Source: an optimization exercise on an open RTL-to-GDS flow (aim: small area and a short achievable clock period). Production flows keep margins and buffers that such runs may drop.
Some runs may be left out. An edit can pass the tests and still lose a function that they never use.
No run shown here included a check of the RTL's function; only the layout flow was run.

Figure 1. M1 wires (run 1).
Scale: 2 px per µm. Supply wires on this layer in gray.
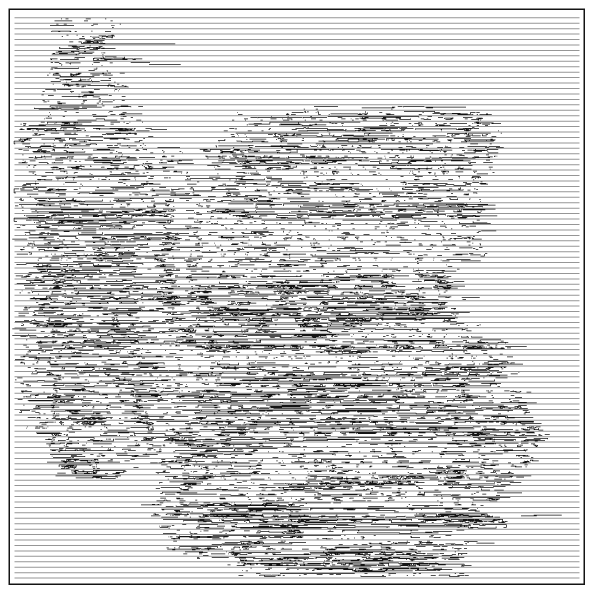
Figure 2. Logic cells by family (run 1).
Scale: 2 px per µm.
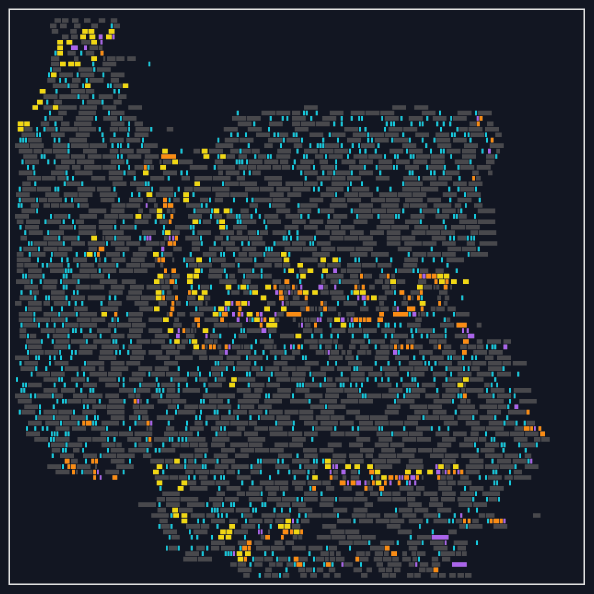
Figure 3. Zoomed window (run 1).
Window x 123 to 163, y 123 to 163 µm. Cells in gray, sequential cells in the stronger gray; small squares are vias.
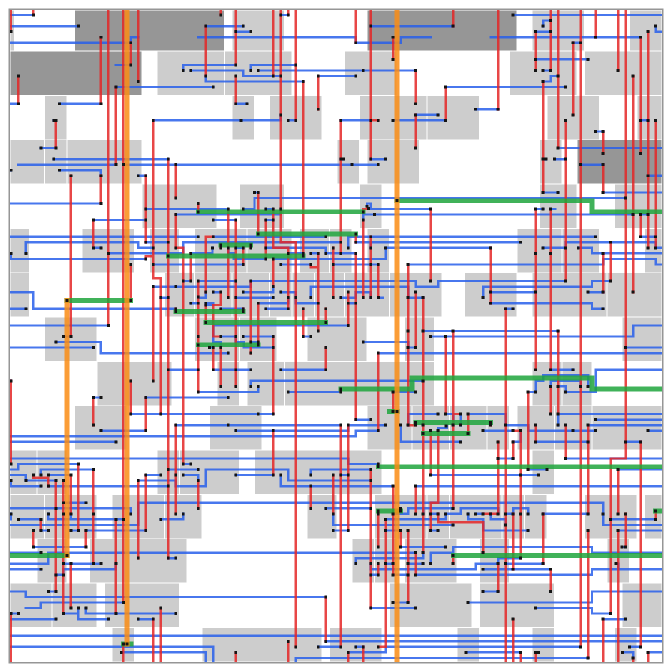
==> flow/design.v, too long to show whole: its modules and the start of the top module <==
// module IIR_filter1: 1557 lines
// module IIR_filter2: 1646 lines
// module IIR_filter3: 1515 lines
// module Filter_IIR: 11 lines
module Filter_IIR(Output, Input, clk, reset);
  // ...
==> flow/run.sh <==
#!/bin/bash
# synth_recipe.tcl (not shown) runs the flow's synth.tcl, then flattens the netlist and writes it again
# the make line also repeats each setting of config.mk as NAME=value (left out here)
make -C /OpenROAD-flow-scripts/flow DESIGN_CONFIG=/design/flow/config.mk WORK_HOME=/design/flow/orfs CLKGATE_MAP_FILE= SYNTH_SCRIPT=/design/flow/synth_recipe.tcl finish
==> flow/config.mk <==
export PLATFORM = sky130hd
export DESIGN_NAME = Filter_IIR
export DESIGN_NICKNAME = Filter_IIR
export VERILOG_FILES = /design/flow/design.v
export SDC_FILE = /design/flow/constraint.sdc
export NUM_CORES = 4
export LEC_CHECK = 0
export CAP_MARGIN = 20
export CORE_MARGIN = 2
export CORE_UTILIZATION = 40
export SLEW_MARGIN = 20
==> flow/constraint.sdc <==
create_clock -name core_clock -period 40.0 [get_ports {clk}]
set_input_delay 8.0000 -clock core_clock [delete_from_list [all_inputs] [get_ports {clk}]]
set_output_delay 8.0000 -clock core_clock [all_outputs]
set_load 0.01 [all_outputs]
==> results.sh, run 1 <==
export IMPL_dr_wl_met3_um=2140
export IMPL_clock_skew_ns=0.00960
export IMPL_synthTopCellsByCount="inv_1 (993), fa_1 (859), ha_1 (270), dfrtp_1 (138), xnor2_1 (111)"
export IMPL_grt_util_met3_pct=2.70
export IMPL_port_buffers=65
export IMPL_syn_inst=2861
export IMPL_slew_violations=0
export IMPL_grtUsageMet1_pct=24.2
export IMPL_postCtsResizedCells=0
export IMPL_die_area_um2=82200
export IMPL_crit_top_cell="fa_1"
export IMPL_hold_viol=0
export IMPL_avgViaCountPerCell=4.61
export IMPL_cts_buffer_depth=2
export IMPL_synth_area_leader_cell="fa_1"
export IMPL_drt_initial_drc_count=818
export IMPL_place_gp_congestion=0.867
export IMPL_worstSetupStartpointType="primary input"
export IMPL_ys_seq_elements=138
export IMPL_hold_path_class="reg2reg"
export IMPL_max_stage_delay_ns=0.65
export IMPL_reg2reg_depth=88
export IMPL_ys_flop_type="dfrtp_1"
export IMPL_cts_tree="yes"
export IMPL_worst_endpoint_required_ns=32.00
export IMPL_maxSlewHeadroom_pct=38.9
export IMPL_grt_antenna_before_repair=0
export IMPL_rsz0062_at_grt="false"
export IMPL_drv_cap=0
export IMPL_clock_fmax_mhz=27.3
export IMPL_ys_warn_count=3
export IMPL_drc=0
export IMPL_synth_distinct_cells=76
export IMPL_fp_dieH_um=287
export IMPL_fin_crit_sh_pct=91.5
export IMPL_fp_coreArea_um2=79100
export IMPL_insertedDiodeCount=0
export IMPL_cts_sinks=138
export IMPL_worst_path_max_delay_cell="clkdlybuf4s50_1"
export IMPL_vias=18300
export IMPL_ctsHtreeMaxLevel=4
export IMPL_std_cell_rows=103
export IMPL_yosys_area_top_type_share_pct=53.8
export IMPL_nets=4073
export IMPL_areaGrowthSynthToFinish_pct=7.27
export IMPL_synth_edf_count=0
export IMPL_cts_setup_buffers=0
export IMPL_busiest_layer="met2"
export IMPL_synth_most_common_cell="inv_1"
export IMPL_synthTopCellsByArea="fa_1 (54%), inv_1 (12%), dfrtp_1 (11%)"
export IMPL_post_route_util_pct=43.4
export IMPL_path_class="in2out"
export IMPL_worstSetupEndpointType="output pin"
export IMPL_status="complete, no violations"
-- Figure 1 (at the start) --
wire length on this layer = 29.5 mm
share of all routed wire = 44%
nets with wire on the layer = 3865
longest straight run = 71.3 µm

-- Figure 2 (at the start) --
purple -> NOR gates  # cells 88
yellow -> XOR/XNOR gates  # cells 148
orange -> inverting AOI/OAI gates  # cells 149
cyan -> inverters  # cells 993, where widely spread

-- Figure 3 (at the start) --
green -> metal 3
red -> metal 2
orange -> metal 4
blue -> metal 1
most frequent = xnor2_1 (13), inv_1 (12), nor2_1 (9)
cells with their middle in the window = 105
sequential cells in the window = 4

## run 1: stage by stage
stage,cells,area [µm²],worst slack [ns],hold WS (ns)
2_1_floorplan,2861,32000,5.85,0.354
6_report,3973,34300,3.39,0.375
4_1_cts,3973,34300,3.28,0.386
5_1_grt,3973,34300,2.21,0.390
3_5_place_dp,3941,33700,3.28,0.378
3_3_place_gp,3941,33700,3.75,0.363
## run 1: area by class of cell
cell class / count / area, µm²
Fill cell: 7613 / 44800
Clock inverter: 15 / 180
Sequential cell: 138 / 3450
Tap cell: 1050 / 1310
Multi-Input combinational cell: 1693 / 24500
Clock buffer: 17 / 425
Timing Repair Buffer: 67 / 667
Inverter: 993 / 3730
## run 1: worst max-delay path: cells and delay by family
family | cells | cell delay (ns)
buf+inv | 6 | 1.53
mux | 1 | 0.08
simple gates | 6 | 0.91
compound gates | 13 | 3.08
fa+ha+maj | 33 | 12.72
xor+xnor | 8 | 2.30
## run 1: cell usage in the layout (no fill, tap or decap), types with 4 or more instances in the layout
cell             synthesis  final
o21a_1                   7      7
nand3_1                 13     13
clkbuf_16                0     17
a211o_1                  4      4
dfrtp_1                138    138
and3_1                   5      5
maj3_2                   4      4
nand2b_1                10     10
a21oi_1                 63     63
a21o_1                  26     26
xnor2_1                111    111
a211oi_1                 7      7
o21bai_1                11     11
o21ai_0                 26     26
nor4_1                   4      4
inv_6                    0      7
a31oi_1                 11     11
nor3_1                  10     10
nand4_1                  9      9
nor2_1                  59     59
ha_1                   270    270
o31a_1                   5      5
fa_1                   859    859
o211ai_1                 4      4
o31ai_1                  4      4
or2_2                    4      4
xor2_1                  36     36
clkdlybuf4s50_1          0     64
a31o_2                   4      4
nor3b_1                  4      4
nand2_1                 36     36
maj3_1                  15     15
inv_1                  993    993
nor2b_1                  7      7
or3_1                    5      5
## run 1: kinds of logic after synthesis
family / Yosys count / synth area share, %
xor+xnor: 148 / 4.08
compound gates: 208 / 4.54
flops: 138 / 10.8
fa+ha+maj: 1148 / 64.9
simple gates: 185 / 3.05
buf+inv: 1030 / 12.5
mux: 4 / 0.129
==> run 2: too many edits to list; what changed since run 1 <==
flow/design.v: 4733 -> 4525 lines; modules unchanged: 1
  IIR_filter1: edited, 1557 -> 1894 lines
  IIR_filter2: edited, 1646 -> 1314 lines
  IIR_filter3: edited, 1515 -> 1302 lines
Figure 4. Logic cells by family (run 2).
Scale: 2 px per µm.
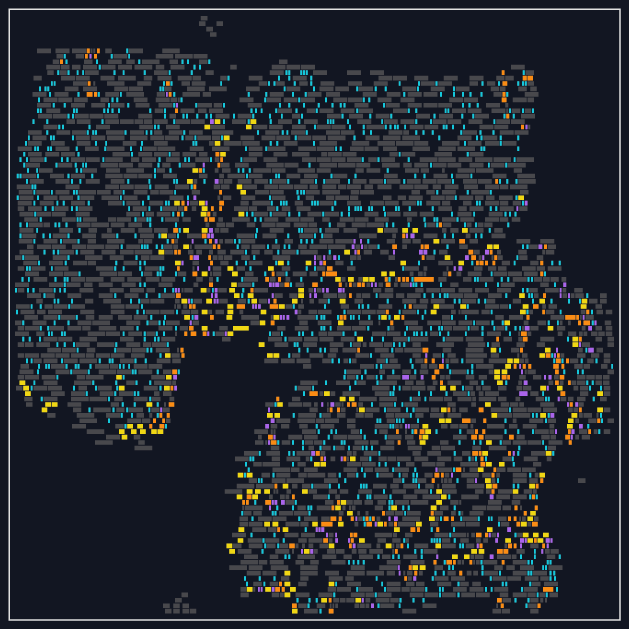
purple -> NOR gates  # cells 167
yellow -> XOR/XNOR gates  # cells 221
cyan -> inverters  # cells 1120, where widely spread
orange -> inverting AOI/OAI gates  # cells 273

Figure 5. Zoomed window (run 2).
Window x 132 to 172, y 132 to 172 µm. Cells in gray, sequential cells in the stronger gray; small squares are vias.
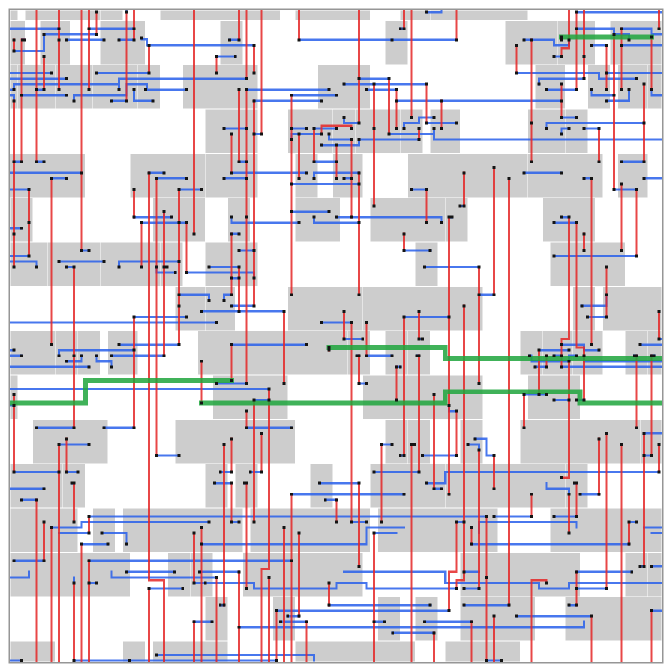
red -> metal 2
blue -> metal 1
green -> metal 3
cells with their middle in the window = 99
most frequent = inv_1 (29), fa_1 (15), ha_1 (12)
sequential cells in the window = 0

==> results.sh, run 2 <==
export IMPL_avgViaCountPerCell=4.72
export IMPL_ff_latch_area_um2=3450
export IMPL_fp_dieH_um=305
export IMPL_hold_slack_ns=0.496
export IMPL_rsz0062_at_grt="false"
export IMPL_instances_no_fill=4776
export IMPL_fillers=8709
export IMPL_fin_crit_sh_pct=78.6
export IMPL_start_util_pct=40.3
export IMPL_final_cell_mix="inv_1 (1119), fa_1 (795), ha_1 (479), xnor2_1 (145), dfrtp_1 (138)"
export IMPL_cts_buffer_depth=2
export IMPL_ctsHtreeMaxLevel=4
export IMPL_ys_warn_count=3
export IMPL_cts_sinks=138
export IMPL_path_buf_inv=9
export IMPL_layout_commonest_cell="inv_1"
export IMPL_place_gp_congestion=0.893
export IMPL_drv_cap=0
export IMPL_maxSlewHeadroom_pct=31.0
export IMPL_areaGrowthSynthToFinish_pct=7.18
export IMPL_std_cell_rows=110
export IMPL_clock_skew_ns=0.0202
export IMPL_clock_fmax_mhz=31.8
export IMPL_syn_inst=3520
export IMPL_cts_setup_buffers=0
export IMPL_synthTopCellsByCount="inv_1 (1119), fa_1 (795), ha_1 (479), xnor2_1 (145), dfrtp_1 (138)"
export IMPL_port_buffers=64
export IMPL_setup_slack_ns=8.54
export IMPL_vias=22600
export IMPL_worst_endpoint_required_ns=32.00
export IMPL_grt_pass1_vias=25200
export IMPL_status="complete, no violations"
export IMPL_ys_seq_elements=138
export IMPL_drc=0
export IMPL_hold_path_class="reg2reg"
export IMPL_die_area_um2=92800
export IMPL_cts_tree="yes"
export IMPL_cp_num_cells=58
export IMPL_clock_latency_ns=0.50
export IMPL_synth_area_leader_cell="fa_1"
export IMPL_final_cell_area_um2=38800
export IMPL_max_stage_delay_ns=0.67
export IMPL_synthTopCellsByArea="fa_1 (44%), ha_1 (17%), inv_1 (12%)"
export IMPL_synth_distinct_cells=88
export IMPL_place_area_um2=38200
export IMPL_post_place_ws_ns=8.60
export IMPL_slew_violations=0
export IMPL_placed_cells=4744
export IMPL_crit_top_cell="inv_1"
export IMPL_synth_most_common_cell="inv_1"
export IMPL_path_class="in2out"
export IMPL_worstSetupEndpointType="output pin"
export IMPL_hold_viol=0
export IMPL_critPathTopFamily="compound AO/OA/AOI/OAI gates"
export IMPL_grt_antenna_before_repair=0
export IMPL_fp_coreArea_um2=89700
export IMPL_yosys_area_top_type_share_pct=44.0
export IMPL_worst_path_max_delay_cell="clkdlybuf4s50_1"
export IMPL_ys_flop_type="dfrtp_1"
export IMPL_multiInputGateArea_um2=28300
export IMPL_worstSetupStartpointType="primary input"
Figure 6. M1 wires (run 2).
Scale: 2 px per µm. Supply wires on this layer in gray.
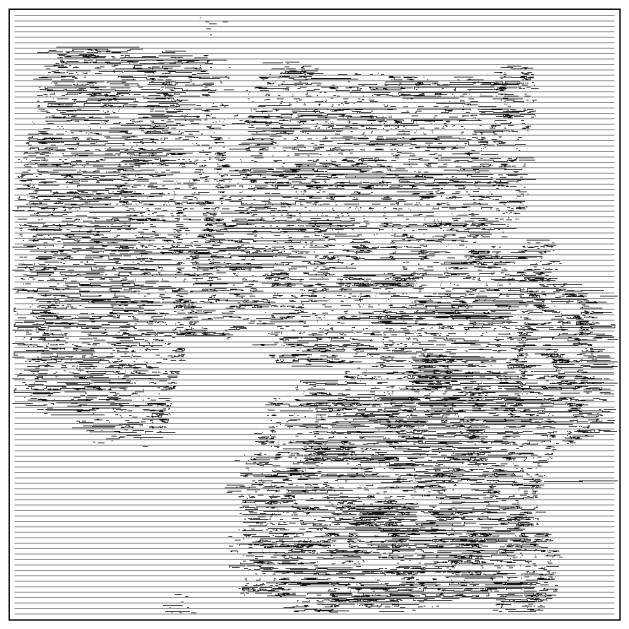
longest straight run = 92.5 µm
nets with wire on the layer = 4618

-- run 2: logic make-up (layout without fill, tap and decap cells) --
| group | count (synthesis) | count (layout) | synth area share [%] |
|---|---|---|---|
| adder cells (fa/ha/maj) | 1287 | 1287 | 60.9 |
| buffers and inverters | 1143 | 1223 | 12.1 |
| AO/OA/AOI/OAI | 379 | 379 | 6.99 |
| AND/OR/NAND/NOR | 350 | 350 | 4.97 |
| XOR/XNOR | 221 | 221 | 5.39 |
| flip-flops | 138 | 138 | 9.55 |
| multiplexers | 2 | 2 | 0.0554 |
-- run 2: layer usage --
metal / up-vias / track usage [%] / routed length, µm
li1: 10700 / - / -
met1: 11500 / 23.6 / 34700
met2: 265 / 32.2 / 39800
met3: 92 / 2.75 / 2290
met4: 0 / 4.57 / 1900
met5: - / 0 / 0
-- run 2: layout make-up --
cell class / instances / share of cell area (%)
Inverter: 1120 / 10.8
Multi-Input combinational cell: 2239 / 73.1
Clock buffer: 17 / 1.10
Tap cell: 1176 / 3.80
Timing Repair Buffer: 71 / 1.79
Sequential cell: 138 / 8.91
Clock inverter: 15 / 0.462
## Run 3: large edit since run 2, in outline
flow/design.v: 4525 -> 4362 lines; modules unchanged: 1
  IIR_filter1: edited, 1894 -> 1450 lines
  IIR_filter2: edited, 1314 -> 1493 lines
  IIR_filter3: edited, 1302 -> 1404 lines
Figure 7. Clock distribution (run 3).
Scale: 1.5 px per µm.
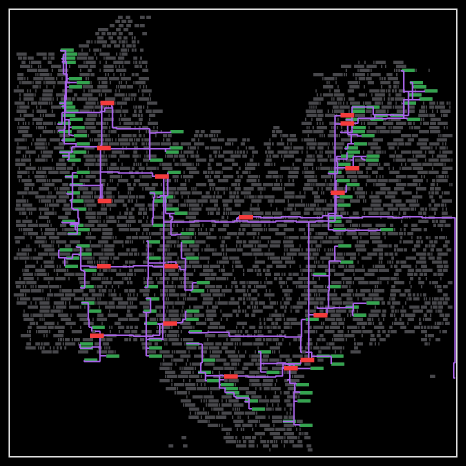
red -> clock drivers  # count 17
purple -> clock wires  # length 2820 µm
green -> flip-flops  # count 138
routed clock nets = 18

Figure 8. M1 wires (run 3).
Scale: 2 px per µm. Supply wires on this layer in gray.
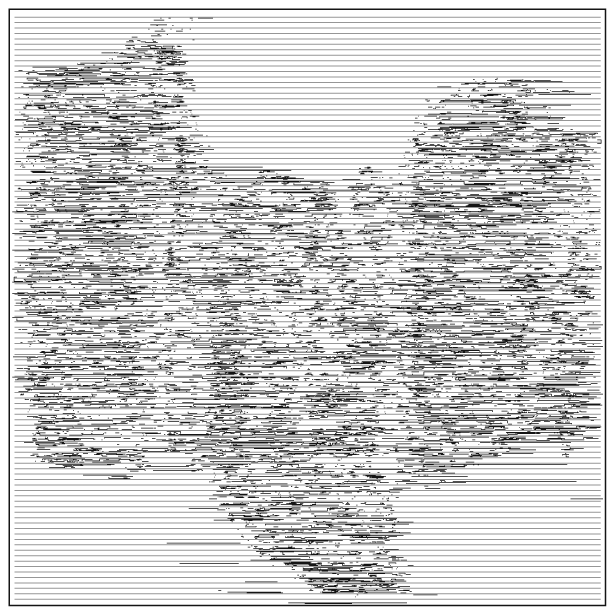
nets with wire on the layer = 4267
share of all routed wire = 43%
wire length on this layer = 32.0 mm
longest straight run = 61.6 µm
main direction = horizontal

==> results.sh, run 3 <==
export IMPL_status="complete, no violations"
export IMPL_worstSetupStartpointType="flip-flop"
export IMPL_layout_commonest_cell="inv_1"
export IMPL_path_buf_inv=15
export IMPL_setup_slack_ns=6.93
export IMPL_placed_cells=4283
export IMPL_worstSetupEndpointType="output pin"
export IMPL_instances_no_fill=4315
export IMPL_final_cell_area_um2=37000
export IMPL_fin_crit_sh_pct=82.7
export IMPL_ctsHtreeMaxLevel=4
export IMPL_worst_path_max_delay_cell="clkdlybuf4s50_1"
export IMPL_synth_edf_count=0
export IMPL_final_cell_mix="inv_1 (1132), fa_1 (919), ha_1 (372), dfrtp_1 (138), xnor2_1 (80)"
export IMPL_ys_flop_type="dfrtp_1"
export IMPL_clock_fmax_mhz=30.2
export IMPL_rsz0062_at_grt="false"
export IMPL_fillers=8155
export IMPL_yosys_area_top_type_share_pct=53.5
export IMPL_synthTopCellsByArea="fa_1 (53%), ha_1 (14%), inv_1 (12%)"
export IMPL_post_route_util_pct=43.4
export IMPL_slew_violations=0
export IMPL_clock_skew_ns=0.0193
export IMPL_synth_area_leader_cell="fa_1"
export IMPL_cp_num_cells=83
export IMPL_hold_path_class="reg2reg"
export IMPL_syn_inst=3080
export IMPL_critPathTopFamily="adder cells"
export IMPL_path_class="reg2out"
export IMPL_synth_most_common_cell="inv_1"
export IMPL_ys_seq_elements=138
export IMPL_start_util_pct=40.4
export IMPL_nets=4483
export IMPL_drc=0
export IMPL_avgViaCountPerCell=4.53
export IMPL_post_place_ws_ns=7.26
export IMPL_vias=19600
export IMPL_routed_wirelength_um=74500
export IMPL_cts_buffer_depth=2
export IMPL_insertedDiodeCount=0
export IMPL_fp_coreArea_um2=85300
export IMPL_synth_distinct_cells=74
export IMPL_place_area_um2=36500
export IMPL_hold_slack_ns=0.504
export IMPL_maxSlewHeadroom_pct=21.8
export IMPL_hold_viol=0
export IMPL_cts_setup_buffers=0
export IMPL_ys_warn_count=3
export IMPL_crit_top_cell="fa_1"
export IMPL_synthTopCellsByCount="inv_1 (1132), fa_1 (919), ha_1 (372), dfrtp_1 (138), xnor2_1 (81)"
export IMPL_postCtsResizedCells=0
export IMPL_std_cell_rows=107
export IMPL_cts_tree="yes"
export IMPL_cts_sinks=138
export IMPL_die_area_um2=88400
export IMPL_grt_pass1_vias=22700
export IMPL_place_gp_congestion=0.869
export IMPL_fp_dieH_um=297
export IMPL_drt_initial_drc_count=644
export IMPL_avgRoutedWirePerCell_um=17.3
Figure 9. Logic cells by family (run 3).
Scale: 2 px per µm.
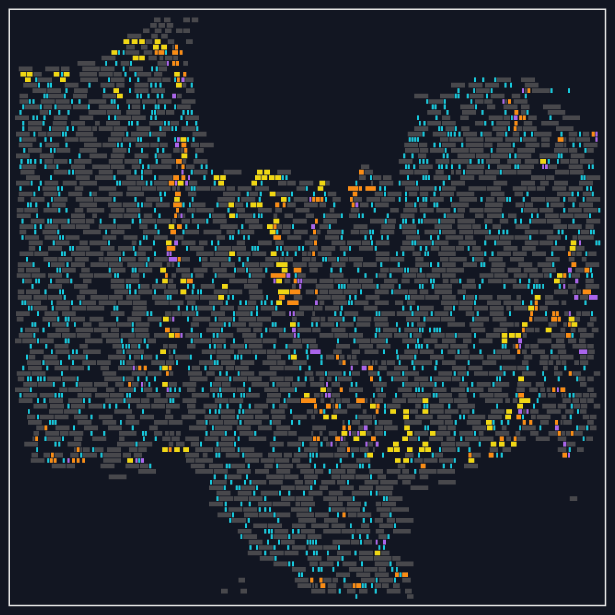
orange -> inverting AOI/OAI gates  # cells 139
cyan -> inverters  # cells 1132
purple -> NOR gates  # cells 73
yellow -> XOR/XNOR gates  # cells 124, where widely spread

## run 3: per-layer routing
metal	routed length (µm)	global-route usage, %	part of all wire, %	vias up
li1	-	-	-	8996
met1	32000	23.6	43	10300
met2	39300	32.9	53	206
met3	1820	2.15	2.4	67
met4	1360	4.23	1.8	0
met5	0	0	0	-
## run 3: cell families after synthesis
family	Yosys count	synth area share, %
AOI/OAI and AO/OA	202	4.14
xor gates and xnor gates	124	3.20
adders and majority gates	1307	67.4
buffers and inverters	1158	12.9
DFF	138	10.0
muxes	1	0.0654
and+or+nand+nor	150	2.22
## run 3: layout make-up
cell class                      instances  area [µm²]  area share [%]
Timing Repair Buffer                   85         802            2.16
Tap cell                             1144        1430            3.86
Multi-Input combinational cell       1784       26500            71.6
Clock buffer                           17         425            1.15
Clock inverter                         15         151           0.409
Sequential cell                       138        3450            9.32
Inverter                             1132        4250            11.5
## run 3: worst register-to-register path: cells and delay by family, from the launching register on
family | cells | cell delay (ns)
simple gates | 6 | 1.15
fa+ha+maj | 56 | 22.12
buf+inv | 14 | 1.18
compound gates | 5 | 1.11
flops | 1 | 0.49
xor+xnor | 7 | 1.57
--- run 4: outline of the changes from run 3 ---
flow/design.v: 4362 -> 6425 lines; modules unchanged: 1
  IIR_filter1: edited, 1450 -> 2162 lines
  IIR_filter2: edited, 1493 -> 2183 lines
  IIR_filter3: edited, 1404 -> 2065 lines
Figure 10. M1 wires (run 4).
Scale: 1.5 px per µm. Supply wires on this layer in gray.
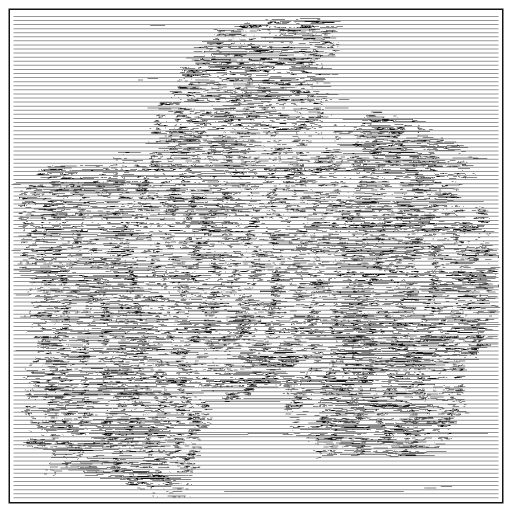
share of all routed wire = 43%
wire length on this layer = 41.8 mm
main direction = horizontal
longest straight run = 120 µm

Figure 11. Clock distribution (run 4).
Scale: 1.5 px per µm.
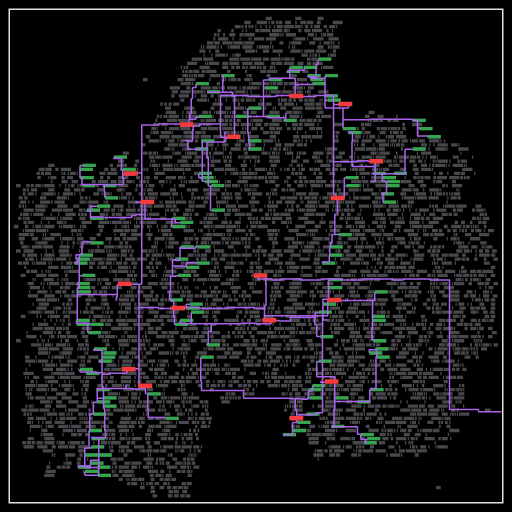
purple -> clock wires  # length 3110 µm
green -> flip-flops  # count 138
red -> clock drivers  # count 17
routed clock nets = 18

==> results.sh, run 4 <==
export IMPL_status="complete, no violations"
export IMPL_place_hpwl_um=87300
export IMPL_grt_antenna_before_repair=1
export IMPL_max_stage_delay_ns=0.65
export IMPL_clock_fmax_mhz=32.4
export IMPL_grt_util_met3_pct=1.79
export IMPL_grt_pass1_wl_um=159000
export IMPL_postCtsResizedCells=0
export IMPL_grt_total_usage_pct=18.9
export IMPL_maxSlewHeadroom_pct=33.2
export IMPL_grtUsageMet2_pct=34.9
export IMPL_placed_cells=5693
export IMPL_insertedDiodeCount=0
export IMPL_final_cell_mix="inv_1 (1178), ha_1 (786), fa_1 (743), a21oi_1 (186), xnor2_1 (183)"
export IMPL_yosys_area_share_simple_pct=5.73
export IMPL_multiInputGateArea_um2=33900
export IMPL_synth_top_family_by_area="adder cells"
export IMPL_finalSetupViolations=0
export IMPL_areaGrowthSynthToFinish_pct=6.75
export IMPL_place_area_um2=44200
export IMPL_fp_dieH_um=328
export IMPL_synthTopCellsByCount="inv_1 (1178), ha_1 (786), fa_1 (743), a21oi_1 (186), xnor2_1 (183)"
export IMPL_cts_buffers=17
export IMPL_drc=0
export IMPL_ys_flop_type="dfrtp_1"
export IMPL_worst_path_max_delay_cell="clkdlybuf4s50_1"
export IMPL_ios=66
export IMPL_synth_seq_area_share_pct=8.23
export IMPL_synth_most_common_cell="inv_1"
export IMPL_reg2reg_slack_ns=18.28
export IMPL_hold_slack_ns=0.452
export IMPL_final_cell_area_um2=44800
export IMPL_ys_seq_elements=138
export IMPL_die_area_um2=108000
export IMPL_synth_compound_area_share_pct=9.65
export IMPL_grtUsageMet1_pct=23.8
export IMPL_avgViaCountPerCell=4.86
export IMPL_busiest_layer="met2"
export IMPL_cts_buffer_depth=2
export IMPL_layout_drive_gt1_share_pct=1.86
export IMPL_synth_edf_count=0
export IMPL_layout_commonest_cell="inv_1"
export IMPL_syn_inst=4264
export IMPL_routed_wirelength_um=96500
export IMPL_syn_area_per_cell_um2=9.84
export IMPL_hold_viol=0
export IMPL_fin_tns_setup_ns=0
export IMPL_ctsHtreeMaxLevel=4
export IMPL_synth_nets=5827
export IMPL_instances_no_fill=5725
export IMPL_critPathTopFamily="compound AO/OA/AOI/OAI gates"
export IMPL_grt_pass1_vias=30300
export IMPL_vias=27800
export IMPL_avgRoutedWirePerCell_um=16.9
export IMPL_worst_endpoint_required_ns=32.00
export IMPL_synth_area_mux_share_pct=0.0358
export IMPL_root_buffer="clkbuf_16"
export IMPL_cts_sinks=138
export IMPL_arrival_ns=22.91
export IMPL_ant_nets=0
export IMPL_port_buffers=65
export IMPL_ys_warn_count=3
export IMPL_fp_coreArea_um2=104000
export IMPL_hold_path_class="reg2reg"
export IMPL_clock_latency_ns=0.50
export IMPL_yosys_area_top_type_share_pct=35.4
export IMPL_start_util_pct=40.4
export IMPL_synthAdderAreaFrac_pct=58.9
export IMPL_synth_async_reset_ratio_pct=100
export IMPL_die_x_um=328
export IMPL_overflow=0
export IMPL_synth_xor_area_share_pct=6.47
export IMPL_nets=5895
export IMPL_cp_num_cells=66
export IMPL_reg2reg_depth=87
export IMPL_drv_cap=0
export IMPL_rsz0062_at_grt="false"
export IMPL_path_class="in2out"
export IMPL_fillers=10000
export IMPL_synth_distinct_cells=72
export IMPL_ff_latch_area_um2=3450
export IMPL_slew_violations=0
export IMPL_cts_setup_buffers=0
export IMPL_drt_initial_drc_count=1078
export IMPL_min_path_cells=0
export IMPL_worstSetupStartpointType="primary input"
export IMPL_clock_skew_ns=0.0184
export IMPL_synthTopCellsByArea="fa_1 (35%), ha_1 (23%), inv_1 (11%)"
export IMPL_cts_tree="yes"
export IMPL_worstSetupEndpointType="output pin"
export IMPL_synth_area_leader_cell="fa_1"
export IMPL_path_buf_inv=7
export IMPL_std_cell_rows=118
export IMPL_fin_crit_sh_pct=77.3
export IMPL_place_gp_congestion=0.888
Figure 12. Logic cells by family (run 4).
Scale: 1.5 px per µm.
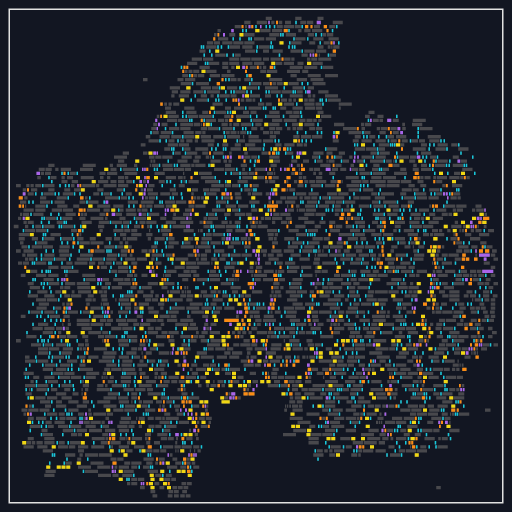
orange -> inverting AOI/OAI gates  # cells 405
purple -> NOR gates  # cells 208
yellow -> XOR/XNOR gates  # cells 309
cyan -> inverters  # cells 1178

-- run 4: area by class of cell --
class / count / area share, %
inverters: 1178 / 9.87
flip-flops and latches: 138 / 7.71
multi-input cells: 2921 / 75.7
repair buffers: 76 / 1.64
clock inverters: 12 / 0.251
clock buffers: 20 / 1.02
well taps: 1380 / 3.85
-- run 4: cell families (layout without fill, tap and decap cells) --
family | after synthesis | in the layout
AOI/OAI and AO/OA | 615 | 615
xor gates and xnor gates | 309 | 309
adders and majority gates | 1530 | 1530
buffers and inverters | 1205 | 1286
DFF | 138 | 138
muxes | 1 | 1
and+or+nand+nor | 466 | 466
-- run 4: per-stage QoR --
step / util, % / setup WS, ns
after global placement: 42.6 / 9.32
after CTS: 43.2 / 9.05
after floorplan: - / 11.00
after detailed placement: 42.6 / 9.16
final: 43.2 / 9.09
after global routing: 43.2 / 7.82
-- run 4: per-layer routing --
metal,routed length [µm],share of wire [%]
met5,0,0
met4,1430,1.5
met3,2550,2.6
met2,50800,53
met1,41800,43
## Run 5: large edit since run 4, in outline
flow/design.v: 6425 -> 4353 lines; modules unchanged: 0
  Filter_IIR: edited, 11 -> 4352 lines
  removed: IIR_filter1, IIR_filter2, IIR_filter3
Figure 13. Clock distribution (run 5).
Scale: 1.5 px per µm.
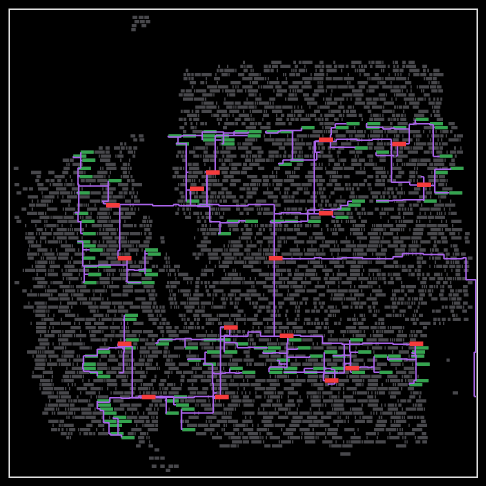
purple -> clock wires  # length 2760 µm
green -> flip-flops  # count 138
red -> clock drivers  # count 17
routed clock nets = 18

Figure 14. M1 wires (run 5).
Scale: 2 px per µm. Supply wires on this layer in gray.
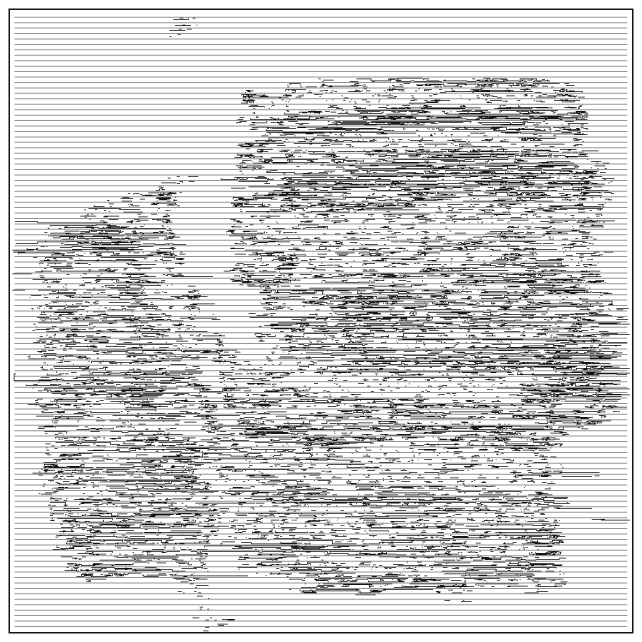
nets with wire on the layer = 4684
share of all routed wire = 45%
longest straight run = 97.1 µm
wire length on this layer = 35.6 mm
main direction = horizontal

==> results.sh, run 5 <==
export IMPL_status="complete, no violations"
export IMPL_worst_endpoint_required_ns=32.00
export IMPL_arrival_ns=23.57
export IMPL_clock_latency_ns=0.49
export IMPL_synth_nets=4902
export IMPL_syn_area_per_cell_um2=10.8
export IMPL_start_util_pct=40.4
export IMPL_areaGrowthSynthToFinish_pct=7.01
export IMPL_root_buffer="clkbuf_16"
export IMPL_fp_dieH_um=311
export IMPL_multiInputGateArea_um2=29700
export IMPL_synth_distinct_cells=74
export IMPL_rsz0062_at_grt="false"
export IMPL_place_area_um2=39700
export IMPL_synthTopCellsByArea="fa_1 (51%), ha_1 (14%), inv_1 (12%)"
export IMPL_grt_pass1_vias=24900
export IMPL_cts_sinks=138
export IMPL_clock_skew_ns=0.0118
export IMPL_avgRoutedWirePerCell_um=16.3
export IMPL_synth_seq_area_share_pct=9.16
export IMPL_nets=4964
export IMPL_ys_warn_count=1
export IMPL_synth_area_leader_cell="fa_1"
export IMPL_reg2reg_depth=73
export IMPL_post_route_util_pct=43.2
export IMPL_vias=22500
export IMPL_die_area_um2=96700
export IMPL_path_buf_inv=5
export IMPL_synth_most_common_cell="inv_1"
export IMPL_layout_commonest_cell="inv_1"
export IMPL_cts_buffer_depth=2
export IMPL_overflow=0
export IMPL_synthTopCellsByCount="inv_1 (1159), fa_1 (954), ha_1 (430), dfrtp_1 (138), xnor2_1 (96)"
export IMPL_insertedDiodeCount=0
export IMPL_ys_seq_elements=138
export IMPL_ctsHtreeMaxLevel=4
export IMPL_postCtsResizedCells=0
export IMPL_grt_total_usage_pct=17.6
export IMPL_worstSetupStartpointType="primary input"
export IMPL_path_class="in2out"
export IMPL_place_hpwl_um=70900
export IMPL_ff_latch_area_um2=3450
export IMPL_die_x_um=311
export IMPL_maxSlewHeadroom_pct=37.9
export IMPL_final_cell_area_um2=40300
export IMPL_fp_coreArea_um2=93300
export IMPL_cts_buffers=17
export IMPL_place_gp_congestion=0.883
export IMPL_clock_fmax_mhz=31.7
export IMPL_fillers=9010
export IMPL_cp_num_cells=48
export IMPL_std_cell_rows=112
export IMPL_cts_setup_buffers=0
export IMPL_drv_cap=0
export IMPL_ios=66
export IMPL_port_buffers=64
export IMPL_finalSetupViolations=0
export IMPL_slew_violations=0
export IMPL_syn_inst=3484
export IMPL_critPathTopFamily="compound AO/OA/AOI/OAI gates"
export IMPL_yosys_area_top_type_share_pct=50.7
export IMPL_worst_path_max_delay_cell="xnor2_1"
export IMPL_reg2reg_slack_ns=17.69
export IMPL_routed_wirelength_um=78500
export IMPL_drt_initial_drc_count=941
export IMPL_max_stage_delay_ns=0.70
export IMPL_synth_async_reset_ratio_pct=100
export IMPL_drc=0
export IMPL_grt_pass1_wl_um=132000
export IMPL_synth_edf_count=0
export IMPL_fin_crit_sh_pct=78.9
export IMPL_ant_nets=0
export IMPL_hold_viol=0
export IMPL_min_path_cells=0
export IMPL_hold_path_class="reg2reg"
export IMPL_crit_top_cell="fa_1"
export IMPL_fin_tns_setup_ns=0
export IMPL_avgViaCountPerCell=4.67
export IMPL_grt_antenna_before_repair=0
export IMPL_worstSetupEndpointType="output pin"
export IMPL_ys_flop_type="dfrtp_1"
export IMPL_layout_drive_gt1_share_pct=1.60
Figure 15. Logic cells by family (run 5).
Scale: 2 px per µm.
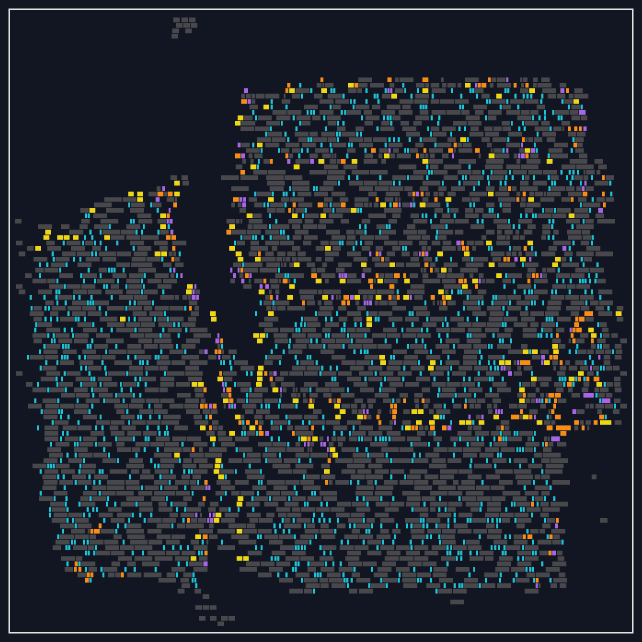
yellow -> XOR/XNOR gates  # cells 168
orange -> inverting AOI/OAI gates  # cells 201
cyan -> inverters  # cells 1159, where widely spread
purple -> NOR gates  # cells 123

-- run 5: cell types whose count changed in the layout (fill, tap and decap cells not counted), moves of 53 or more --
cell / before / now
ha_1: 786 / 430
fa_1: 743 / 954
a21oi_1: 186 / 83
xnor2_1: 183 / 96
xor2_1: 125 / 71
a21o_1: 122 / 69
-- run 5: cell families (layout without fill, tap and decap cells) --
group / Yosys count / count (layout) / synth area share, %
AOI/OAI and AO/OA: 327 / 327 / 5.94
and+or+nand+nor: 272 / 272 / 3.69
xor gates and xnor gates: 168 / 168 / 3.92
muxes: 1 / 1 / 0.0266
DFF: 138 / 138 / 9.16
adders and majority gates: 1395 / 1395 / 65.2
buffers and inverters: 1183 / 1257 / 12.0
-- run 5: worst reg2reg max path: cells and delay by family (launching register included) --
family	cells	cell delay [ns]
xor+xnor	4	1.98
simple gates	5	1.05
fa+ha+maj	36	13.96
flops	1	0.55
buf+inv	8	0.57
compound gates	20	4.10
-- run 5: layer usage --
layer | vias to the layer above | GRT usage [%] | share of wire [%]
li1 | 10400 | - | -
met1 | 11700 | 24.2 | 45
met2 | 301 | 29.7 | 50
met3 | 60 | 2.80 | 3.5
met4 | 0 | 3.45 | 1.5
met5 | - | 0 | 0
-- run 5: final cells by class --
type                       count  area share [%]
clock buffer                  17            1.05
clock inverter                14           0.403
inverter                    1159            10.8
multi-input combinational   2163            73.7
sequential                   138            8.56
tap                         1254            3.89
timing repair buffer          67            1.65
-- run 5: through the flow --
stage          cells  setup slack (ns)  hold WS, ns
2_1_floorplan   3484             11.86        0.378
6_report        4812              8.43        0.464
5_1_grt         4812              7.26        0.498
3_3_place_gp    4781              8.41        0.470
3_5_place_dp    4781              8.31        0.464
4_1_cts         4812              8.24        0.477
--- run 6: outline of the changes from run 5 ---
flow/design.v: 4353 -> 4381 lines; modules unchanged: 0
  Filter_IIR: edited, 4352 -> 4368 lines
  iir_fa: new, 6 lines
  iir_ha: new, 6 lines
==> module iir_fa as of run 6 <==
module iir_fa(a, b, c, s, co);
  input a, b, c;
  output s, co;
  assign s = a ^ b ^ c;
  assign co = (a & b) | (a & c) | (b & c);
endmodule
==> module iir_ha as of run 6 <==
module iir_ha(a, b, s, co);
  input a, b;
  output s, co;
  assign s = a ^ b;
  assign co = a & b;
endmodule
--- a/flow/config.mk
+++ b/flow/config.mk
@@ -10,2 +10,4 @@
 export CORE_UTILIZATION = 40
 export SLEW_MARGIN = 20
+export SYNTH_HIERARCHICAL = 1
+export SYNTH_MINIMUM_KEEP_SIZE = 0
Figure 16. M1 wires (run 6).
Scale: 2 px per µm. Supply wires on this layer in gray.
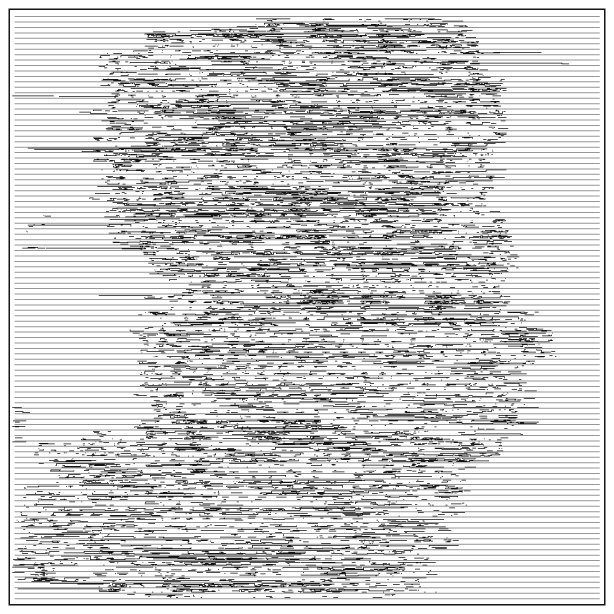
longest straight run = 72.2 µm
wire length on this layer = 32.4 mm

Figure 17. Zoomed window (run 6).
Window x 129 to 169, y 129 to 169 µm. Cells in gray, sequential cells in the stronger gray; small squares are vias.
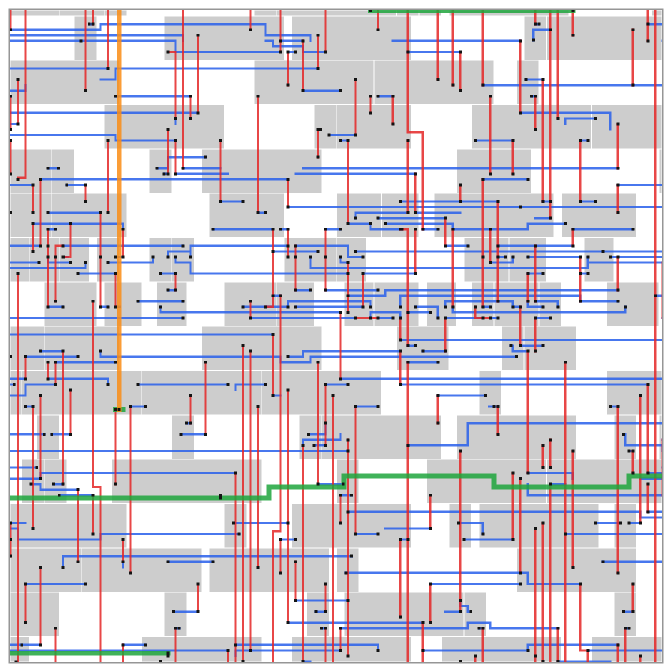
blue -> metal 1
orange -> metal 4
red -> metal 2
green -> metal 3
sequential cells in the window = 0
cells with their middle in the window = 90
most frequent = fa_1 (30), inv_1 (25), ha_1 (8)

==> results.sh, run 6 <==
export IMPL_hold_path_class="reg2reg"
export IMPL_overflow=0
export IMPL_drv_cap=0
export IMPL_cp_num_cells=53
export IMPL_fin_crit_sh_pct=79.0
export IMPL_grt_antenna_before_repair=2
export IMPL_synth_compound_area_share_pct=6.70
export IMPL_synthAdderAreaFrac_pct=64.9
export IMPL_place_area_um2=36300
export IMPL_placed_cells=4238
export IMPL_cts_sinks=138
export IMPL_place_hpwl_um=62100
export IMPL_std_cell_rows=107
export IMPL_critPathTopFamily="compound AO/OA/AOI/OAI gates"
export IMPL_yosys_area_share_simple_pct=4.32
export IMPL_final_cell_area_um2=36900
export IMPL_synth_most_common_cell="fa_1"
export IMPL_synth_seq_area_share_pct=10.1
export IMPL_layout_drive_gt1_share_pct=2.11
export IMPL_synth_area_leader_cell="fa_1"
export IMPL_reg2reg_slack_ns=17.01
export IMPL_ys_seq_elements=138
export IMPL_path_buf_inv=5
export IMPL_routed_wirelength_um=69000
export IMPL_syn_inst=3041
export IMPL_rsz0062_at_grt="false"
export IMPL_maxSlewHeadroom_pct=30.1
export IMPL_post_place_ws_ns=8.41
export IMPL_cts_buffer_depth=2
export IMPL_clock_fmax_mhz=31.7
export IMPL_cts_buffers=17
export IMPL_synth_nets=4344
export IMPL_avgRoutedWirePerCell_um=16.2
export IMPL_fp_coreArea_um2=85100
export IMPL_die_area_um2=88200
export IMPL_ctsHtreeMaxLevel=4
export IMPL_hold_viol=0
export IMPL_areaGrowthSynthToFinish_pct=7.52
export IMPL_synth_xor_area_share_pct=5.02
export IMPL_post_route_util_pct=43.4
export IMPL_cts_setup_buffers=0
export IMPL_period_minus_slack_ns=31.58
export IMPL_drc=0
export IMPL_ys_flop_type="dfrtp_1"
export IMPL_status="complete, no violations"
export IMPL_die_x_um=297
export IMPL_synth_top_family_by_area="adder cells"
export IMPL_synth_area_mux_share_pct=0.0291
export IMPL_worst_path_max_delay_cell="o41ai_1"
export IMPL_insertedDiodeCount=0
export IMPL_grt_total_usage_pct=17.1
export IMPL_clock_skew_ns=0.0132
export IMPL_instances_no_fill=4270
export IMPL_vias=20100
export IMPL_final_cell_mix="fa_1 (854), inv_1 (787), ha_1 (415), dfrtp_1 (138), xnor2_1 (130)"
export IMPL_synth_distinct_cells=69
export IMPL_grt_pass1_vias=21800
export IMPL_min_path_cells=0
export IMPL_ant_nets=0
export IMPL_fp_dieH_um=297
export IMPL_worstSetupEndpointType="output pin"
export IMPL_synth_async_reset_ratio_pct=100
export IMPL_cp_max_fo=9
export IMPL_layout_commonest_cell="fa_1"
export IMPL_worst_endpoint_required_ns=32.00
export IMPL_clock_latency_ns=0.51
export IMPL_slew_violations=0
export IMPL_cts_tree="yes"
export IMPL_ios=66
export IMPL_synthTopCellsByArea="fa_1 (50%), ha_1 (15%), dfrtp_1 (10%)"
export IMPL_synthesis_area_um2=34400
export IMPL_drt_initial_drc_count=883
export IMPL_avgViaCountPerCell=4.71
export IMPL_place_gp_congestion=0.869
export IMPL_port_buffers=64
export IMPL_yosys_area_top_type_share_pct=49.8
export IMPL_synthTopCellsByCount="fa_1 (854), inv_1 (787), ha_1 (415), dfrtp_1 (138), xnor2_1 (130)"
export IMPL_hold_slack_ns=0.490
export IMPL_postCtsResizedCells=0
export IMPL_finalSetupViolations=0
export IMPL_grt_pass1_wl_um=117000
export IMPL_setup_slack_ns=8.42
export IMPL_nets=4416
export IMPL_arrival_ns=23.58
export IMPL_worstSetupStartpointType="primary input"
export IMPL_syn_area_per_cell_um2=11.3
export IMPL_ys_warn_count=7
export IMPL_start_util_pct=40.3
export IMPL_synth_edf_count=0
export IMPL_reg2reg_depth=70
export IMPL_max_stage_delay_ns=0.85
export IMPL_path_class="in2out"
export IMPL_fin_tns_setup_ns=0
Figure 18. Logic cells by family (run 6).
Scale: 2 px per µm.
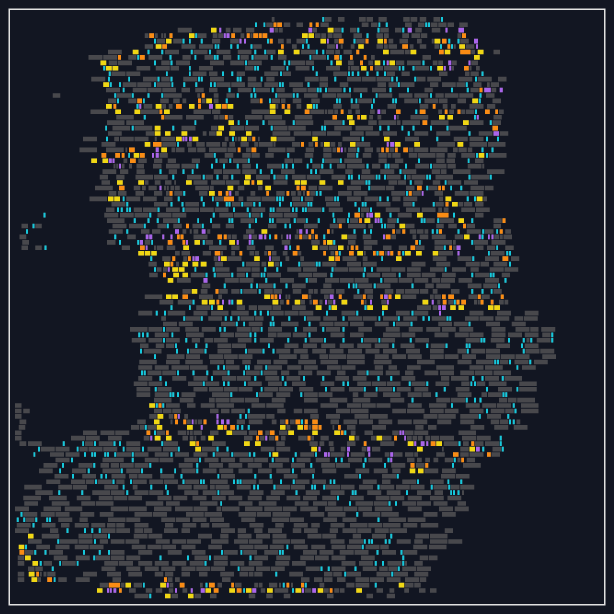
yellow -> XOR/XNOR gates  # cells 197
cyan -> inverters  # cells 787
orange -> inverting AOI/OAI gates  # cells 210
purple -> NOR gates  # cells 126

[run 6: area by class of cell]
type | instances | area (µm²)
fillers | 8139 | 48200
multi-input cells | 2098 | 27800
flip-flops and latches | 138 | 3450
inverters | 787 | 2950
well taps | 1144 | 1430
repair buffers | 71 | 694
clock buffers | 17 | 425
clock inverters | 15 | 169
[run 6: cell families (layout without fill, tap and decap cells)]
kind of cell | Yosys count | count (layout)
flip-flops | 138 | 138
XOR/XNOR | 197 | 197
AO/OA/AOI/OAI | 337 | 337
multiplexers | 1 | 1
adder cells (fa/ha/maj) | 1269 | 1269
AND/OR/NAND/NOR | 294 | 294
buffers and inverters | 805 | 890
[run 6: layer usage]
metal	wire, µm	GRT usage (%)
met2	33600	27.8
met1	32400	24.5
met5	12	0
met3	1850	2.10
met4	1120	3.88
[run 6: worst register-to-register path, delay by kind of cell (launching register included)]
| kind | cells | cell delay [ns] |
|---|---|---|
| AO/OA/AOI/OAI | 13 | 3.58 |
| adder cells (fa/ha/maj) | 39 | 15.48 |
| AND/OR/NAND/NOR | 8 | 1.99 |
| flip-flops | 1 | 0.48 |
| buffers and inverters | 6 | 0.68 |
| XOR/XNOR | 4 | 0.66 |
==> run 7: too many edits to list; what changed since run 6 <==
flow/design.v: 4381 -> 4440 lines; modules unchanged: 2
  Filter_IIR: edited, 4368 -> 4427 lines
Figure 19. Clock distribution (run 7).
Scale: 1.5 px per µm.
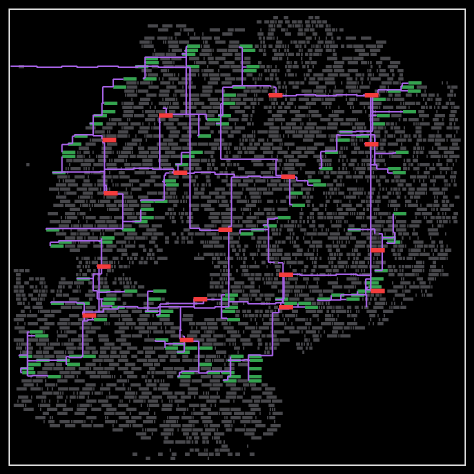
green -> flip-flops  # count 138
red -> clock drivers  # count 17
purple -> clock wires  # length 2930 µm
flops lie = widely spread
routed clock nets = 18

Figure 20. Zoomed window (run 7).
Window x 131 to 171, y 131 to 171 µm. Cells in gray, sequential cells in the stronger gray; small squares are vias.
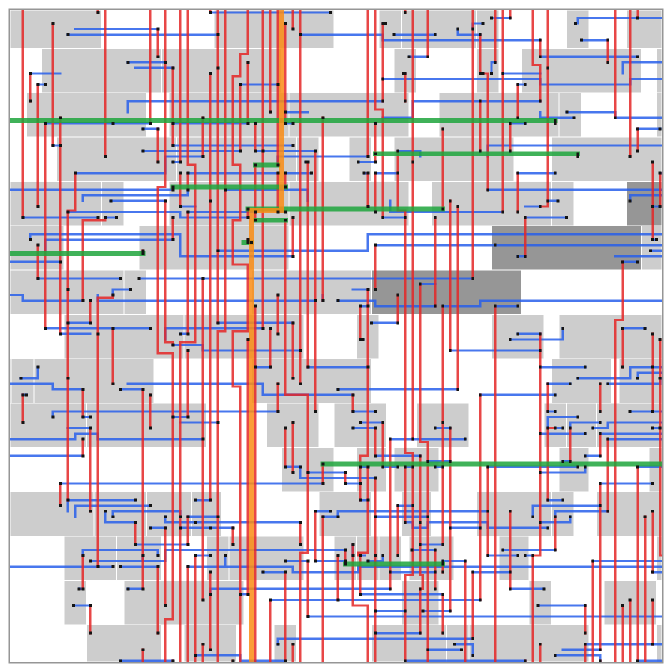
red -> metal 2
blue -> metal 1
orange -> metal 4
green -> metal 3
most frequent = fa_1 (30), inv_1 (17)
sequential cells in the window = 2
cells with their middle in the window = 86

==> results.sh, run 7 <==
export IMPL_status="complete, no violations"
export IMPL_die_x_um=303
export IMPL_grt_antenna_before_repair=0
export IMPL_grt_pass1_wl_um=125000
export IMPL_synth_distinct_cells=63
export IMPL_drt_initial_drc_count=766
export IMPL_drv_cap=0
export IMPL_port_buffers=64
export IMPL_final_cell_mix="fa_1 (987), inv_1 (794), ha_1 (378), dfrtp_1 (138), xnor2_1 (98)"
export IMPL_syn_inst=3028
export IMPL_reg2reg_depth=72
export IMPL_ctsHtreeMaxLevel=4
export IMPL_synth_area_leader_cell="fa_1"
export IMPL_fin_crit_sh_pct=76.9
export IMPL_period_minus_slack_ns=30.75
export IMPL_arrival_ns=22.75
export IMPL_place_gp_congestion=0.851
export IMPL_overflow=0
export IMPL_layout_drive_gt1_share_pct=2.37
export IMPL_slew_violations=0
export IMPL_placed_cells=4253
export IMPL_ys_warn_count=7
export IMPL_die_area_um2=91800
export IMPL_synthesis_area_um2=35800
export IMPL_synth_seq_area_share_pct=9.66
export IMPL_fillers=8354
export IMPL_std_cell_rows=109
export IMPL_grt_total_usage_pct=17.9
export IMPL_worst_path_max_delay_cell="clkdlybuf4s50_1"
export IMPL_max_stage_delay_ns=0.65
export IMPL_reg2reg_slack_ns=16.65
export IMPL_ios=66
export IMPL_ant_nets=0
export IMPL_routed_wirelength_um=73600
export IMPL_synth_most_common_cell="fa_1"
export IMPL_fp_coreArea_um2=88500
export IMPL_avgRoutedWirePerCell_um=17.2
export IMPL_post_route_util_pct=43.4
export IMPL_worst_endpoint_required_ns=32.00
export IMPL_path_class="in2out"
export IMPL_instances_no_fill=4285
export IMPL_avgViaCountPerCell=4.75
export IMPL_rsz0062_at_grt="false"
export IMPL_drc=0
export IMPL_cts_buffers=17
export IMPL_synth_async_reset_ratio_pct=100
export IMPL_insertedDiodeCount=0
export IMPL_syn_area_per_cell_um2=11.8
export IMPL_synth_nets=4427
export IMPL_fin_tns_setup_ns=0
export IMPL_clock_skew_ns=0.0163
export IMPL_min_path_cells=0
export IMPL_layout_commonest_cell="fa_1"
export IMPL_synthTopCellsByArea="fa_1 (55%), ha_1 (13%), dfrtp_1 (9.7%)"
export IMPL_fp_dieH_um=303
export IMPL_place_hpwl_um=64400
export IMPL_postCtsResizedCells=0
export IMPL_synthTopCellsByCount="fa_1 (987), inv_1 (794), ha_1 (378), dfrtp_1 (138), xnor2_1 (100)"
export IMPL_start_util_pct=40.4
export IMPL_nets=4506
export IMPL_cts_sinks=138
export IMPL_maxSlewHeadroom_pct=27.6
export IMPL_finalSetupViolations=0
export IMPL_synth_edf_count=0
export IMPL_yosys_area_top_type_share_pct=55.3
export IMPL_clock_latency_ns=0.50
export IMPL_hold_viol=0
export IMPL_hold_path_class="reg2reg"
export IMPL_clock_fmax_mhz=32.5
export IMPL_cts_setup_buffers=0
export IMPL_worstSetupStartpointType="primary input"
export IMPL_vias=20300
export IMPL_ys_seq_elements=138
export IMPL_areaGrowthSynthToFinish_pct=7.41
export IMPL_ys_flop_type="dfrtp_1"
export IMPL_cts_buffer_depth=2
export IMPL_crit_top_cell="fa_1"
export IMPL_grt_pass1_vias=23400
export IMPL_hold_slack_ns=0.479
export IMPL_worstSetupEndpointType="output pin"
Figure 21. Logic cells by family (run 7).
Scale: 2 px per µm.
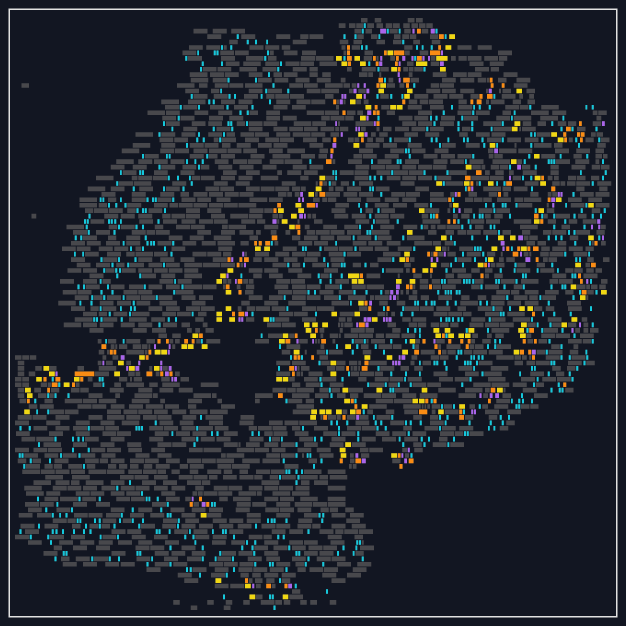
yellow -> XOR/XNOR gates  # cells 166
orange -> inverting AOI/OAI gates  # cells 181
purple -> NOR gates  # cells 128
cyan -> inverters  # cells 794, where widely spread

run 7: cell count changes in the layout (fill, tap and decap cells not counted), sizes merged, moves of 7 or more:
cell,change
or3,-7
o21bai,-7
a21oi,-12
nand3,-7
a21o,-24
and2,-7
xnor2,-30
fa,+133
ha,-37
buf,+13
run 7: area by class of cell:
cell class                 count  area (µm²)  area share (%)
clock buffer                  18         429            1.12
clock inverter                14         126           0.329
inverter                     794        2980            7.76
multi-input combinational   2072       29200            75.9
sequential                   138        3450            8.99
tap                         1165        1460            3.80
timing repair buffer          84         792            2.06
run 7: logic make-up after synthesis:
group           count (synthesis)  synth area share (%)
mux                             2                0.0560
simple gates                  259                  3.53
xor+xnor                      166                  4.07
buf+inv                       818                  8.84
fa+ha+maj                    1366                  68.5
flops                         138                  9.66
compound gates                279                  5.32
run 7: worst max-delay path, delay by kind of cell:
family	cells	cell delay [ns]
AOI/OAI and AO/OA	21	5.61
adders and majority gates	12	5.06
buffers and inverters	6	1.80
xor gates and xnor gates	3	1.24
and+or+nand+nor	8	1.00
run 7: metrics by stage:
step | setup slack [ns] | instance area, µm²
final | 9.25 | 38400
after global routing | 8.29 | 38400
after detailed placement | 9.14 | 37800
after floorplan | 12.02 | 35800
after CTS | 9.09 | 38400
after global placement | 9.23 | 37800
run 7: layer usage:
layer  GRT usage, %  up-vias  wire length, µm
met5              0        -                0
li1               -     9311                -
met2           31.3      185            38100
met4           4.64        0             1630
met3           2.59       72             1990
met1           23.4    10800            31900
--- run 8: outline of the changes from run 7 ---
flow/design.v: 4440 -> 4193 lines; modules unchanged: 2
  Filter_IIR: edited, 4427 -> 4180 lines
==> flow/flow/run.sh (new file) <==
#!/bin/bash
export BUFFER_PORTS_ARGS="-buffer_cell sky130_fd_sc_hd__buf_2"
bash standard.sh > standard.log 2>&1
==> flow/standard.sh (new file) <==
#!/bin/bash
# synth_recipe.tcl (not shown) runs the flow's synth.tcl, then flattens the netlist and writes it again
# the make line also repeats each setting of config.mk as NAME=value (left out here)
make -C /OpenROAD-flow-scripts/flow DESIGN_CONFIG=/design/flow/config.mk WORK_HOME=/design/flow/orfs CLKGATE_MAP_FILE= SYNTH_SCRIPT=/design/flow/synth_recipe.tcl "${@:-finish}"
removed: flow/run.sh
Figure 22. Logic cells by family (run 8).
Scale: 2 px per µm.
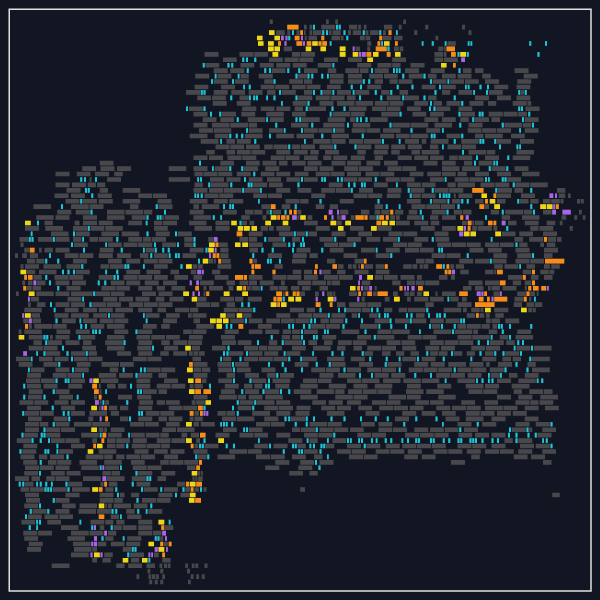
yellow -> XOR/XNOR gates  # cells 101, where widely spread
cyan -> inverters  # cells 701, where widely spread
orange -> inverting AOI/OAI gates  # cells 137, where widely spread
purple -> NOR gates  # cells 76, where widely spread

Figure 23. Clock distribution (run 8).
Scale: 1.5 px per µm.
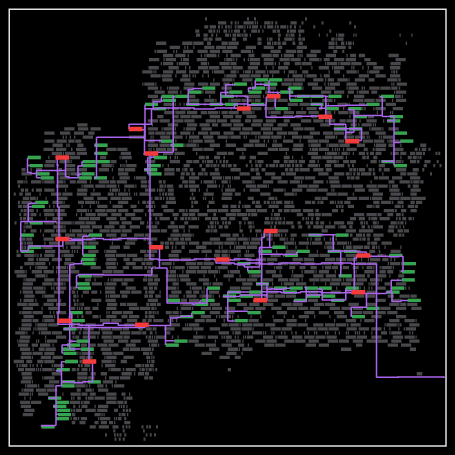
green -> flip-flops  # count 138
red -> clock drivers  # count 17
purple -> clock wires  # length 2740 µm
routed clock nets = 18

==> results.sh, run 8 <==
export IMPL_slew_violations=0
export IMPL_insertedDiodeCount=0
export IMPL_ff_latch_area_um2=3450
export IMPL_cts_tree="yes"
export IMPL_overflow=0
export IMPL_status="complete, no violations"
export IMPL_layout_drive_gt1_share_pct=4.90
export IMPL_grt_pass1_wl_um=114000
export IMPL_synth_seq_area_share_pct=10.5
export IMPL_rsz0062_at_grt="false"
export IMPL_grt_pass1_vias=21800
export IMPL_avgRoutedWirePerCell_um=17.8
export IMPL_synth_distinct_cells=68
export IMPL_path_class="reg2out"
export IMPL_die_area_um2=84200
export IMPL_syn_inst=2617
export IMPL_worstSetupStartpointType="flip-flop"
export IMPL_vias=17900
export IMPL_ys_flop_type="dfrtp_1"
export IMPL_worst_path_max_delay_cell="xnor2_1"
export IMPL_period_minus_slack_ns=31.17
export IMPL_cts_buffer_depth=2
export IMPL_syn_area_per_cell_um2=12.5
export IMPL_drt_initial_drc_count=703
export IMPL_synth_nets=3942
export IMPL_hold_viol=0
export IMPL_synthesis_area_um2=32700
export IMPL_hold_slack_ns=0.483
export IMPL_hold_path_class="reg2reg"
export IMPL_cts_setup_buffers=0
export IMPL_clock_fmax_mhz=32.1
export IMPL_fin_tns_setup_ns=0
export IMPL_start_util_pct=40.5
export IMPL_root_buffer="clkbuf_16"
export IMPL_cp_max_fo=9
export IMPL_grt_antenna_before_repair=0
export IMPL_final_cell_mix="fa_1 (953), inv_1 (701), ha_1 (338), dfrtp_1 (138), xnor2_1 (64)"
export IMPL_postCtsResizedCells=0
export IMPL_grt_total_usage_pct=17.5
export IMPL_multiInputGateArea_um2=26500
export IMPL_routed_wirelength_um=66700
export IMPL_cts_buffers=17
export IMPL_areaGrowthSynthToFinish_pct=6.49
export IMPL_crit_top_cell="fa_1"
export IMPL_reg2reg_slack_ns=15.93
export IMPL_synth_area_leader_cell="fa_1"
export IMPL_fp_dieH_um=290
export IMPL_reg2reg_depth=78
export IMPL_max_stage_delay_ns=0.88
export IMPL_ys_seq_elements=138
export IMPL_fp_coreArea_um2=80800
export IMPL_finalSetupViolations=0
export IMPL_place_gp_congestion=0.858
Figure 24. M1 wires (run 8).
Scale: 2 px per µm. Supply wires on this layer in gray.
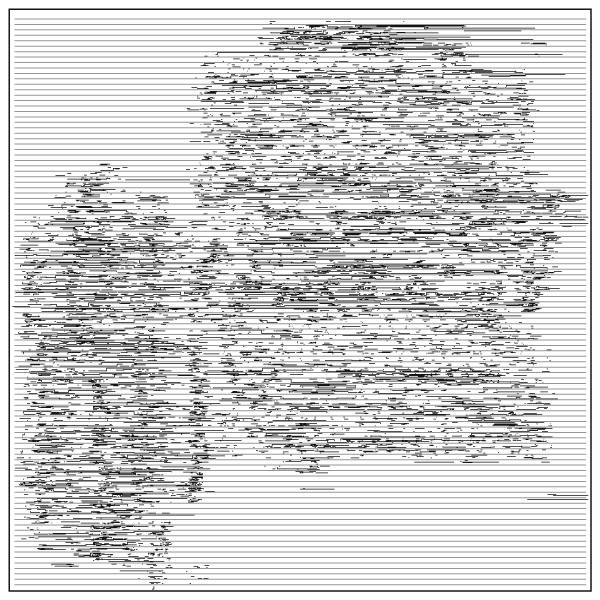
nets with wire on the layer = 3686
longest straight run = 88.3 µm
main direction = horizontal

-- run 8: changes by cell type in the layout (fill, tap and decap cells not counted), sizes merged, moves of 8 or more --
cell	previous run	this run
xor2	66	37
inv	803	704
nor2	79	45
a21oi	84	60
clkdlybuf4s50	63	0
fa	987	953
nor3	25	14
nand3	24	16
ha	378	338
nand2	49	27
buf	21	70
o21ai	40	24
a21o	52	29
xnor2	100	64
-- run 8: kinds of logic after synthesis --
family                     Yosys count  synth area share [%]
buffers and inverters              727                  8.63
DFF                                138                  10.5
and+or+nand+nor                    167                  2.66
adders and majority gates         1291                  71.2
muxes                                1                0.0306
xor gates and xnor gates           101                  2.70
AOI/OAI and AO/OA                  192                  4.24
-- run 8: through the flow --
stage / setup WS [ns] / utilization [%] / cells / area (µm²)
after detailed placement: 9.12 / 42.4 / 3721 / 34200
after CTS: 8.53 / 43.1 / 3753 / 34900
after global placement: 9.62 / 42.4 / 3721 / 34200
after global routing: 7.69 / 43.1 / 3753 / 34900
after floorplan: 11.13 / - / 2617 / 32700
final: 8.83 / 43.1 / 3753 / 34900
-- run 8: per-layer routing --
| layer | routed length, µm | track usage (%) | part of all wire, % | vias up |
|---|---|---|---|---|
| met5 | 0 | 0 | 0 | - |
| met1 | 28400 | 22.6 | 43 | 9771 |
| met3 | 1550 | 2.37 | 2.3 | 67 |
| met4 | 1560 | 4.75 | 2.3 | 0 |
| li1 | - | - | - | 7922 |
| met2 | 35100 | 30.9 | 53 | 185 |
-- run 8: worst max-delay path, delay by kind of cell (launching register included) --
family	cells	cell delay [ns]
DFF	1	0.39
and+or+nand+nor	2	0.27
xor gates and xnor gates	4	1.70
AOI/OAI and AO/OA	12	2.46
buffers and inverters	10	0.83
adders and majority gates	44	16.99
-- run 8: area by class of cell --
class | instances | area share, %
Sequential cell | 138 | 9.91
Clock buffer | 20 | 1.31
Inverter | 701 | 7.55
Tap cell | 1060 | 3.80
Multi-Input combinational cell | 1752 | 75.9
Timing Repair Buffer | 70 | 1.07
Clock inverter | 12 | 0.470
## Run 9: large edit since run 8, in outline
flow/design.v: 4193 -> 3642 lines; modules unchanged: 2
  Filter_IIR: edited, 4180 -> 3629 lines
Figure 25. M1 wires (run 9).
Scale: 2 px per µm. Supply wires on this layer in gray.
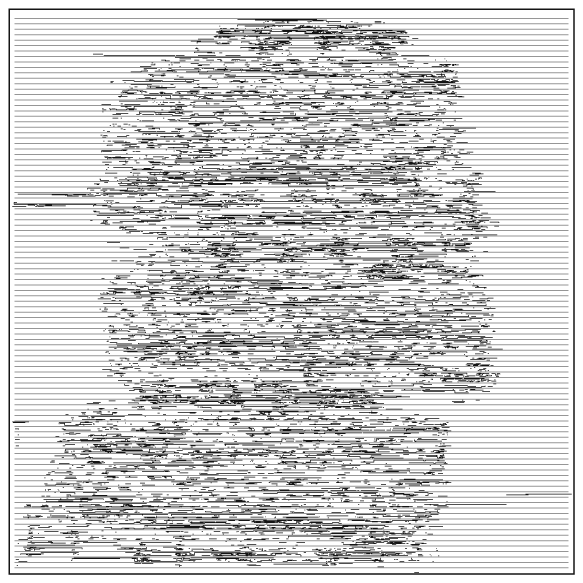
share of all routed wire = 44%
nets with wire on the layer = 3449
main direction = horizontal
longest straight run = 66.2 µm

Figure 26. Clock distribution (run 9).
Scale: 1.5 px per µm.
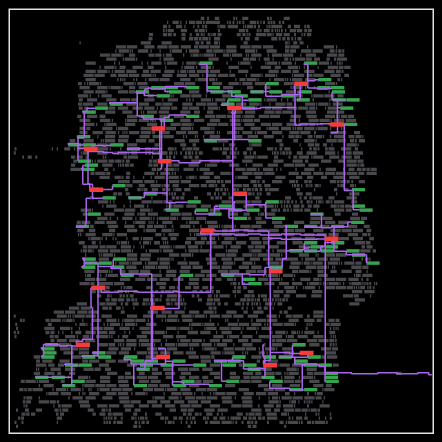
green -> flip-flops  # count 138
red -> clock drivers  # count 17
purple -> clock wires  # length 2850 µm
routed clock nets = 18

==> results.sh, run 9 <==
export IMPL_worst_path_max_delay_cell="fa_1"
export IMPL_syn_area_per_cell_um2=12.5
export IMPL_start_util_pct=40.5
export IMPL_clock_fmax_mhz=31.8
export IMPL_rsz0062_at_grt="false"
export IMPL_cts_buffer_depth=2
export IMPL_crit_top_cell="fa_1"
export IMPL_avgViaCountPerCell=4.77
export IMPL_layout_drive_gt1_share_pct=4.70
export IMPL_root_buffer="clkbuf_16"
export IMPL_critPathTopFamily="adder cells"
export IMPL_syn_inst=2473
export IMPL_yosys_area_top_type_share_pct=56.8
export IMPL_place_area_um2=32300
export IMPL_insertedDiodeCount=0
export IMPL_synth_edf_count=0
export IMPL_synthTopCellsByCount="fa_1 (875), inv_1 (601), ha_1 (288), dfrtp_1 (138), xnor2_1 (92)"
export IMPL_nets=3738
export IMPL_period_minus_slack_ns=31.47
export IMPL_grt_pass1_vias=20000
export IMPL_fp_coreArea_um2=76100
export IMPL_cts_tree="yes"
export IMPL_grt_antenna_before_repair=0
export IMPL_clock_skew_ns=0.0126
export IMPL_final_cell_area_um2=33000
export IMPL_synth_distinct_cells=64
export IMPL_synthTopCellsByArea="fa_1 (57%), ha_1 (12%), dfrtp_1 (11%)"
export IMPL_finalSetupViolations=0
export IMPL_place_hpwl_um=55700
export IMPL_fp_dieH_um=282
export IMPL_vias=17100
export IMPL_fin_tns_setup_ns=0
export IMPL_port_buffers=64
export IMPL_instances_no_fill=3584
export IMPL_ios=66
export IMPL_areaGrowthSynthToFinish_pct=6.94
export IMPL_avgRoutedWirePerCell_um=17.4
export IMPL_ctsHtreeMaxLevel=4
export IMPL_fin_crit_sh_pct=78.7
export IMPL_synth_most_common_cell="fa_1"
export IMPL_drc=0
export IMPL_die_x_um=282
export IMPL_ys_warn_count=7
export IMPL_std_cell_rows=101
export IMPL_synthesis_area_um2=30800
export IMPL_overflow=0
export IMPL_cp_max_fo=9
export IMPL_worst_endpoint_required_ns=32.00
export IMPL_hold_path_class="reg2reg"
export IMPL_min_path_cells=0
export IMPL_die_area_um2=79300
export IMPL_max_stage_delay_ns=0.55
export IMPL_routed_wirelength_um=62500
export IMPL_place_gp_congestion=0.831
export IMPL_hold_viol=0
export IMPL_path_class="reg2out"
export IMPL_cp_num_cells=76
export IMPL_synth_area_leader_cell="fa_1"
export IMPL_drv_cap=0
export IMPL_maxSlewHeadroom_pct=36.0
export IMPL_drt_initial_drc_count=687
export IMPL_grt_total_usage_pct=17.5
export IMPL_synth_seq_area_share_pct=11.2
export IMPL_arrival_ns=23.47
export IMPL_ant_nets=0
export IMPL_ys_seq_elements=138
export IMPL_cts_sinks=138
export IMPL_status="complete, no violations"
export IMPL_cts_buffers=17
export IMPL_reg2reg_depth=74
export IMPL_path_buf_inv=6
export IMPL_reg2reg_slack_ns=14.50
export IMPL_worstSetupStartpointType="flip-flop"
export IMPL_grt_max_degree=84
export IMPL_clock_latency_ns=0.49
export IMPL_ys_flop_type="dfrtp_1"
Figure 27. Logic cells by family (run 9).
Scale: 2 px per µm.
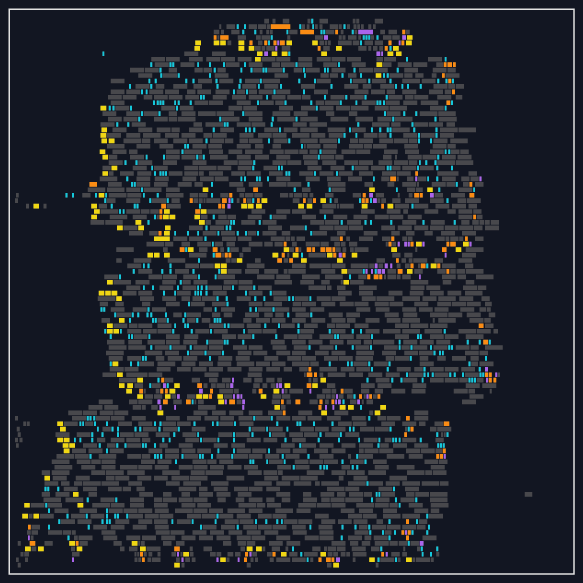
yellow -> XOR/XNOR gates  # cells 147
cyan -> inverters  # cells 601
orange -> inverting AOI/OAI gates  # cells 137
purple -> NOR gates  # cells 71

run 9: cell types whose count changed after synthesis, sizes merged, moves of 10 or more:
| cell | change |
|---|---|
| fa | -78 |
| xnor2 | +28 |
| inv | -100 |
| o21ai | +15 |
| a21o | +10 |
| xor2 | +17 |
| maj3 | +22 |
| ha | -50 |
run 9: cells by family after synthesis:
family	share of synthesized area, %
adders and majority gates	69.2
AOI/OAI and AO/OA	4.58
muxes	0.0649
buffers and inverters	7.83
and+or+nand+nor	2.91
xor gates and xnor gates	4.22
DFF	11.2
run 9: cell type report:
class,instances,area (µm²)
fill,7026,43100
multi-input combinational,1713,25000
sequential,138,3450
inverter,601,2260
tap,1030,1290
clock buffer,22,474
timing repair buffer,70,372
clock inverter,10,164
run 9: worst register-to-register path, delay by kind of cell, from the launching register on:
kind,cells,cell delay [ns]
and+or+nand+nor,4,0.47
adders and majority gates,54,21.13
AOI/OAI and AO/OA,7,1.59
DFF,1,0.41
xor gates and xnor gates,4,1.31
buffers and inverters,5,0.48
run 9: metrics by stage:
stage | hold WS [ns] | setup WS [ns]
after detailed placement | 0.371 | 8.98
after floorplan | 0.354 | 11.33
after global placement | 0.363 | 9.36
after global routing | 0.393 | 7.19
after CTS | 0.385 | 8.38
final | 0.379 | 8.53
run 9: routing by layer:
layer | routed length (µm) | part of all wire (%) | GRT usage, % | up-vias
met5 | 0 | 0 | 0 | -
met4 | 1170 | 1.9 | 4.36 | 0
met3 | 1790 | 2.9 | 2.68 | 63
met2 | 32300 | 52 | 29.7 | 208
met1 | 27200 | 44 | 23.6 | 9143
li1 | - | - | - | 7666
==> run 10: changes to the inputs <==
==> flow/flow/run.sh (replaced) <==
#!/bin/bash
export BUFFER_PORTS_ARGS="-buffer_cell sky130_fd_sc_hd__buf_2"
export SETUP_SLACK_MARGIN=12
bash standard.sh > standard.log 2>&1
Figure 28. Logic cells by family (run 10).
Scale: 2 px per µm.
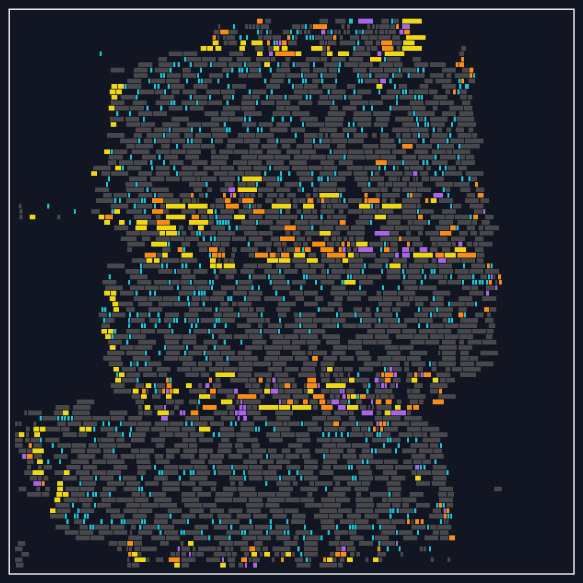
yellow -> XOR/XNOR gates  # cells 147
purple -> NOR gates  # cells 71
orange -> inverting AOI/OAI gates  # cells 137
cyan -> inverters  # cells 601

Figure 29. Clock distribution (run 10).
Scale: 1.5 px per µm.
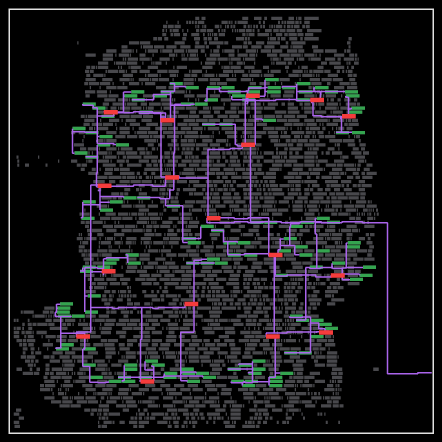
red -> clock drivers  # count 17
purple -> clock wires  # length 2860 µm
green -> flip-flops  # count 138
routed clock nets = 18

==> results.sh, run 10 <==
export IMPL_status="complete, no violations"
export IMPL_crit_top_cell="ha_4"
export IMPL_vias=17900
export IMPL_slew_violations=0
export IMPL_fp_coreArea_um2=76100
export IMPL_worst_endpoint_required_ns=32.00
export IMPL_post_place_ws_ns=9.66
export IMPL_start_util_pct=40.5
export IMPL_synth_distinct_cells=64
export IMPL_final_cell_mix="fa_1 (814), inv_1 (576), ha_1 (243), buf_4 (135), dfrtp_1 (128)"
export IMPL_hold_path_class="reg2reg"
export IMPL_grt_total_usage_pct=18.2
export IMPL_fp_dieH_um=282
export IMPL_drv_cap=0
export IMPL_worstSetupStartpointType="primary input"
export IMPL_yosys_area_share_simple_pct=2.91
export IMPL_port_buffers=64
export IMPL_areaGrowthSynthToFinish_pct=17.4
export IMPL_overflow=0
export IMPL_place_gp_congestion=0.813
export IMPL_placed_cells=3551
export IMPL_clock_latency_ns=0.49
export IMPL_place_hpwl_um=55400
export IMPL_ctsHtreeMaxLevel=4
export IMPL_synth_area_mux_share_pct=0.0649
export IMPL_grt_antenna_before_repair=0
export IMPL_synth_xor_area_share_pct=4.22
export IMPL_ios=66
export IMPL_reg2reg_depth=78
export IMPL_ys_seq_elements=138
export IMPL_die_area_um2=79300
export IMPL_first_pass_iters=5
export IMPL_hold_slack_ns=0.382
export IMPL_clock_fmax_mhz=35.1
export IMPL_instances_no_fill=3732
export IMPL_clkTransAtPathRegs_ns=0.06
export IMPL_cts_buffers=17
export IMPL_tightest_slew_ns=0.990
export IMPL_fin_crit_sh_pct=71.3
export IMPL_ys_warn_count=7
export IMPL_clock_skew_ns=0.0136
export IMPL_synth_nets=3670
export IMPL_nets=3887
export IMPL_avgViaCountPerCell=4.81
export IMPL_maxSlewHeadroom_pct=34.0
export IMPL_drc=0
export IMPL_rsz0062_at_grt="true"
export IMPL_grt_pass1_wl_um=110000
export IMPL_critPathTopFamily="compound AO/OA/AOI/OAI gates"
export IMPL_root_buffer="clkbuf_16"
export IMPL_ant_nets=0
export IMPL_grt_pass1_vias=20900
export IMPL_cts_tree="yes"
export IMPL_drt_initial_drc_count=707
export IMPL_cp_num_cells=54
export IMPL_layout_drive_gt1_share_pct=21.4
export IMPL_synth_seq_area_share_pct=11.2
export IMPL_synthTopCellsByArea="fa_1 (57%), ha_1 (12%), dfrtp_1 (11%)"
export IMPL_min_path_cells=0
export IMPL_synthesis_area_um2=30800
export IMPL_arrival_ns=20.52
export IMPL_avgRoutedWirePerCell_um=18.0
export IMPL_synth_most_common_cell="fa_1"
export IMPL_die_x_um=282
export IMPL_synth_async_reset_ratio_pct=100
export IMPL_syn_inst=2473
export IMPL_synth_edf_count=0
export IMPL_grt_max_degree=94
export IMPL_layout_commonest_cell="fa_1"
export IMPL_period_minus_slack_ns=28.52
export IMPL_setup_slack_ns=11.48
export IMPL_synthTopCellsByCount="fa_1 (875), inv_1 (601), ha_1 (288), dfrtp_1 (138), xnor2_1 (92)"
export IMPL_worstSetupEndpointType="output pin"
export IMPL_max_stage_delay_ns=0.63
export IMPL_worst_path_max_delay_cell="fa_2"
export IMPL_path_class="in2out"
export IMPL_cts_sinks=138
export IMPL_synthAdderAreaFrac_pct=69.2
export IMPL_insertedDiodeCount=0
export IMPL_synth_top_family_by_area="adder cells"
export IMPL_cts_hold_buf=0
export IMPL_cp_max_fo=4
export IMPL_hold_viol=0
export IMPL_cts_buffer_depth=2
export IMPL_yosys_area_top_type_share_pct=56.8
export IMPL_std_cell_rows=101
export IMPL_syn_area_per_cell_um2=12.5
export IMPL_routed_wirelength_um=67100
export IMPL_reg2reg_slack_ns=16.34
export IMPL_finalSetupViolations=0
export IMPL_synth_compound_area_share_pct=4.58
export IMPL_ys_flop_type="dfrtp_1"
export IMPL_path_buf_inv=7
export IMPL_fin_tns_setup_ns=0
export IMPL_synth_area_leader_cell="fa_1"
Figure 30. M1 wires (run 10).
Scale: 2 px per µm. Supply wires on this layer in gray.
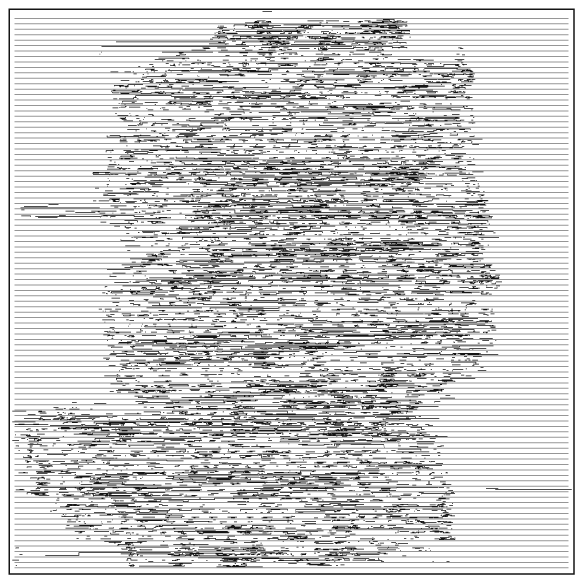
main direction = horizontal
longest straight run = 73.6 µm
nets with wire on the layer = 3573

-- run 10: changes by cell type in the layout (fill, tap and decap cells not counted), sizes merged --
cell	previous run	this run
buf	70	219
clkinvlp	1	5
bufinv	4	1
clkbuf	22	21
clkinv	4	3
-- run 10: worst register-to-register path: cells and delay by family (launching register included) --
kind,cells,cell delay (ns)
fa+ha+maj,53,19.93
compound gates,7,1.17
buf+inv,9,0.88
simple gates,6,0.67
xor+xnor,3,0.50
flops,1,0.41
-- run 10: repair_timing --
| item | CTS | global route |
|---|---|---|
| pin swaps | 90 | 117 |
| cloned | 1 | 0 |
| setup buffers | 80 | 69 |
| gates resized for setup | 249 | 165 |
| endpoints found under the setup margin | 28 | 24 |
-- run 10: layer usage --
metal	GRT usage, %	up-vias	wire [µm]
li1	-	7951	-
met1	24.5	9693	28600
met2	31.4	231	35500
met3	2.50	64	1950
met4	4.24	0	1070
met5	0	-	0
-- run 10: area by class of cell --
class                      count  area [µm²]
sequential                   138        3470
clock buffer                  21         460
tap                         1030        1290
fill                        6751       39900
inverter                     601        2260
timing repair buffer         219        1660
clock inverter                10        95.1
multi-input combinational   1713       27000
-- run 10: kinds of logic (layout without fill, tap and decap cells) --
family          after synthesis  in the layout
compound gates              207            207
xor+xnor                    147            147
fa+ha+maj                  1185           1185
buf+inv                     622            851
flops                       138            138
mux                           2              2
simple gates                172            172
-- run 10: metrics by stage --
| step | util, % | cell area, µm² |
|---|---|---|
| 2_1_floorplan | - | 31000 |
| 3_3_place_gp | 42.7 | 32500 |
| 3_5_place_dp | 42.7 | 32500 |
| 4_1_cts | 45.7 | 34800 |
| 5_1_grt | 47.6 | 36200 |
| 6_report | 47.6 | 36200 |
--- run 11: outline of the changes from run 10 ---
flow/design.v: 3642 -> 3510 lines; modules unchanged: 2
  Filter_IIR: edited, 3629 -> 3497 lines
==> flow/flow/run.sh (replaced) <==
#!/bin/bash
export BUFFER_PORTS_ARGS="-buffer_cell sky130_fd_sc_hd__buf_2"
bash standard.sh > standard.log 2>&1
Figure 31. Clock distribution (run 11).
Scale: 1.5 px per µm.
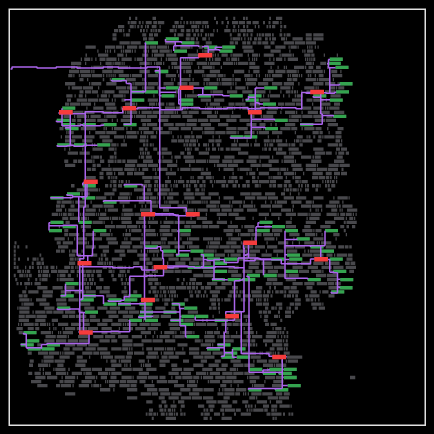
purple -> clock wires  # length 2790 µm
red -> clock drivers  # count 17
green -> flip-flops  # count 138
routed clock nets = 18
flops lie = widely spread

Figure 32. M1 wires (run 11).
Scale: 2 px per µm. Supply wires on this layer in gray.
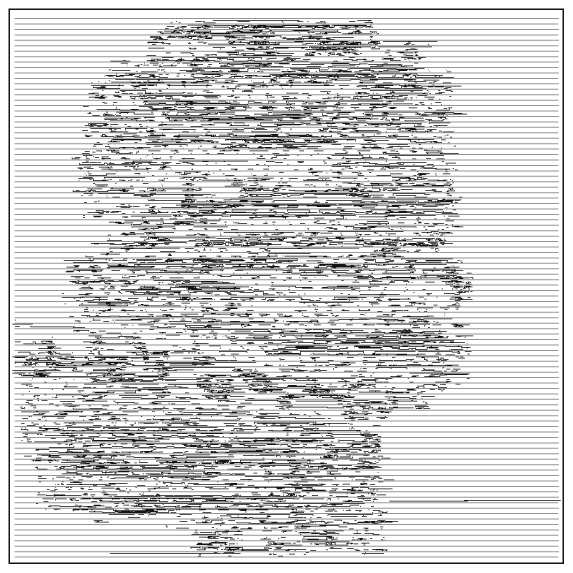
nets with wire on the layer = 3455
wire length on this layer = 27.3 mm

==> results.sh, run 11 <==
export IMPL_ys_warn_count=7
export IMPL_cts_hold_buf=0
export IMPL_root_buffer="clkbuf_16"
export IMPL_ios=66
export IMPL_yosys_area_top_type_share_pct=53.5
export IMPL_synthesis_area_um2=29700
export IMPL_fp_coreArea_um2=73200
export IMPL_grtUsageMet2_pct=28.6
export IMPL_worst_path_max_delay_cell="fa_1"
export IMPL_synth_area_leader_cell="fa_1"
export IMPL_synth_nets=3639
export IMPL_hold_path_class="reg2reg"
export IMPL_die_area_um2=76300
export IMPL_fin_crit_sh_pct=83.0
export IMPL_fillers=6704
export IMPL_nets=3711
export IMPL_grtUsageMet1_pct=24.2
export IMPL_multiInputGateArea_um2=23500
export IMPL_drv_cap=0
export IMPL_arrival_ns=25.22
export IMPL_start_util_pct=40.5
export IMPL_grt_pass1_vias=19400
export IMPL_synth_async_reset_ratio_pct=100
export IMPL_synthTopCellsByArea="fa_1 (53%), ha_1 (13%), dfrtp_1 (12%)"
export IMPL_avgViaCountPerCell=4.76
export IMPL_cp_max_fo=9
export IMPL_max_stage_delay_ns=0.64
export IMPL_period_minus_slack_ns=33.22
export IMPL_hold_viol=0
export IMPL_cts_buffers=17
export IMPL_finalSetupViolations=0
export IMPL_avgRoutedWirePerCell_um=17.0
export IMPL_vias=16900
export IMPL_reg2reg_slack_ns=11.64
export IMPL_drc=0
export IMPL_rsz0062_at_grt="false"
export IMPL_place_hpwl_um=54700
export IMPL_std_cell_rows=99
export IMPL_ys_flop_type="dfrtp_1"
export IMPL_first_pass_iters=5
export IMPL_synthTopCellsByCount="fa_1 (792), inv_1 (686), ha_1 (316), dfrtp_1 (138), xnor2_1 (101)"
export IMPL_synth_distinct_cells=60
export IMPL_overflow=0
export IMPL_place_gp_congestion=0.880
export IMPL_cts_sinks=138
export IMPL_synth_seq_area_share_pct=11.6
export IMPL_hold_slack_ns=0.390
export IMPL_ctsHtreeMaxLevel=4
export IMPL_status="complete, no violations"
export IMPL_cts_buffer_depth=2
export IMPL_ant_nets=0
Figure 33. Zoomed window (run 11).
Window x 118 to 158, y 118 to 158 µm. Cells in gray, sequential cells in the stronger gray; small squares are vias.
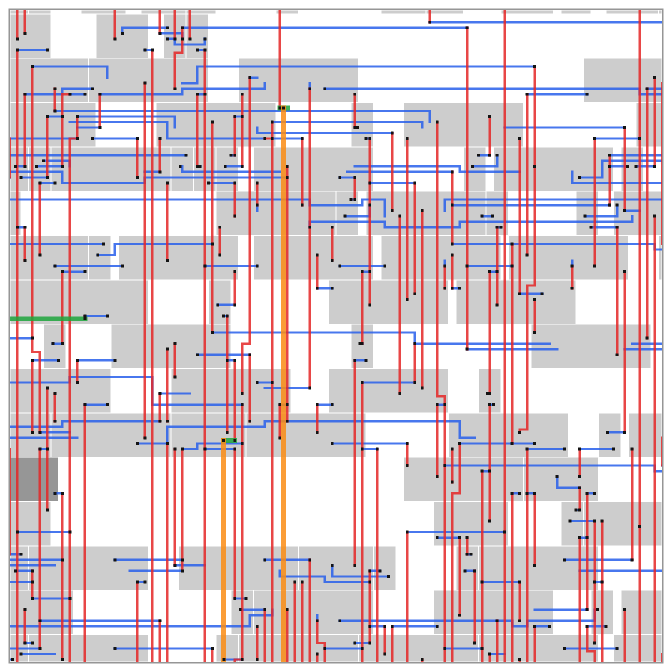
green -> metal 3
blue -> metal 1
orange -> metal 4
red -> metal 2
sequential cells in the window = 0
cells with their middle in the window = 74
most frequent = fa_1 (39), inv_1 (25), ha_1 (5)

==> run 11: cell count changes after synthesis, moves of 7 or more <==
cell     change
and3_1      -12
fa_1        -83
ha_1        +28
inv_1       +85
nand2_1     -10
nor2_1      +26
nor3_1       +7
o21ai_0     -15
o21ai_1      +8
xnor2_1      +9
xor2_1      -19
==> run 11: routing by layer <==
layer / part of all wire [%] / wire length, µm
met3: 3.1 / 1880
met1: 45 / 27300
met4: 1.9 / 1120
met2: 50 / 29900
met5: 0 / 0
==> run 11: area by class of cell <==
cell class	instances	share of cell area, %
timing repair buffer	68	1.13
clock inverter	13	0.423
clock buffer	19	1.40
tap	959	3.79
inverter	686	8.13
multi-input combinational	1658	74.2
sequential	138	10.9
==> run 11: logic make-up after synthesis <==
kind of cell,Yosys count,synth area share (%)
AOI/OAI and AO/OA,206,4.69
and+or+nand+nor,190,3.18
buffers and inverters,701,9.06
adders and majority gates,1126,67.4
xor gates and xnor gates,136,4.02
DFF,138,11.6
==> run 11: stage by stage <==
stage | instances | worst slack [ns]
after detailed placement | 3509 | 7.21
after floorplan | 2497 | 9.12
after global routing | 3541 | 5.37
after CTS | 3541 | 6.57
final | 3541 | 6.78
after global placement | 3509 | 7.53
==> run 11: critical path: cells and delay by family (launching register included) <==
kind | cells | cell delay, ns
AO/OA/AOI/OAI | 16 | 3.60
buffers and inverters | 12 | 1.13
adder cells (fa/ha/maj) | 41 | 15.93
AND/OR/NAND/NOR | 12 | 2.42
flip-flops | 1 | 0.42
XOR/XNOR | 4 | 1.21
## Run 12: large edit since run 11, in outline
flow/design.v: 3510 -> 3374 lines; modules unchanged: 2
  Filter_IIR: edited, 3497 -> 3361 lines
Figure 34. Clock distribution (run 12).
Scale: 1.5 px per µm.
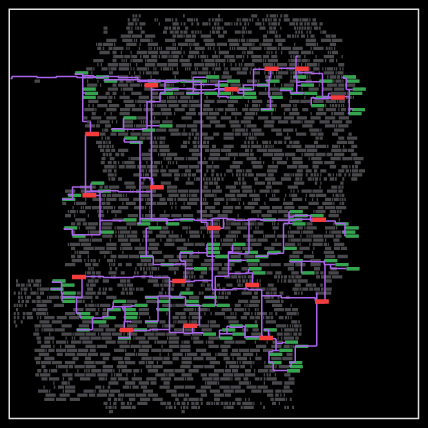
green -> flip-flops  # count 138
red -> clock drivers  # count 17
purple -> clock wires  # length 2700 µm
routed clock nets = 18

Figure 35. M1 wires (run 12).
Scale: 2 px per µm. Supply wires on this layer in gray.
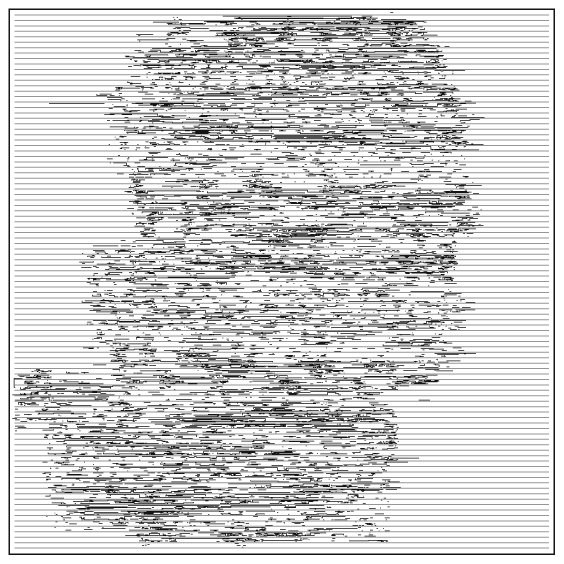
wire length on this layer = 25.6 mm
longest straight run = 64.4 µm
nets with wire on the layer = 3340
main direction = horizontal

==> results.sh, run 12 <==
export IMPL_hold_slack_ns=0.381
export IMPL_hold_path_class="reg2reg"
export IMPL_worstSetupEndpointType="output pin"
export IMPL_place_area_um2=30000
export IMPL_worst_endpoint_required_ns=32.00
export IMPL_nets=3571
export IMPL_yosys_area_top_type_share_pct=51.6
export IMPL_worstSetupStartpointType="flip-flop"
export IMPL_reg2reg_slack_ns=12.48
export IMPL_synth_edf_count=0
export IMPL_synth_distinct_cells=59
export IMPL_setup_slack_ns=7.09
export IMPL_start_util_pct=40.3
export IMPL_synth_nets=3508
export IMPL_place_gp_congestion=0.898
export IMPL_place_hpwl_um=53000
export IMPL_cts_hold_buf=0
export IMPL_overflow=0
export IMPL_insertedDiodeCount=0
export IMPL_status="complete, no violations"
export IMPL_fin_tns_setup_ns=0
export IMPL_period_minus_slack_ns=32.91
export IMPL_root_buffer="clkbuf_16"
export IMPL_hold_viol=0
export IMPL_drv_cap=0
export IMPL_path_class="reg2out"
export IMPL_slew_violations=0
export IMPL_port_buffers=64
export IMPL_areaGrowthSynthToFinish_pct=6.94
export IMPL_avgRoutedWirePerCell_um=16.7
export IMPL_routed_wirelength_um=57300
export IMPL_finalSetupViolations=0
export IMPL_arrival_ns=24.91
export IMPL_ys_seq_elements=138
export IMPL_worst_path_max_delay_cell="fa_1"
export IMPL_grt_antenna_before_repair=0
export IMPL_instances_no_fill=3435
export IMPL_std_cell_rows=98
export IMPL_synthTopCellsByCount="fa_1 (740), inv_1 (640), ha_1 (324), dfrtp_1 (138), xnor2_1 (103)"
export IMPL_clock_fmax_mhz=30.4
export IMPL_final_cell_mix="fa_1 (740), inv_1 (640), ha_1 (324), dfrtp_1 (138), xnor2_1 (103)"
export IMPL_post_place_ws_ns=7.50
export IMPL_cts_setup_buffers=0
export IMPL_synth_area_leader_cell="fa_1"
export IMPL_ios=66
export IMPL_grt_total_usage_pct=17.1
export IMPL_drt_initial_drc_count=750
export IMPL_die_area_um2=73900
export IMPL_layout_commonest_cell="fa_1"
export IMPL_avgViaCountPerCell=4.73
export IMPL_max_stage_delay_ns=0.58
export IMPL_grt_pass1_wl_um=98000
export IMPL_maxSlewHeadroom_pct=33.6
export IMPL_crit_top_cell="fa_1"
export IMPL_cts_tree="yes"
export IMPL_synthTopCellsByArea="fa_1 (52%), ha_1 (14%), dfrtp_1 (12%)"
Figure 36. Logic cells by family (run 12).
Scale: 2 px per µm.
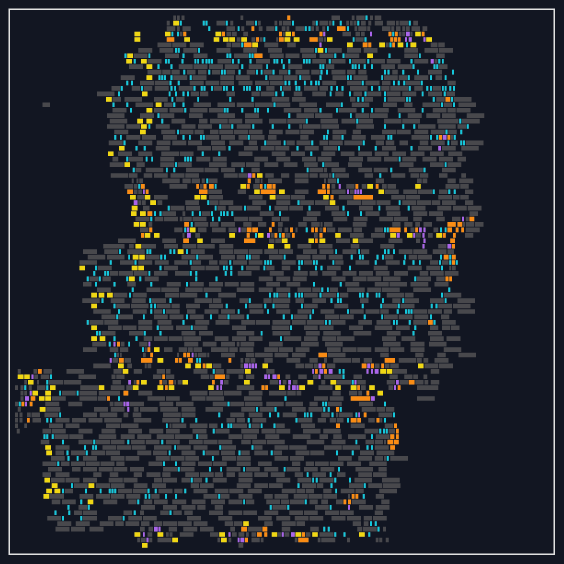
cyan -> inverters  # cells 640
yellow -> XOR/XNOR gates  # cells 147
orange -> inverting AOI/OAI gates  # cells 153
purple -> NOR gates  # cells 82

-- run 12: changes by cell type after synthesis, sizes merged, moves of 7 or more --
cell  before  now
fa       792  740
buf       15   22
nor2      69   50
nor3      23   15
xor2      35   44
ha       316  324
inv      686  640
-- run 12: area by class of cell --
| class | instances | area, µm² |
|---|---|---|
| repair buffers | 66 | 342 |
| flip-flops and latches | 138 | 3450 |
| multi-input cells | 1610 | 22700 |
| well taps | 950 | 1190 |
| fillers | 6513 | 40600 |
| inverters | 640 | 2400 |
| clock inverters | 11 | 169 |
| clock buffers | 20 | 457 |
-- run 12: per-stage QoR --
stage          util (%)
2_1_floorplan         -
3_3_place_gp       42.2
3_5_place_dp       42.2
4_1_cts            43.1
5_1_grt            43.1
6_report           43.1
-- run 12: cells by family after synthesis --
logic type / Yosys count / synth area share [%]
compound gates: 211 / 5.21
fa+ha+maj: 1077 / 66.2
buf+inv: 662 / 8.95
mux: 2 / 0.0698
simple gates: 173 / 3.00
xor+xnor: 147 / 4.49
flops: 138 / 12.0
-- run 12: layer usage --
metal / part of all wire [%] / global-route usage [%] / up-vias
li1: - / - / 7442
met1: 45 / 23.6 / 8565
met2: 51 / 28.9 / 190
met3: 2.8 / 2.85 / 43
met4: 1.2 / 2.94 / 0
met5: 0 / 0 / -
-- run 12: critical path: cells and delay by family, from the launching register on --
family / cells / cell delay (ns)
adder cells (fa/ha/maj): 44 / 17.33
AO/OA/AOI/OAI: 17 / 3.73
AND/OR/NAND/NOR: 6 / 1.26
XOR/XNOR: 3 / 0.84
buffers and inverters: 8 / 0.79
flip-flops: 1 / 0.44
## Run 13: large edit since run 12, in outline
flow/design.v: 3374 -> 3361 lines; modules unchanged: 2
  Filter_IIR: edited, 3361 -> 3348 lines
Figure 37. Register map, names as in the netlist (run 13).
Scale: 1.5 px per µm.
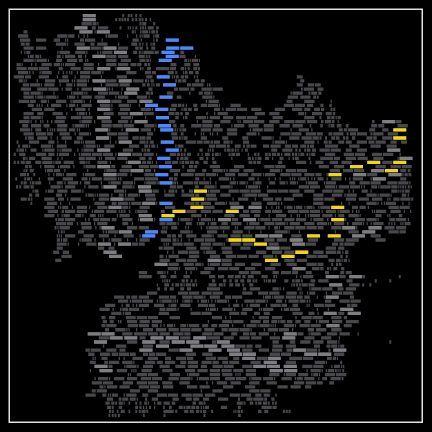
blue -> `s1_c`  # placed flops 24
yellow -> `s2_d1`  # placed flops 23
not colored = 115

Figure 38. Logic cells by family (run 13).
Scale: 2 px per µm.
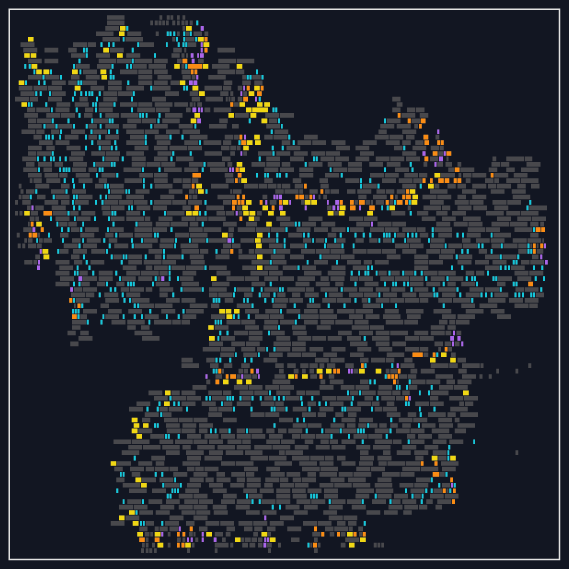
cyan -> inverters  # cells 623, where widely spread
orange -> inverting AOI/OAI gates  # cells 120
purple -> NOR gates  # cells 78
yellow -> XOR/XNOR gates  # cells 126

==> results.sh, run 13 <==
export IMPL_ant_nets=0
export IMPL_die_area_um2=75300
export IMPL_reg2reg_slack_ns=18.41
export IMPL_slew_violations=0
export IMPL_arrival_ns=22.97
export IMPL_ys_seq_elements=162
export IMPL_cts_buffers=17
export IMPL_cts_hold_buf=0
export IMPL_yosys_area_top_type_share_pct=53.1
export IMPL_syn_inst=2374
export IMPL_grt_antenna_before_repair=1
export IMPL_max_stage_delay_ns=0.91
export IMPL_std_cell_rows=99
export IMPL_place_area_um2=30600
export IMPL_clock_fmax_mhz=32.3
export IMPL_hold_path_class="reg2reg"
export IMPL_synth_async_reset_ratio_pct=100
export IMPL_ys_flop_type="dfrtp_1"
export IMPL_grt_total_usage_pct=17.9
export IMPL_synth_edf_count=0
export IMPL_grt_pass1_vias=19300
export IMPL_synth_nets=3488
export IMPL_place_gp_congestion=0.921
export IMPL_synth_area_leader_cell="fa_1"
export IMPL_syn_area_per_cell_um2=12.3
export IMPL_clock_skew_ns=0.0152
export IMPL_grt_pass1_wl_um=102000
export IMPL_fp_coreArea_um2=72700
export IMPL_ys_warn_count=7
export IMPL_cts_buffer_depth=2
export IMPL_layout_commonest_cell="fa_1"
export IMPL_root_buffer="clkbuf_16"
export IMPL_clock_latency_ns=0.50
export IMPL_fin_tns_setup_ns=0
export IMPL_synth_most_common_cell="fa_1"
export IMPL_grt_max_degree=97
export IMPL_tightest_slew_ns=0.988
export IMPL_min_path_cells=0
export IMPL_setup_slack_ns=9.03
export IMPL_vias=16300
export IMPL_cts_setup_buffers=0
export IMPL_worst_path_max_delay_cell="a2111oi_1"
export IMPL_routed_wirelength_um=61100
export IMPL_fin_crit_sh_pct=77.4
export IMPL_port_buffers=64
export IMPL_drv_cap=0
export IMPL_final_cell_area_um2=31200
export IMPL_status="complete, no violations"
export IMPL_final_cell_mix="fa_1 (776), inv_1 (623), ha_1 (304), dfrtp_1 (162), xnor2_1 (96)"
export IMPL_synth_distinct_cells=61
export IMPL_first_pass_iters=5
export IMPL_cp_max_fo=5
export IMPL_place_hpwl_um=55900
export IMPL_avgRoutedWirePerCell_um=17.9
export IMPL_post_place_ws_ns=8.90
export IMPL_finalSetupViolations=0
export IMPL_layout_drive_gt1_share_pct=4.98
export IMPL_period_minus_slack_ns=30.97
export IMPL_reg2reg_depth=58
export IMPL_cts_tree="yes"
export IMPL_drt_initial_drc_count=690
export IMPL_areaGrowthSynthToFinish_pct=6.85
export IMPL_synthesis_area_um2=29200
export IMPL_drc=0
export IMPL_ctsHtreeMaxLevel=4
export IMPL_fp_dieH_um=274
export IMPL_clkTransAtPathRegs_ns=0.08
export IMPL_nets=3552
export IMPL_maxSlewHeadroom_pct=33.6
export IMPL_overflow=0
export IMPL_rsz0062_at_grt="false"
export IMPL_ios=66
export IMPL_worst_endpoint_required_ns=32.00
Figure 39. Zoomed window (run 13).
Window x 117 to 157, y 117 to 157 µm. Cells in gray, sequential cells in the stronger gray; small squares are vias.
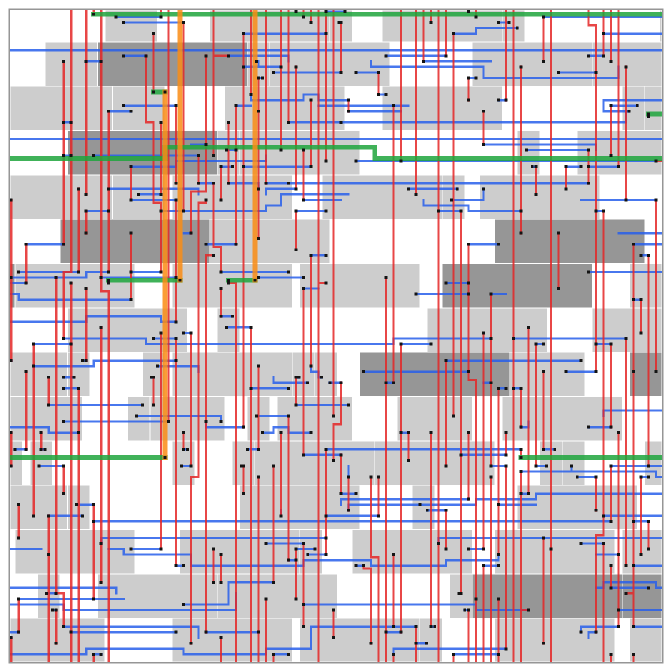
blue -> metal 1
orange -> metal 4
red -> metal 2
green -> metal 3
most frequent = fa_1 (36), inv_1 (26), dfrtp_1 (7)
sequential cells in the window = 7
cells with their middle in the window = 79

[run 13: cell types whose count changed after synthesis, sizes merged, moves of 11 or more]
cell   previous run  this run
dfrtp           138       162
inv             640       623
xor2             44        29
ha              324       304
o21ai            37        26
fa              740       776
[run 13: worst max-delay path: cells and delay by family]
family                     cells  cell delay (ns)
buffers and inverters          5             0.53
and+or+nand+nor               10             2.82
AOI/OAI and AO/OA             18             5.19
xor gates and xnor gates       3             1.24
adders and majority gates     13             5.20
[run 13: per-stage QoR]
stage,cells
global route,3411
floorplan,2374
finish,3411
detailed placement,3378
CTS,3410
global placement,3378
[run 13: area by class of cell]
cell class,instances,area share [%]
diodes,1,0.00801
repair buffers,67,1.12
clock buffers,17,1.36
inverters,623,7.48
clock inverters,15,0.605
multi-input cells,1567,72.6
flip-flops and latches,162,13.0
well taps,959,3.84
[run 13: routing by layer]
layer  GRT usage [%]  vias to the layer above  routed length (µm)
li1                -                     7335                   -
met1            23.2                     8653               26000
met2            30.7                      228               31500
met3            3.21                       78                2160
met4            5.22                        0                1440
met5               0                        -                   0
[run 13: logic make-up (layout without fill, tap and decap cells)]
kind of cell / count (synthesis) / count (layout) / synth area share (%)
fa+ha+maj: 1098 / 1098 / 66.8
other cells: 0 / 1 / 0
buf+inv: 645 / 722 / 8.56
xor+xnor: 126 / 126 / 3.82
simple gates: 162 / 162 / 2.81
compound gates: 181 / 181 / 4.16
flops: 162 / 162 / 13.9
## Run 14: large edit since run 13, in outline
flow/design.v: 3361 -> 3484 lines; modules unchanged: 2
  Filter_IIR: edited, 3348 -> 3471 lines
Figure 40. M1 wires (run 14).
Scale: 2 px per µm. Supply wires on this layer in gray.
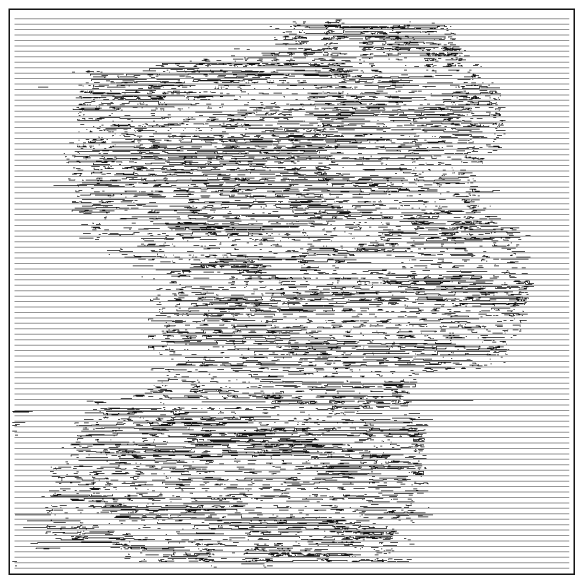
share of all routed wire = 44%
main direction = horizontal
longest straight run = 52.0 µm
wire length on this layer = 26.4 mm
nets with wire on the layer = 3449

Figure 41. Register map, names as in the netlist (run 14).
Scale: 1.5 px per µm.
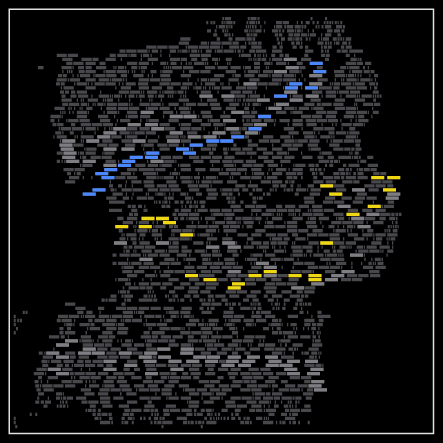
blue -> `s1_c`  # placed flops 24
yellow -> `s2_d1`  # placed flops 23
not colored = 115

==> results.sh, run 14 <==
export IMPL_status="complete, no violations"
export IMPL_first_pass_iters=6
export IMPL_insertedDiodeCount=0
export IMPL_ant_nets=0
export IMPL_grt_max_degree=65
export IMPL_max_stage_delay_ns=0.71
export IMPL_ctsHtreeMaxLevel=4
export IMPL_layout_commonest_cell="fa_1"
export IMPL_fp_coreArea_um2=76200
export IMPL_synth_async_reset_ratio_pct=100
export IMPL_rsz0062_at_grt="false"
export IMPL_synth_distinct_cells=62
export IMPL_fillers=6919
export IMPL_grt_antenna_before_repair=0
export IMPL_maxSlewHeadroom_pct=30.2
export IMPL_place_gp_congestion=0.888
export IMPL_grt_pass1_wl_um=103000
export IMPL_min_path_cells=0
export IMPL_routed_wirelength_um=60500
export IMPL_drt_initial_drc_count=639
export IMPL_start_util_pct=40.5
export IMPL_die_area_um2=79400
export IMPL_drc=0
export IMPL_cts_tree="yes"
export IMPL_clock_skew_ns=0.0115
export IMPL_cts_setup_buffers=0
export IMPL_ys_warn_count=7
export IMPL_synthesis_area_um2=30900
export IMPL_vias=16500
export IMPL_post_route_util_pct=43.3
export IMPL_place_hpwl_um=56000
export IMPL_cp_max_fo=9
export IMPL_worstSetupStartpointType="primary input"
export IMPL_crit_top_cell="fa_1"
export IMPL_synth_most_common_cell="fa_1"
export IMPL_fin_crit_sh_pct=74.5
export IMPL_period_minus_slack_ns=29.79
export IMPL_avgRoutedWirePerCell_um=16.9
export IMPL_place_area_um2=32300
export IMPL_hold_path_class="reg2reg"
export IMPL_final_cell_area_um2=33000
export IMPL_arrival_ns=21.79
export IMPL_synth_seq_area_share_pct=13.1
export IMPL_finalSetupViolations=0
export IMPL_cts_buffer_depth=2
export IMPL_cts_hold_buf=0
export IMPL_ios=66
export IMPL_worst_path_max_delay_cell="a2111oi_0"
export IMPL_areaGrowthSynthToFinish_pct=6.77
export IMPL_worstSetupEndpointType="output pin"
export IMPL_grt_pass1_vias=19700
export IMPL_cts_sinks=162
export IMPL_grt_total_usage_pct=17.1
export IMPL_root_buffer="clkbuf_16"
export IMPL_die_x_um=282
export IMPL_ys_seq_elements=162
export IMPL_layout_drive_gt1_share_pct=4.75
Figure 42. Zoomed window (run 14).
Window x 121 to 161, y 121 to 161 µm. Cells in gray, sequential cells in the stronger gray; small squares are vias.
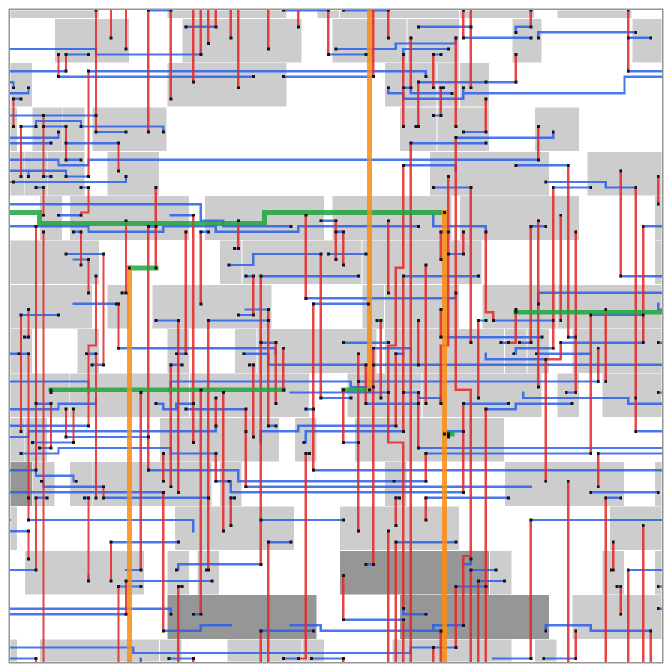
orange -> metal 4
blue -> metal 1
green -> metal 3
red -> metal 2
most frequent = fa_1 (29), inv_1 (24), ha_1 (9)
cells with their middle in the window = 81
sequential cells in the window = 3

## run 14: changes by cell type after synthesis, moves of 5 or more
cell      previous run  this run
xor2_1              29        34
xnor2_1             96        83
maj3_2               7         0
nor3_1              15        10
fa_1               776       872
inv_1              623       716
a211oi_1             9         2
a21oi_1             55        43
o21bai_1             3         8
nor2_1              52        39
ha_1               304       286
## run 14: area by class of cell
cell class	instances	area (µm²)	area share [%]
Sequential cell	162	4050	12.3
Clock inverter	11	153	0.463
Inverter	716	2690	8.15
Timing Repair Buffer	69	364	1.10
Tap cell	1030	1290	3.91
Multi-Input combinational cell	1568	24000	72.7
Clock buffer	20	457	1.39
## run 14: cell families after synthesis
group | after synthesis | share of synthesized area, %
XOR/XNOR | 118 | 3.37
flip-flops | 162 | 13.1
buffers and inverters | 740 | 9.29
adder cells (fa/ha/maj) | 1172 | 68.6
AND/OR/NAND/NOR | 122 | 2.00
AO/OA/AOI/OAI | 156 | 3.61
## run 14: per-layer routing
layer / vias up / track usage, % / part of all wire (%)
met5: - / 0 / 0
met4: 0 / 3.72 / 1.4
met3: 46 / 2.66 / 2.5
met2: 157 / 29.3 / 52
met1: 8858 / 23.1 / 44
li1: 7423 / - / -
## run 14: stage by stage
step,cells,hold WS [ns],worst slack (ns)
4_1_cts,3575,0.401,9.95
5_1_grt,3576,0.414,9.18
3_3_place_gp,3544,0.366,10.04
2_1_floorplan,2470,0.354,12.26
6_report,3576,0.389,10.21
3_5_place_dp,3544,0.379,9.97
## run 14: critical path, delay by kind of cell
kind / cells / cell delay [ns]
adders and majority gates: 12 / 5.03
AOI/OAI and AO/OA: 17 / 4.30
and+or+nand+nor: 12 / 2.71
buffers and inverters: 7 / 0.90
xor gates and xnor gates: 2 / 0.80

==> notes/layouts.md <==
Pictures saved along the way, in no particular order.

Clock distribution.
Scale: 1.5 px per µm.
panel A
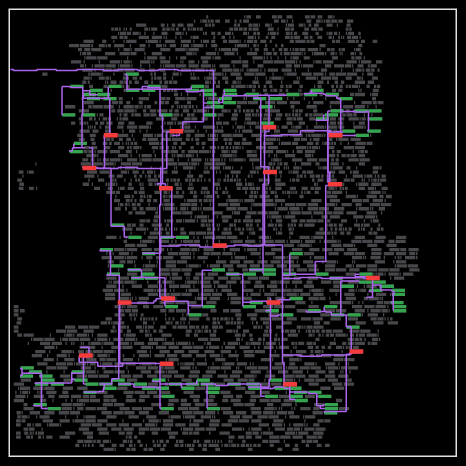
panel B
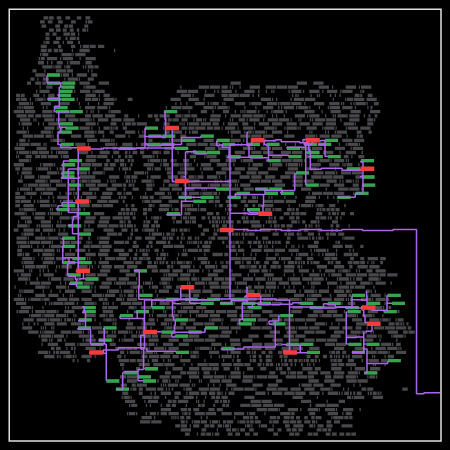
panel C
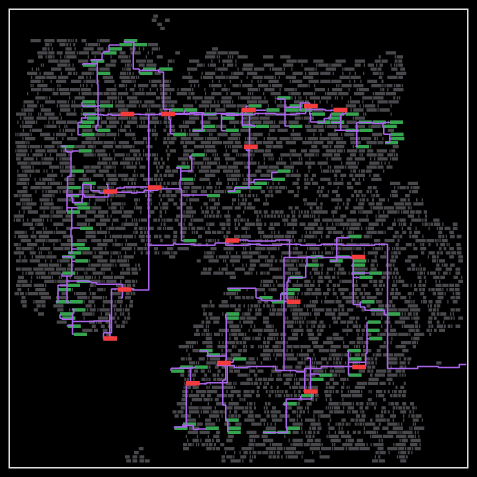
| picture | from |
|---|---|
| panel A | run 6 |
| panel C | run 2 |
| panel B | run 1 |


==> screenshots <==
Zoomed window.
shot_01.png
Window x 135 to 175, y 135 to 175 µm. Cells in gray, sequential cells in the stronger gray; small squares are vias.
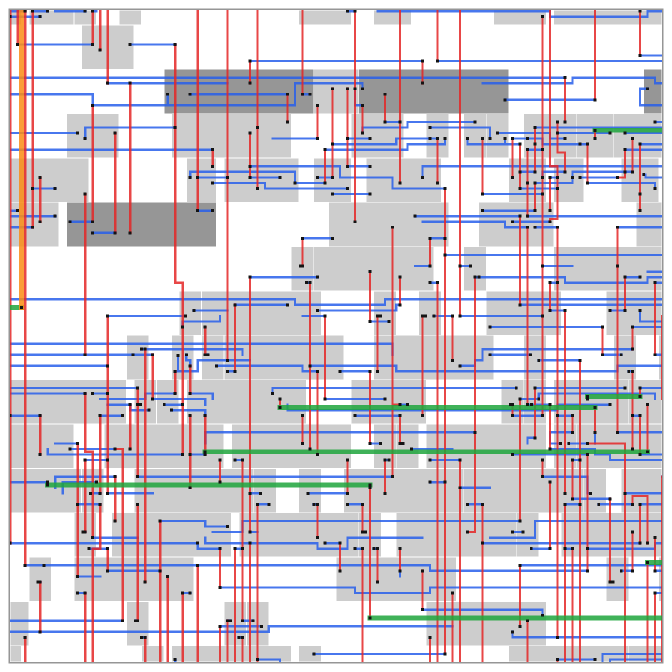
shot_02.png
Window x 125 to 165, y 125 to 165 µm. Cells in gray, sequential cells in the stronger gray; small squares are vias.
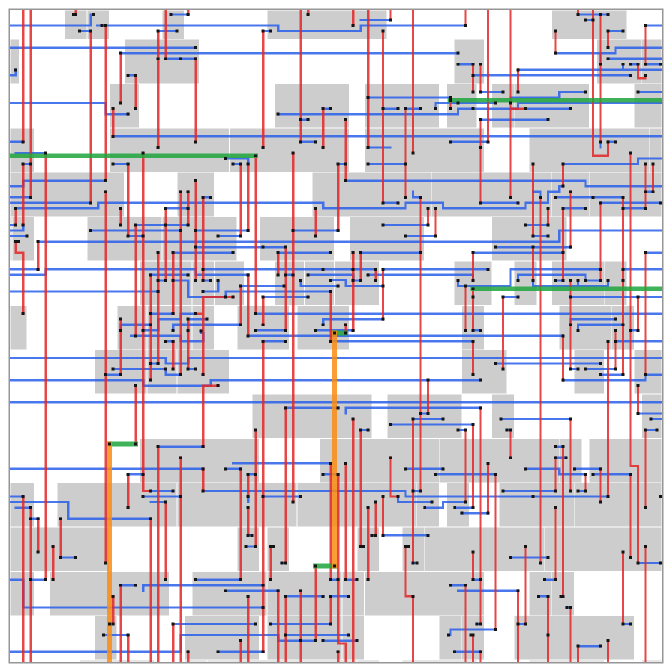
shot_03.png
Window x 116 to 156, y 116 to 156 µm. Cells in gray, sequential cells in the stronger gray; small squares are vias.
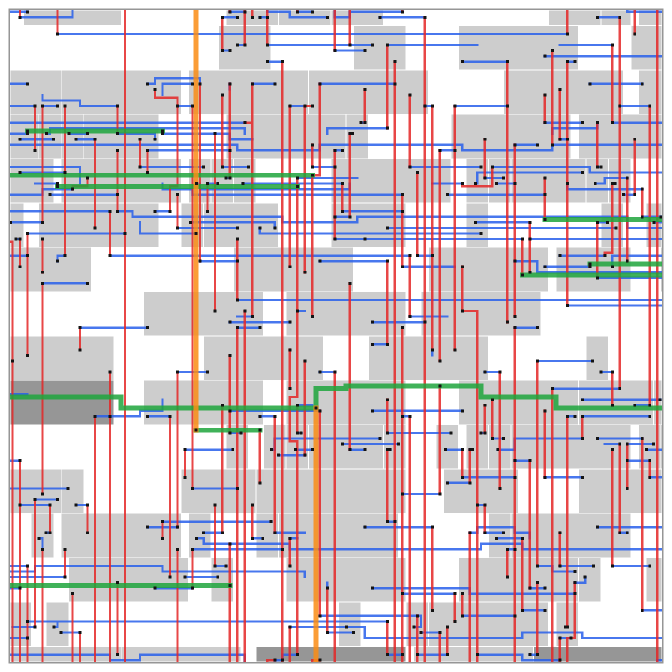
shot_04.png
Window x 121 to 161, y 121 to 161 µm. Cells in gray, sequential cells in the stronger gray; small squares are vias.
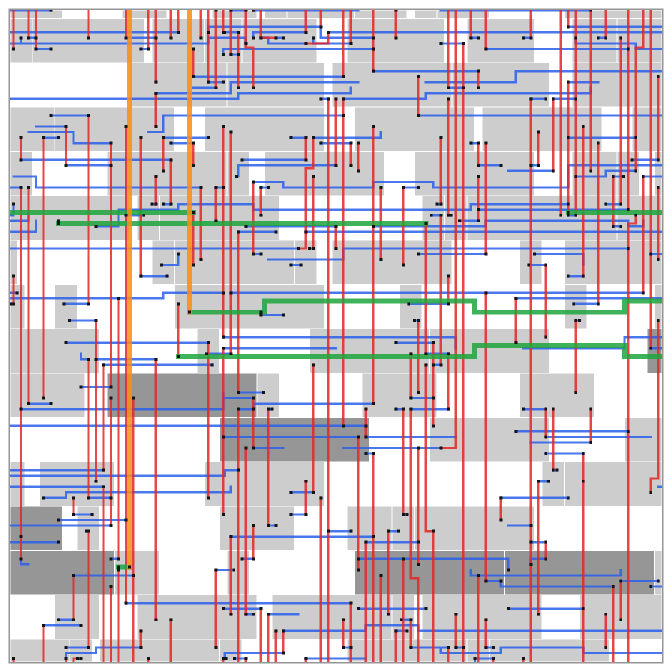
shot_05.png
Window x 144 to 184, y 144 to 184 µm. Cells in gray, sequential cells in the stronger gray; small squares are vias.
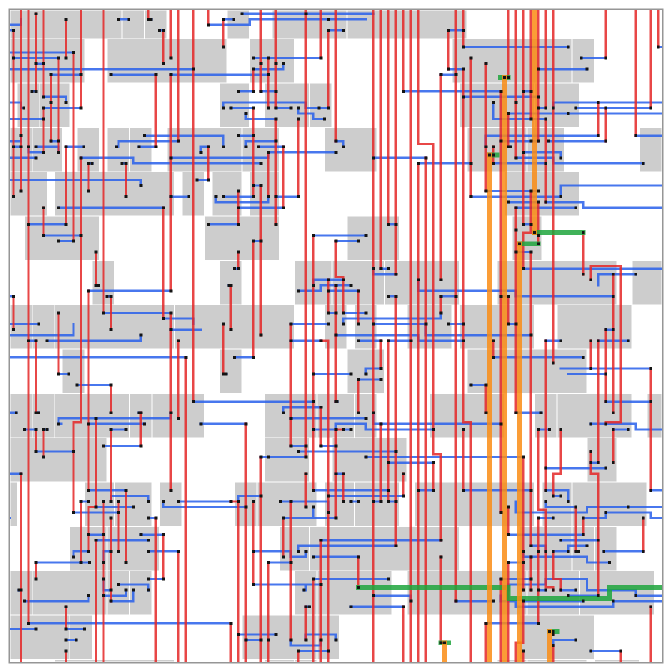
shot_06.png
Window x 129 to 169, y 129 to 169 µm. Cells in gray, sequential cells in the stronger gray; small squares are vias.
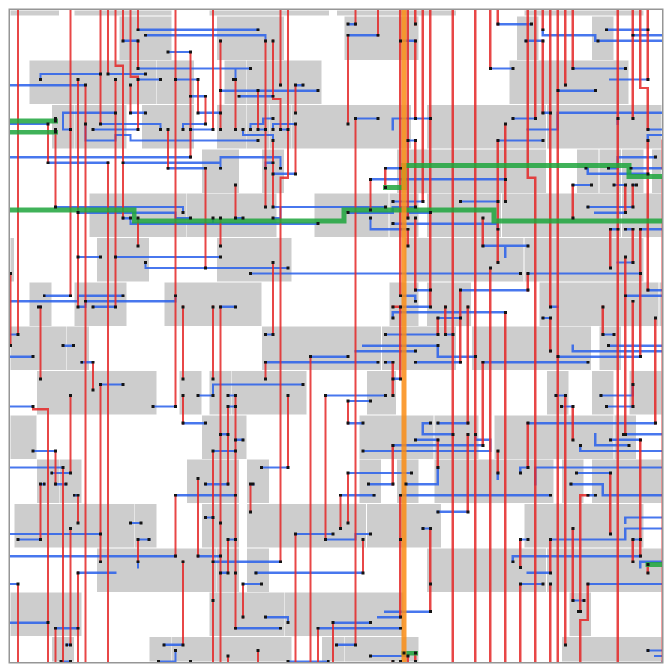
- run 10 = shot_04.png
- run 5 = shot_01.png
- run 4 = shot_05.png
- run 12 = shot_03.png
- run 8 = shot_02.png
- run 3 = shot_06.png

Key to shot_03.png:
green -> metal 3
red -> metal 2
orange -> metal 4
blue -> metal 1
cells with their middle in the window = 81
most frequent = inv_1 (35), fa_1 (32), ha_1 (10)
sequential cells in the window = 1

-- what the ideal ports hide --
No port has a modelled driver above. Below, the same layouts with a new extraction and two added sets of constraints. Step 1 sets driving cells, clkbuf_16 on the clock port and buf_2 on the other inputs (assumed; they add their load-dependent delay and slew). Step 2 also shifts input and output timing later by t, the mid clock arrival at the registers, as if the neighbouring blocks saw the same clock. a / b / c = ideal / step 1 / step 2; a / b = the first two.
run	t (ns)	setup WS [ns]	latest minus earliest clock arrival (ns)
run 1	0.552	3.391 / 3.365 / 3.365	0.009 / 0.009
run 2	0.560	8.541 / 8.505 / 8.505	0.020 / 0.020
run 3	0.552	6.926 / 6.862 / 7.414	0.019 / 0.019
run 4	0.559	9.092 / 9.061 / 9.061	0.018 / 0.018
run 5	0.546	8.428 / 8.397 / 8.397	0.012 / 0.012
run 6	0.561	8.418 / 8.385 / 8.385	0.013 / 0.013
run 7	0.552	9.252 / 9.222 / 9.222	0.017 / 0.017
run 8	0.546	8.832 / 8.774 / 9.320	0.016 / 0.015
run 9	0.545	8.533 / 8.470 / 9.015	0.013 / 0.012
run 10	0.547	11.482 / 11.433 / 11.433	0.014 / 0.014
run 11	0.553	6.781 / 6.721 / 7.274	0.010 / 0.010
run 12	0.546	7.094 / 7.033 / 7.579	0.014 / 0.014
run 13	0.548	9.027 / 9.005 / 9.005	0.015 / 0.015
run 14	0.553	10.210 / 10.188 / 10.188	0.012 / 0.012
After both steps every run listed still meets setup and hold. For run 10, which loses most, drivers alone change the setup slack by -0.049 ns; drivers and shift together by -0.049 ns.
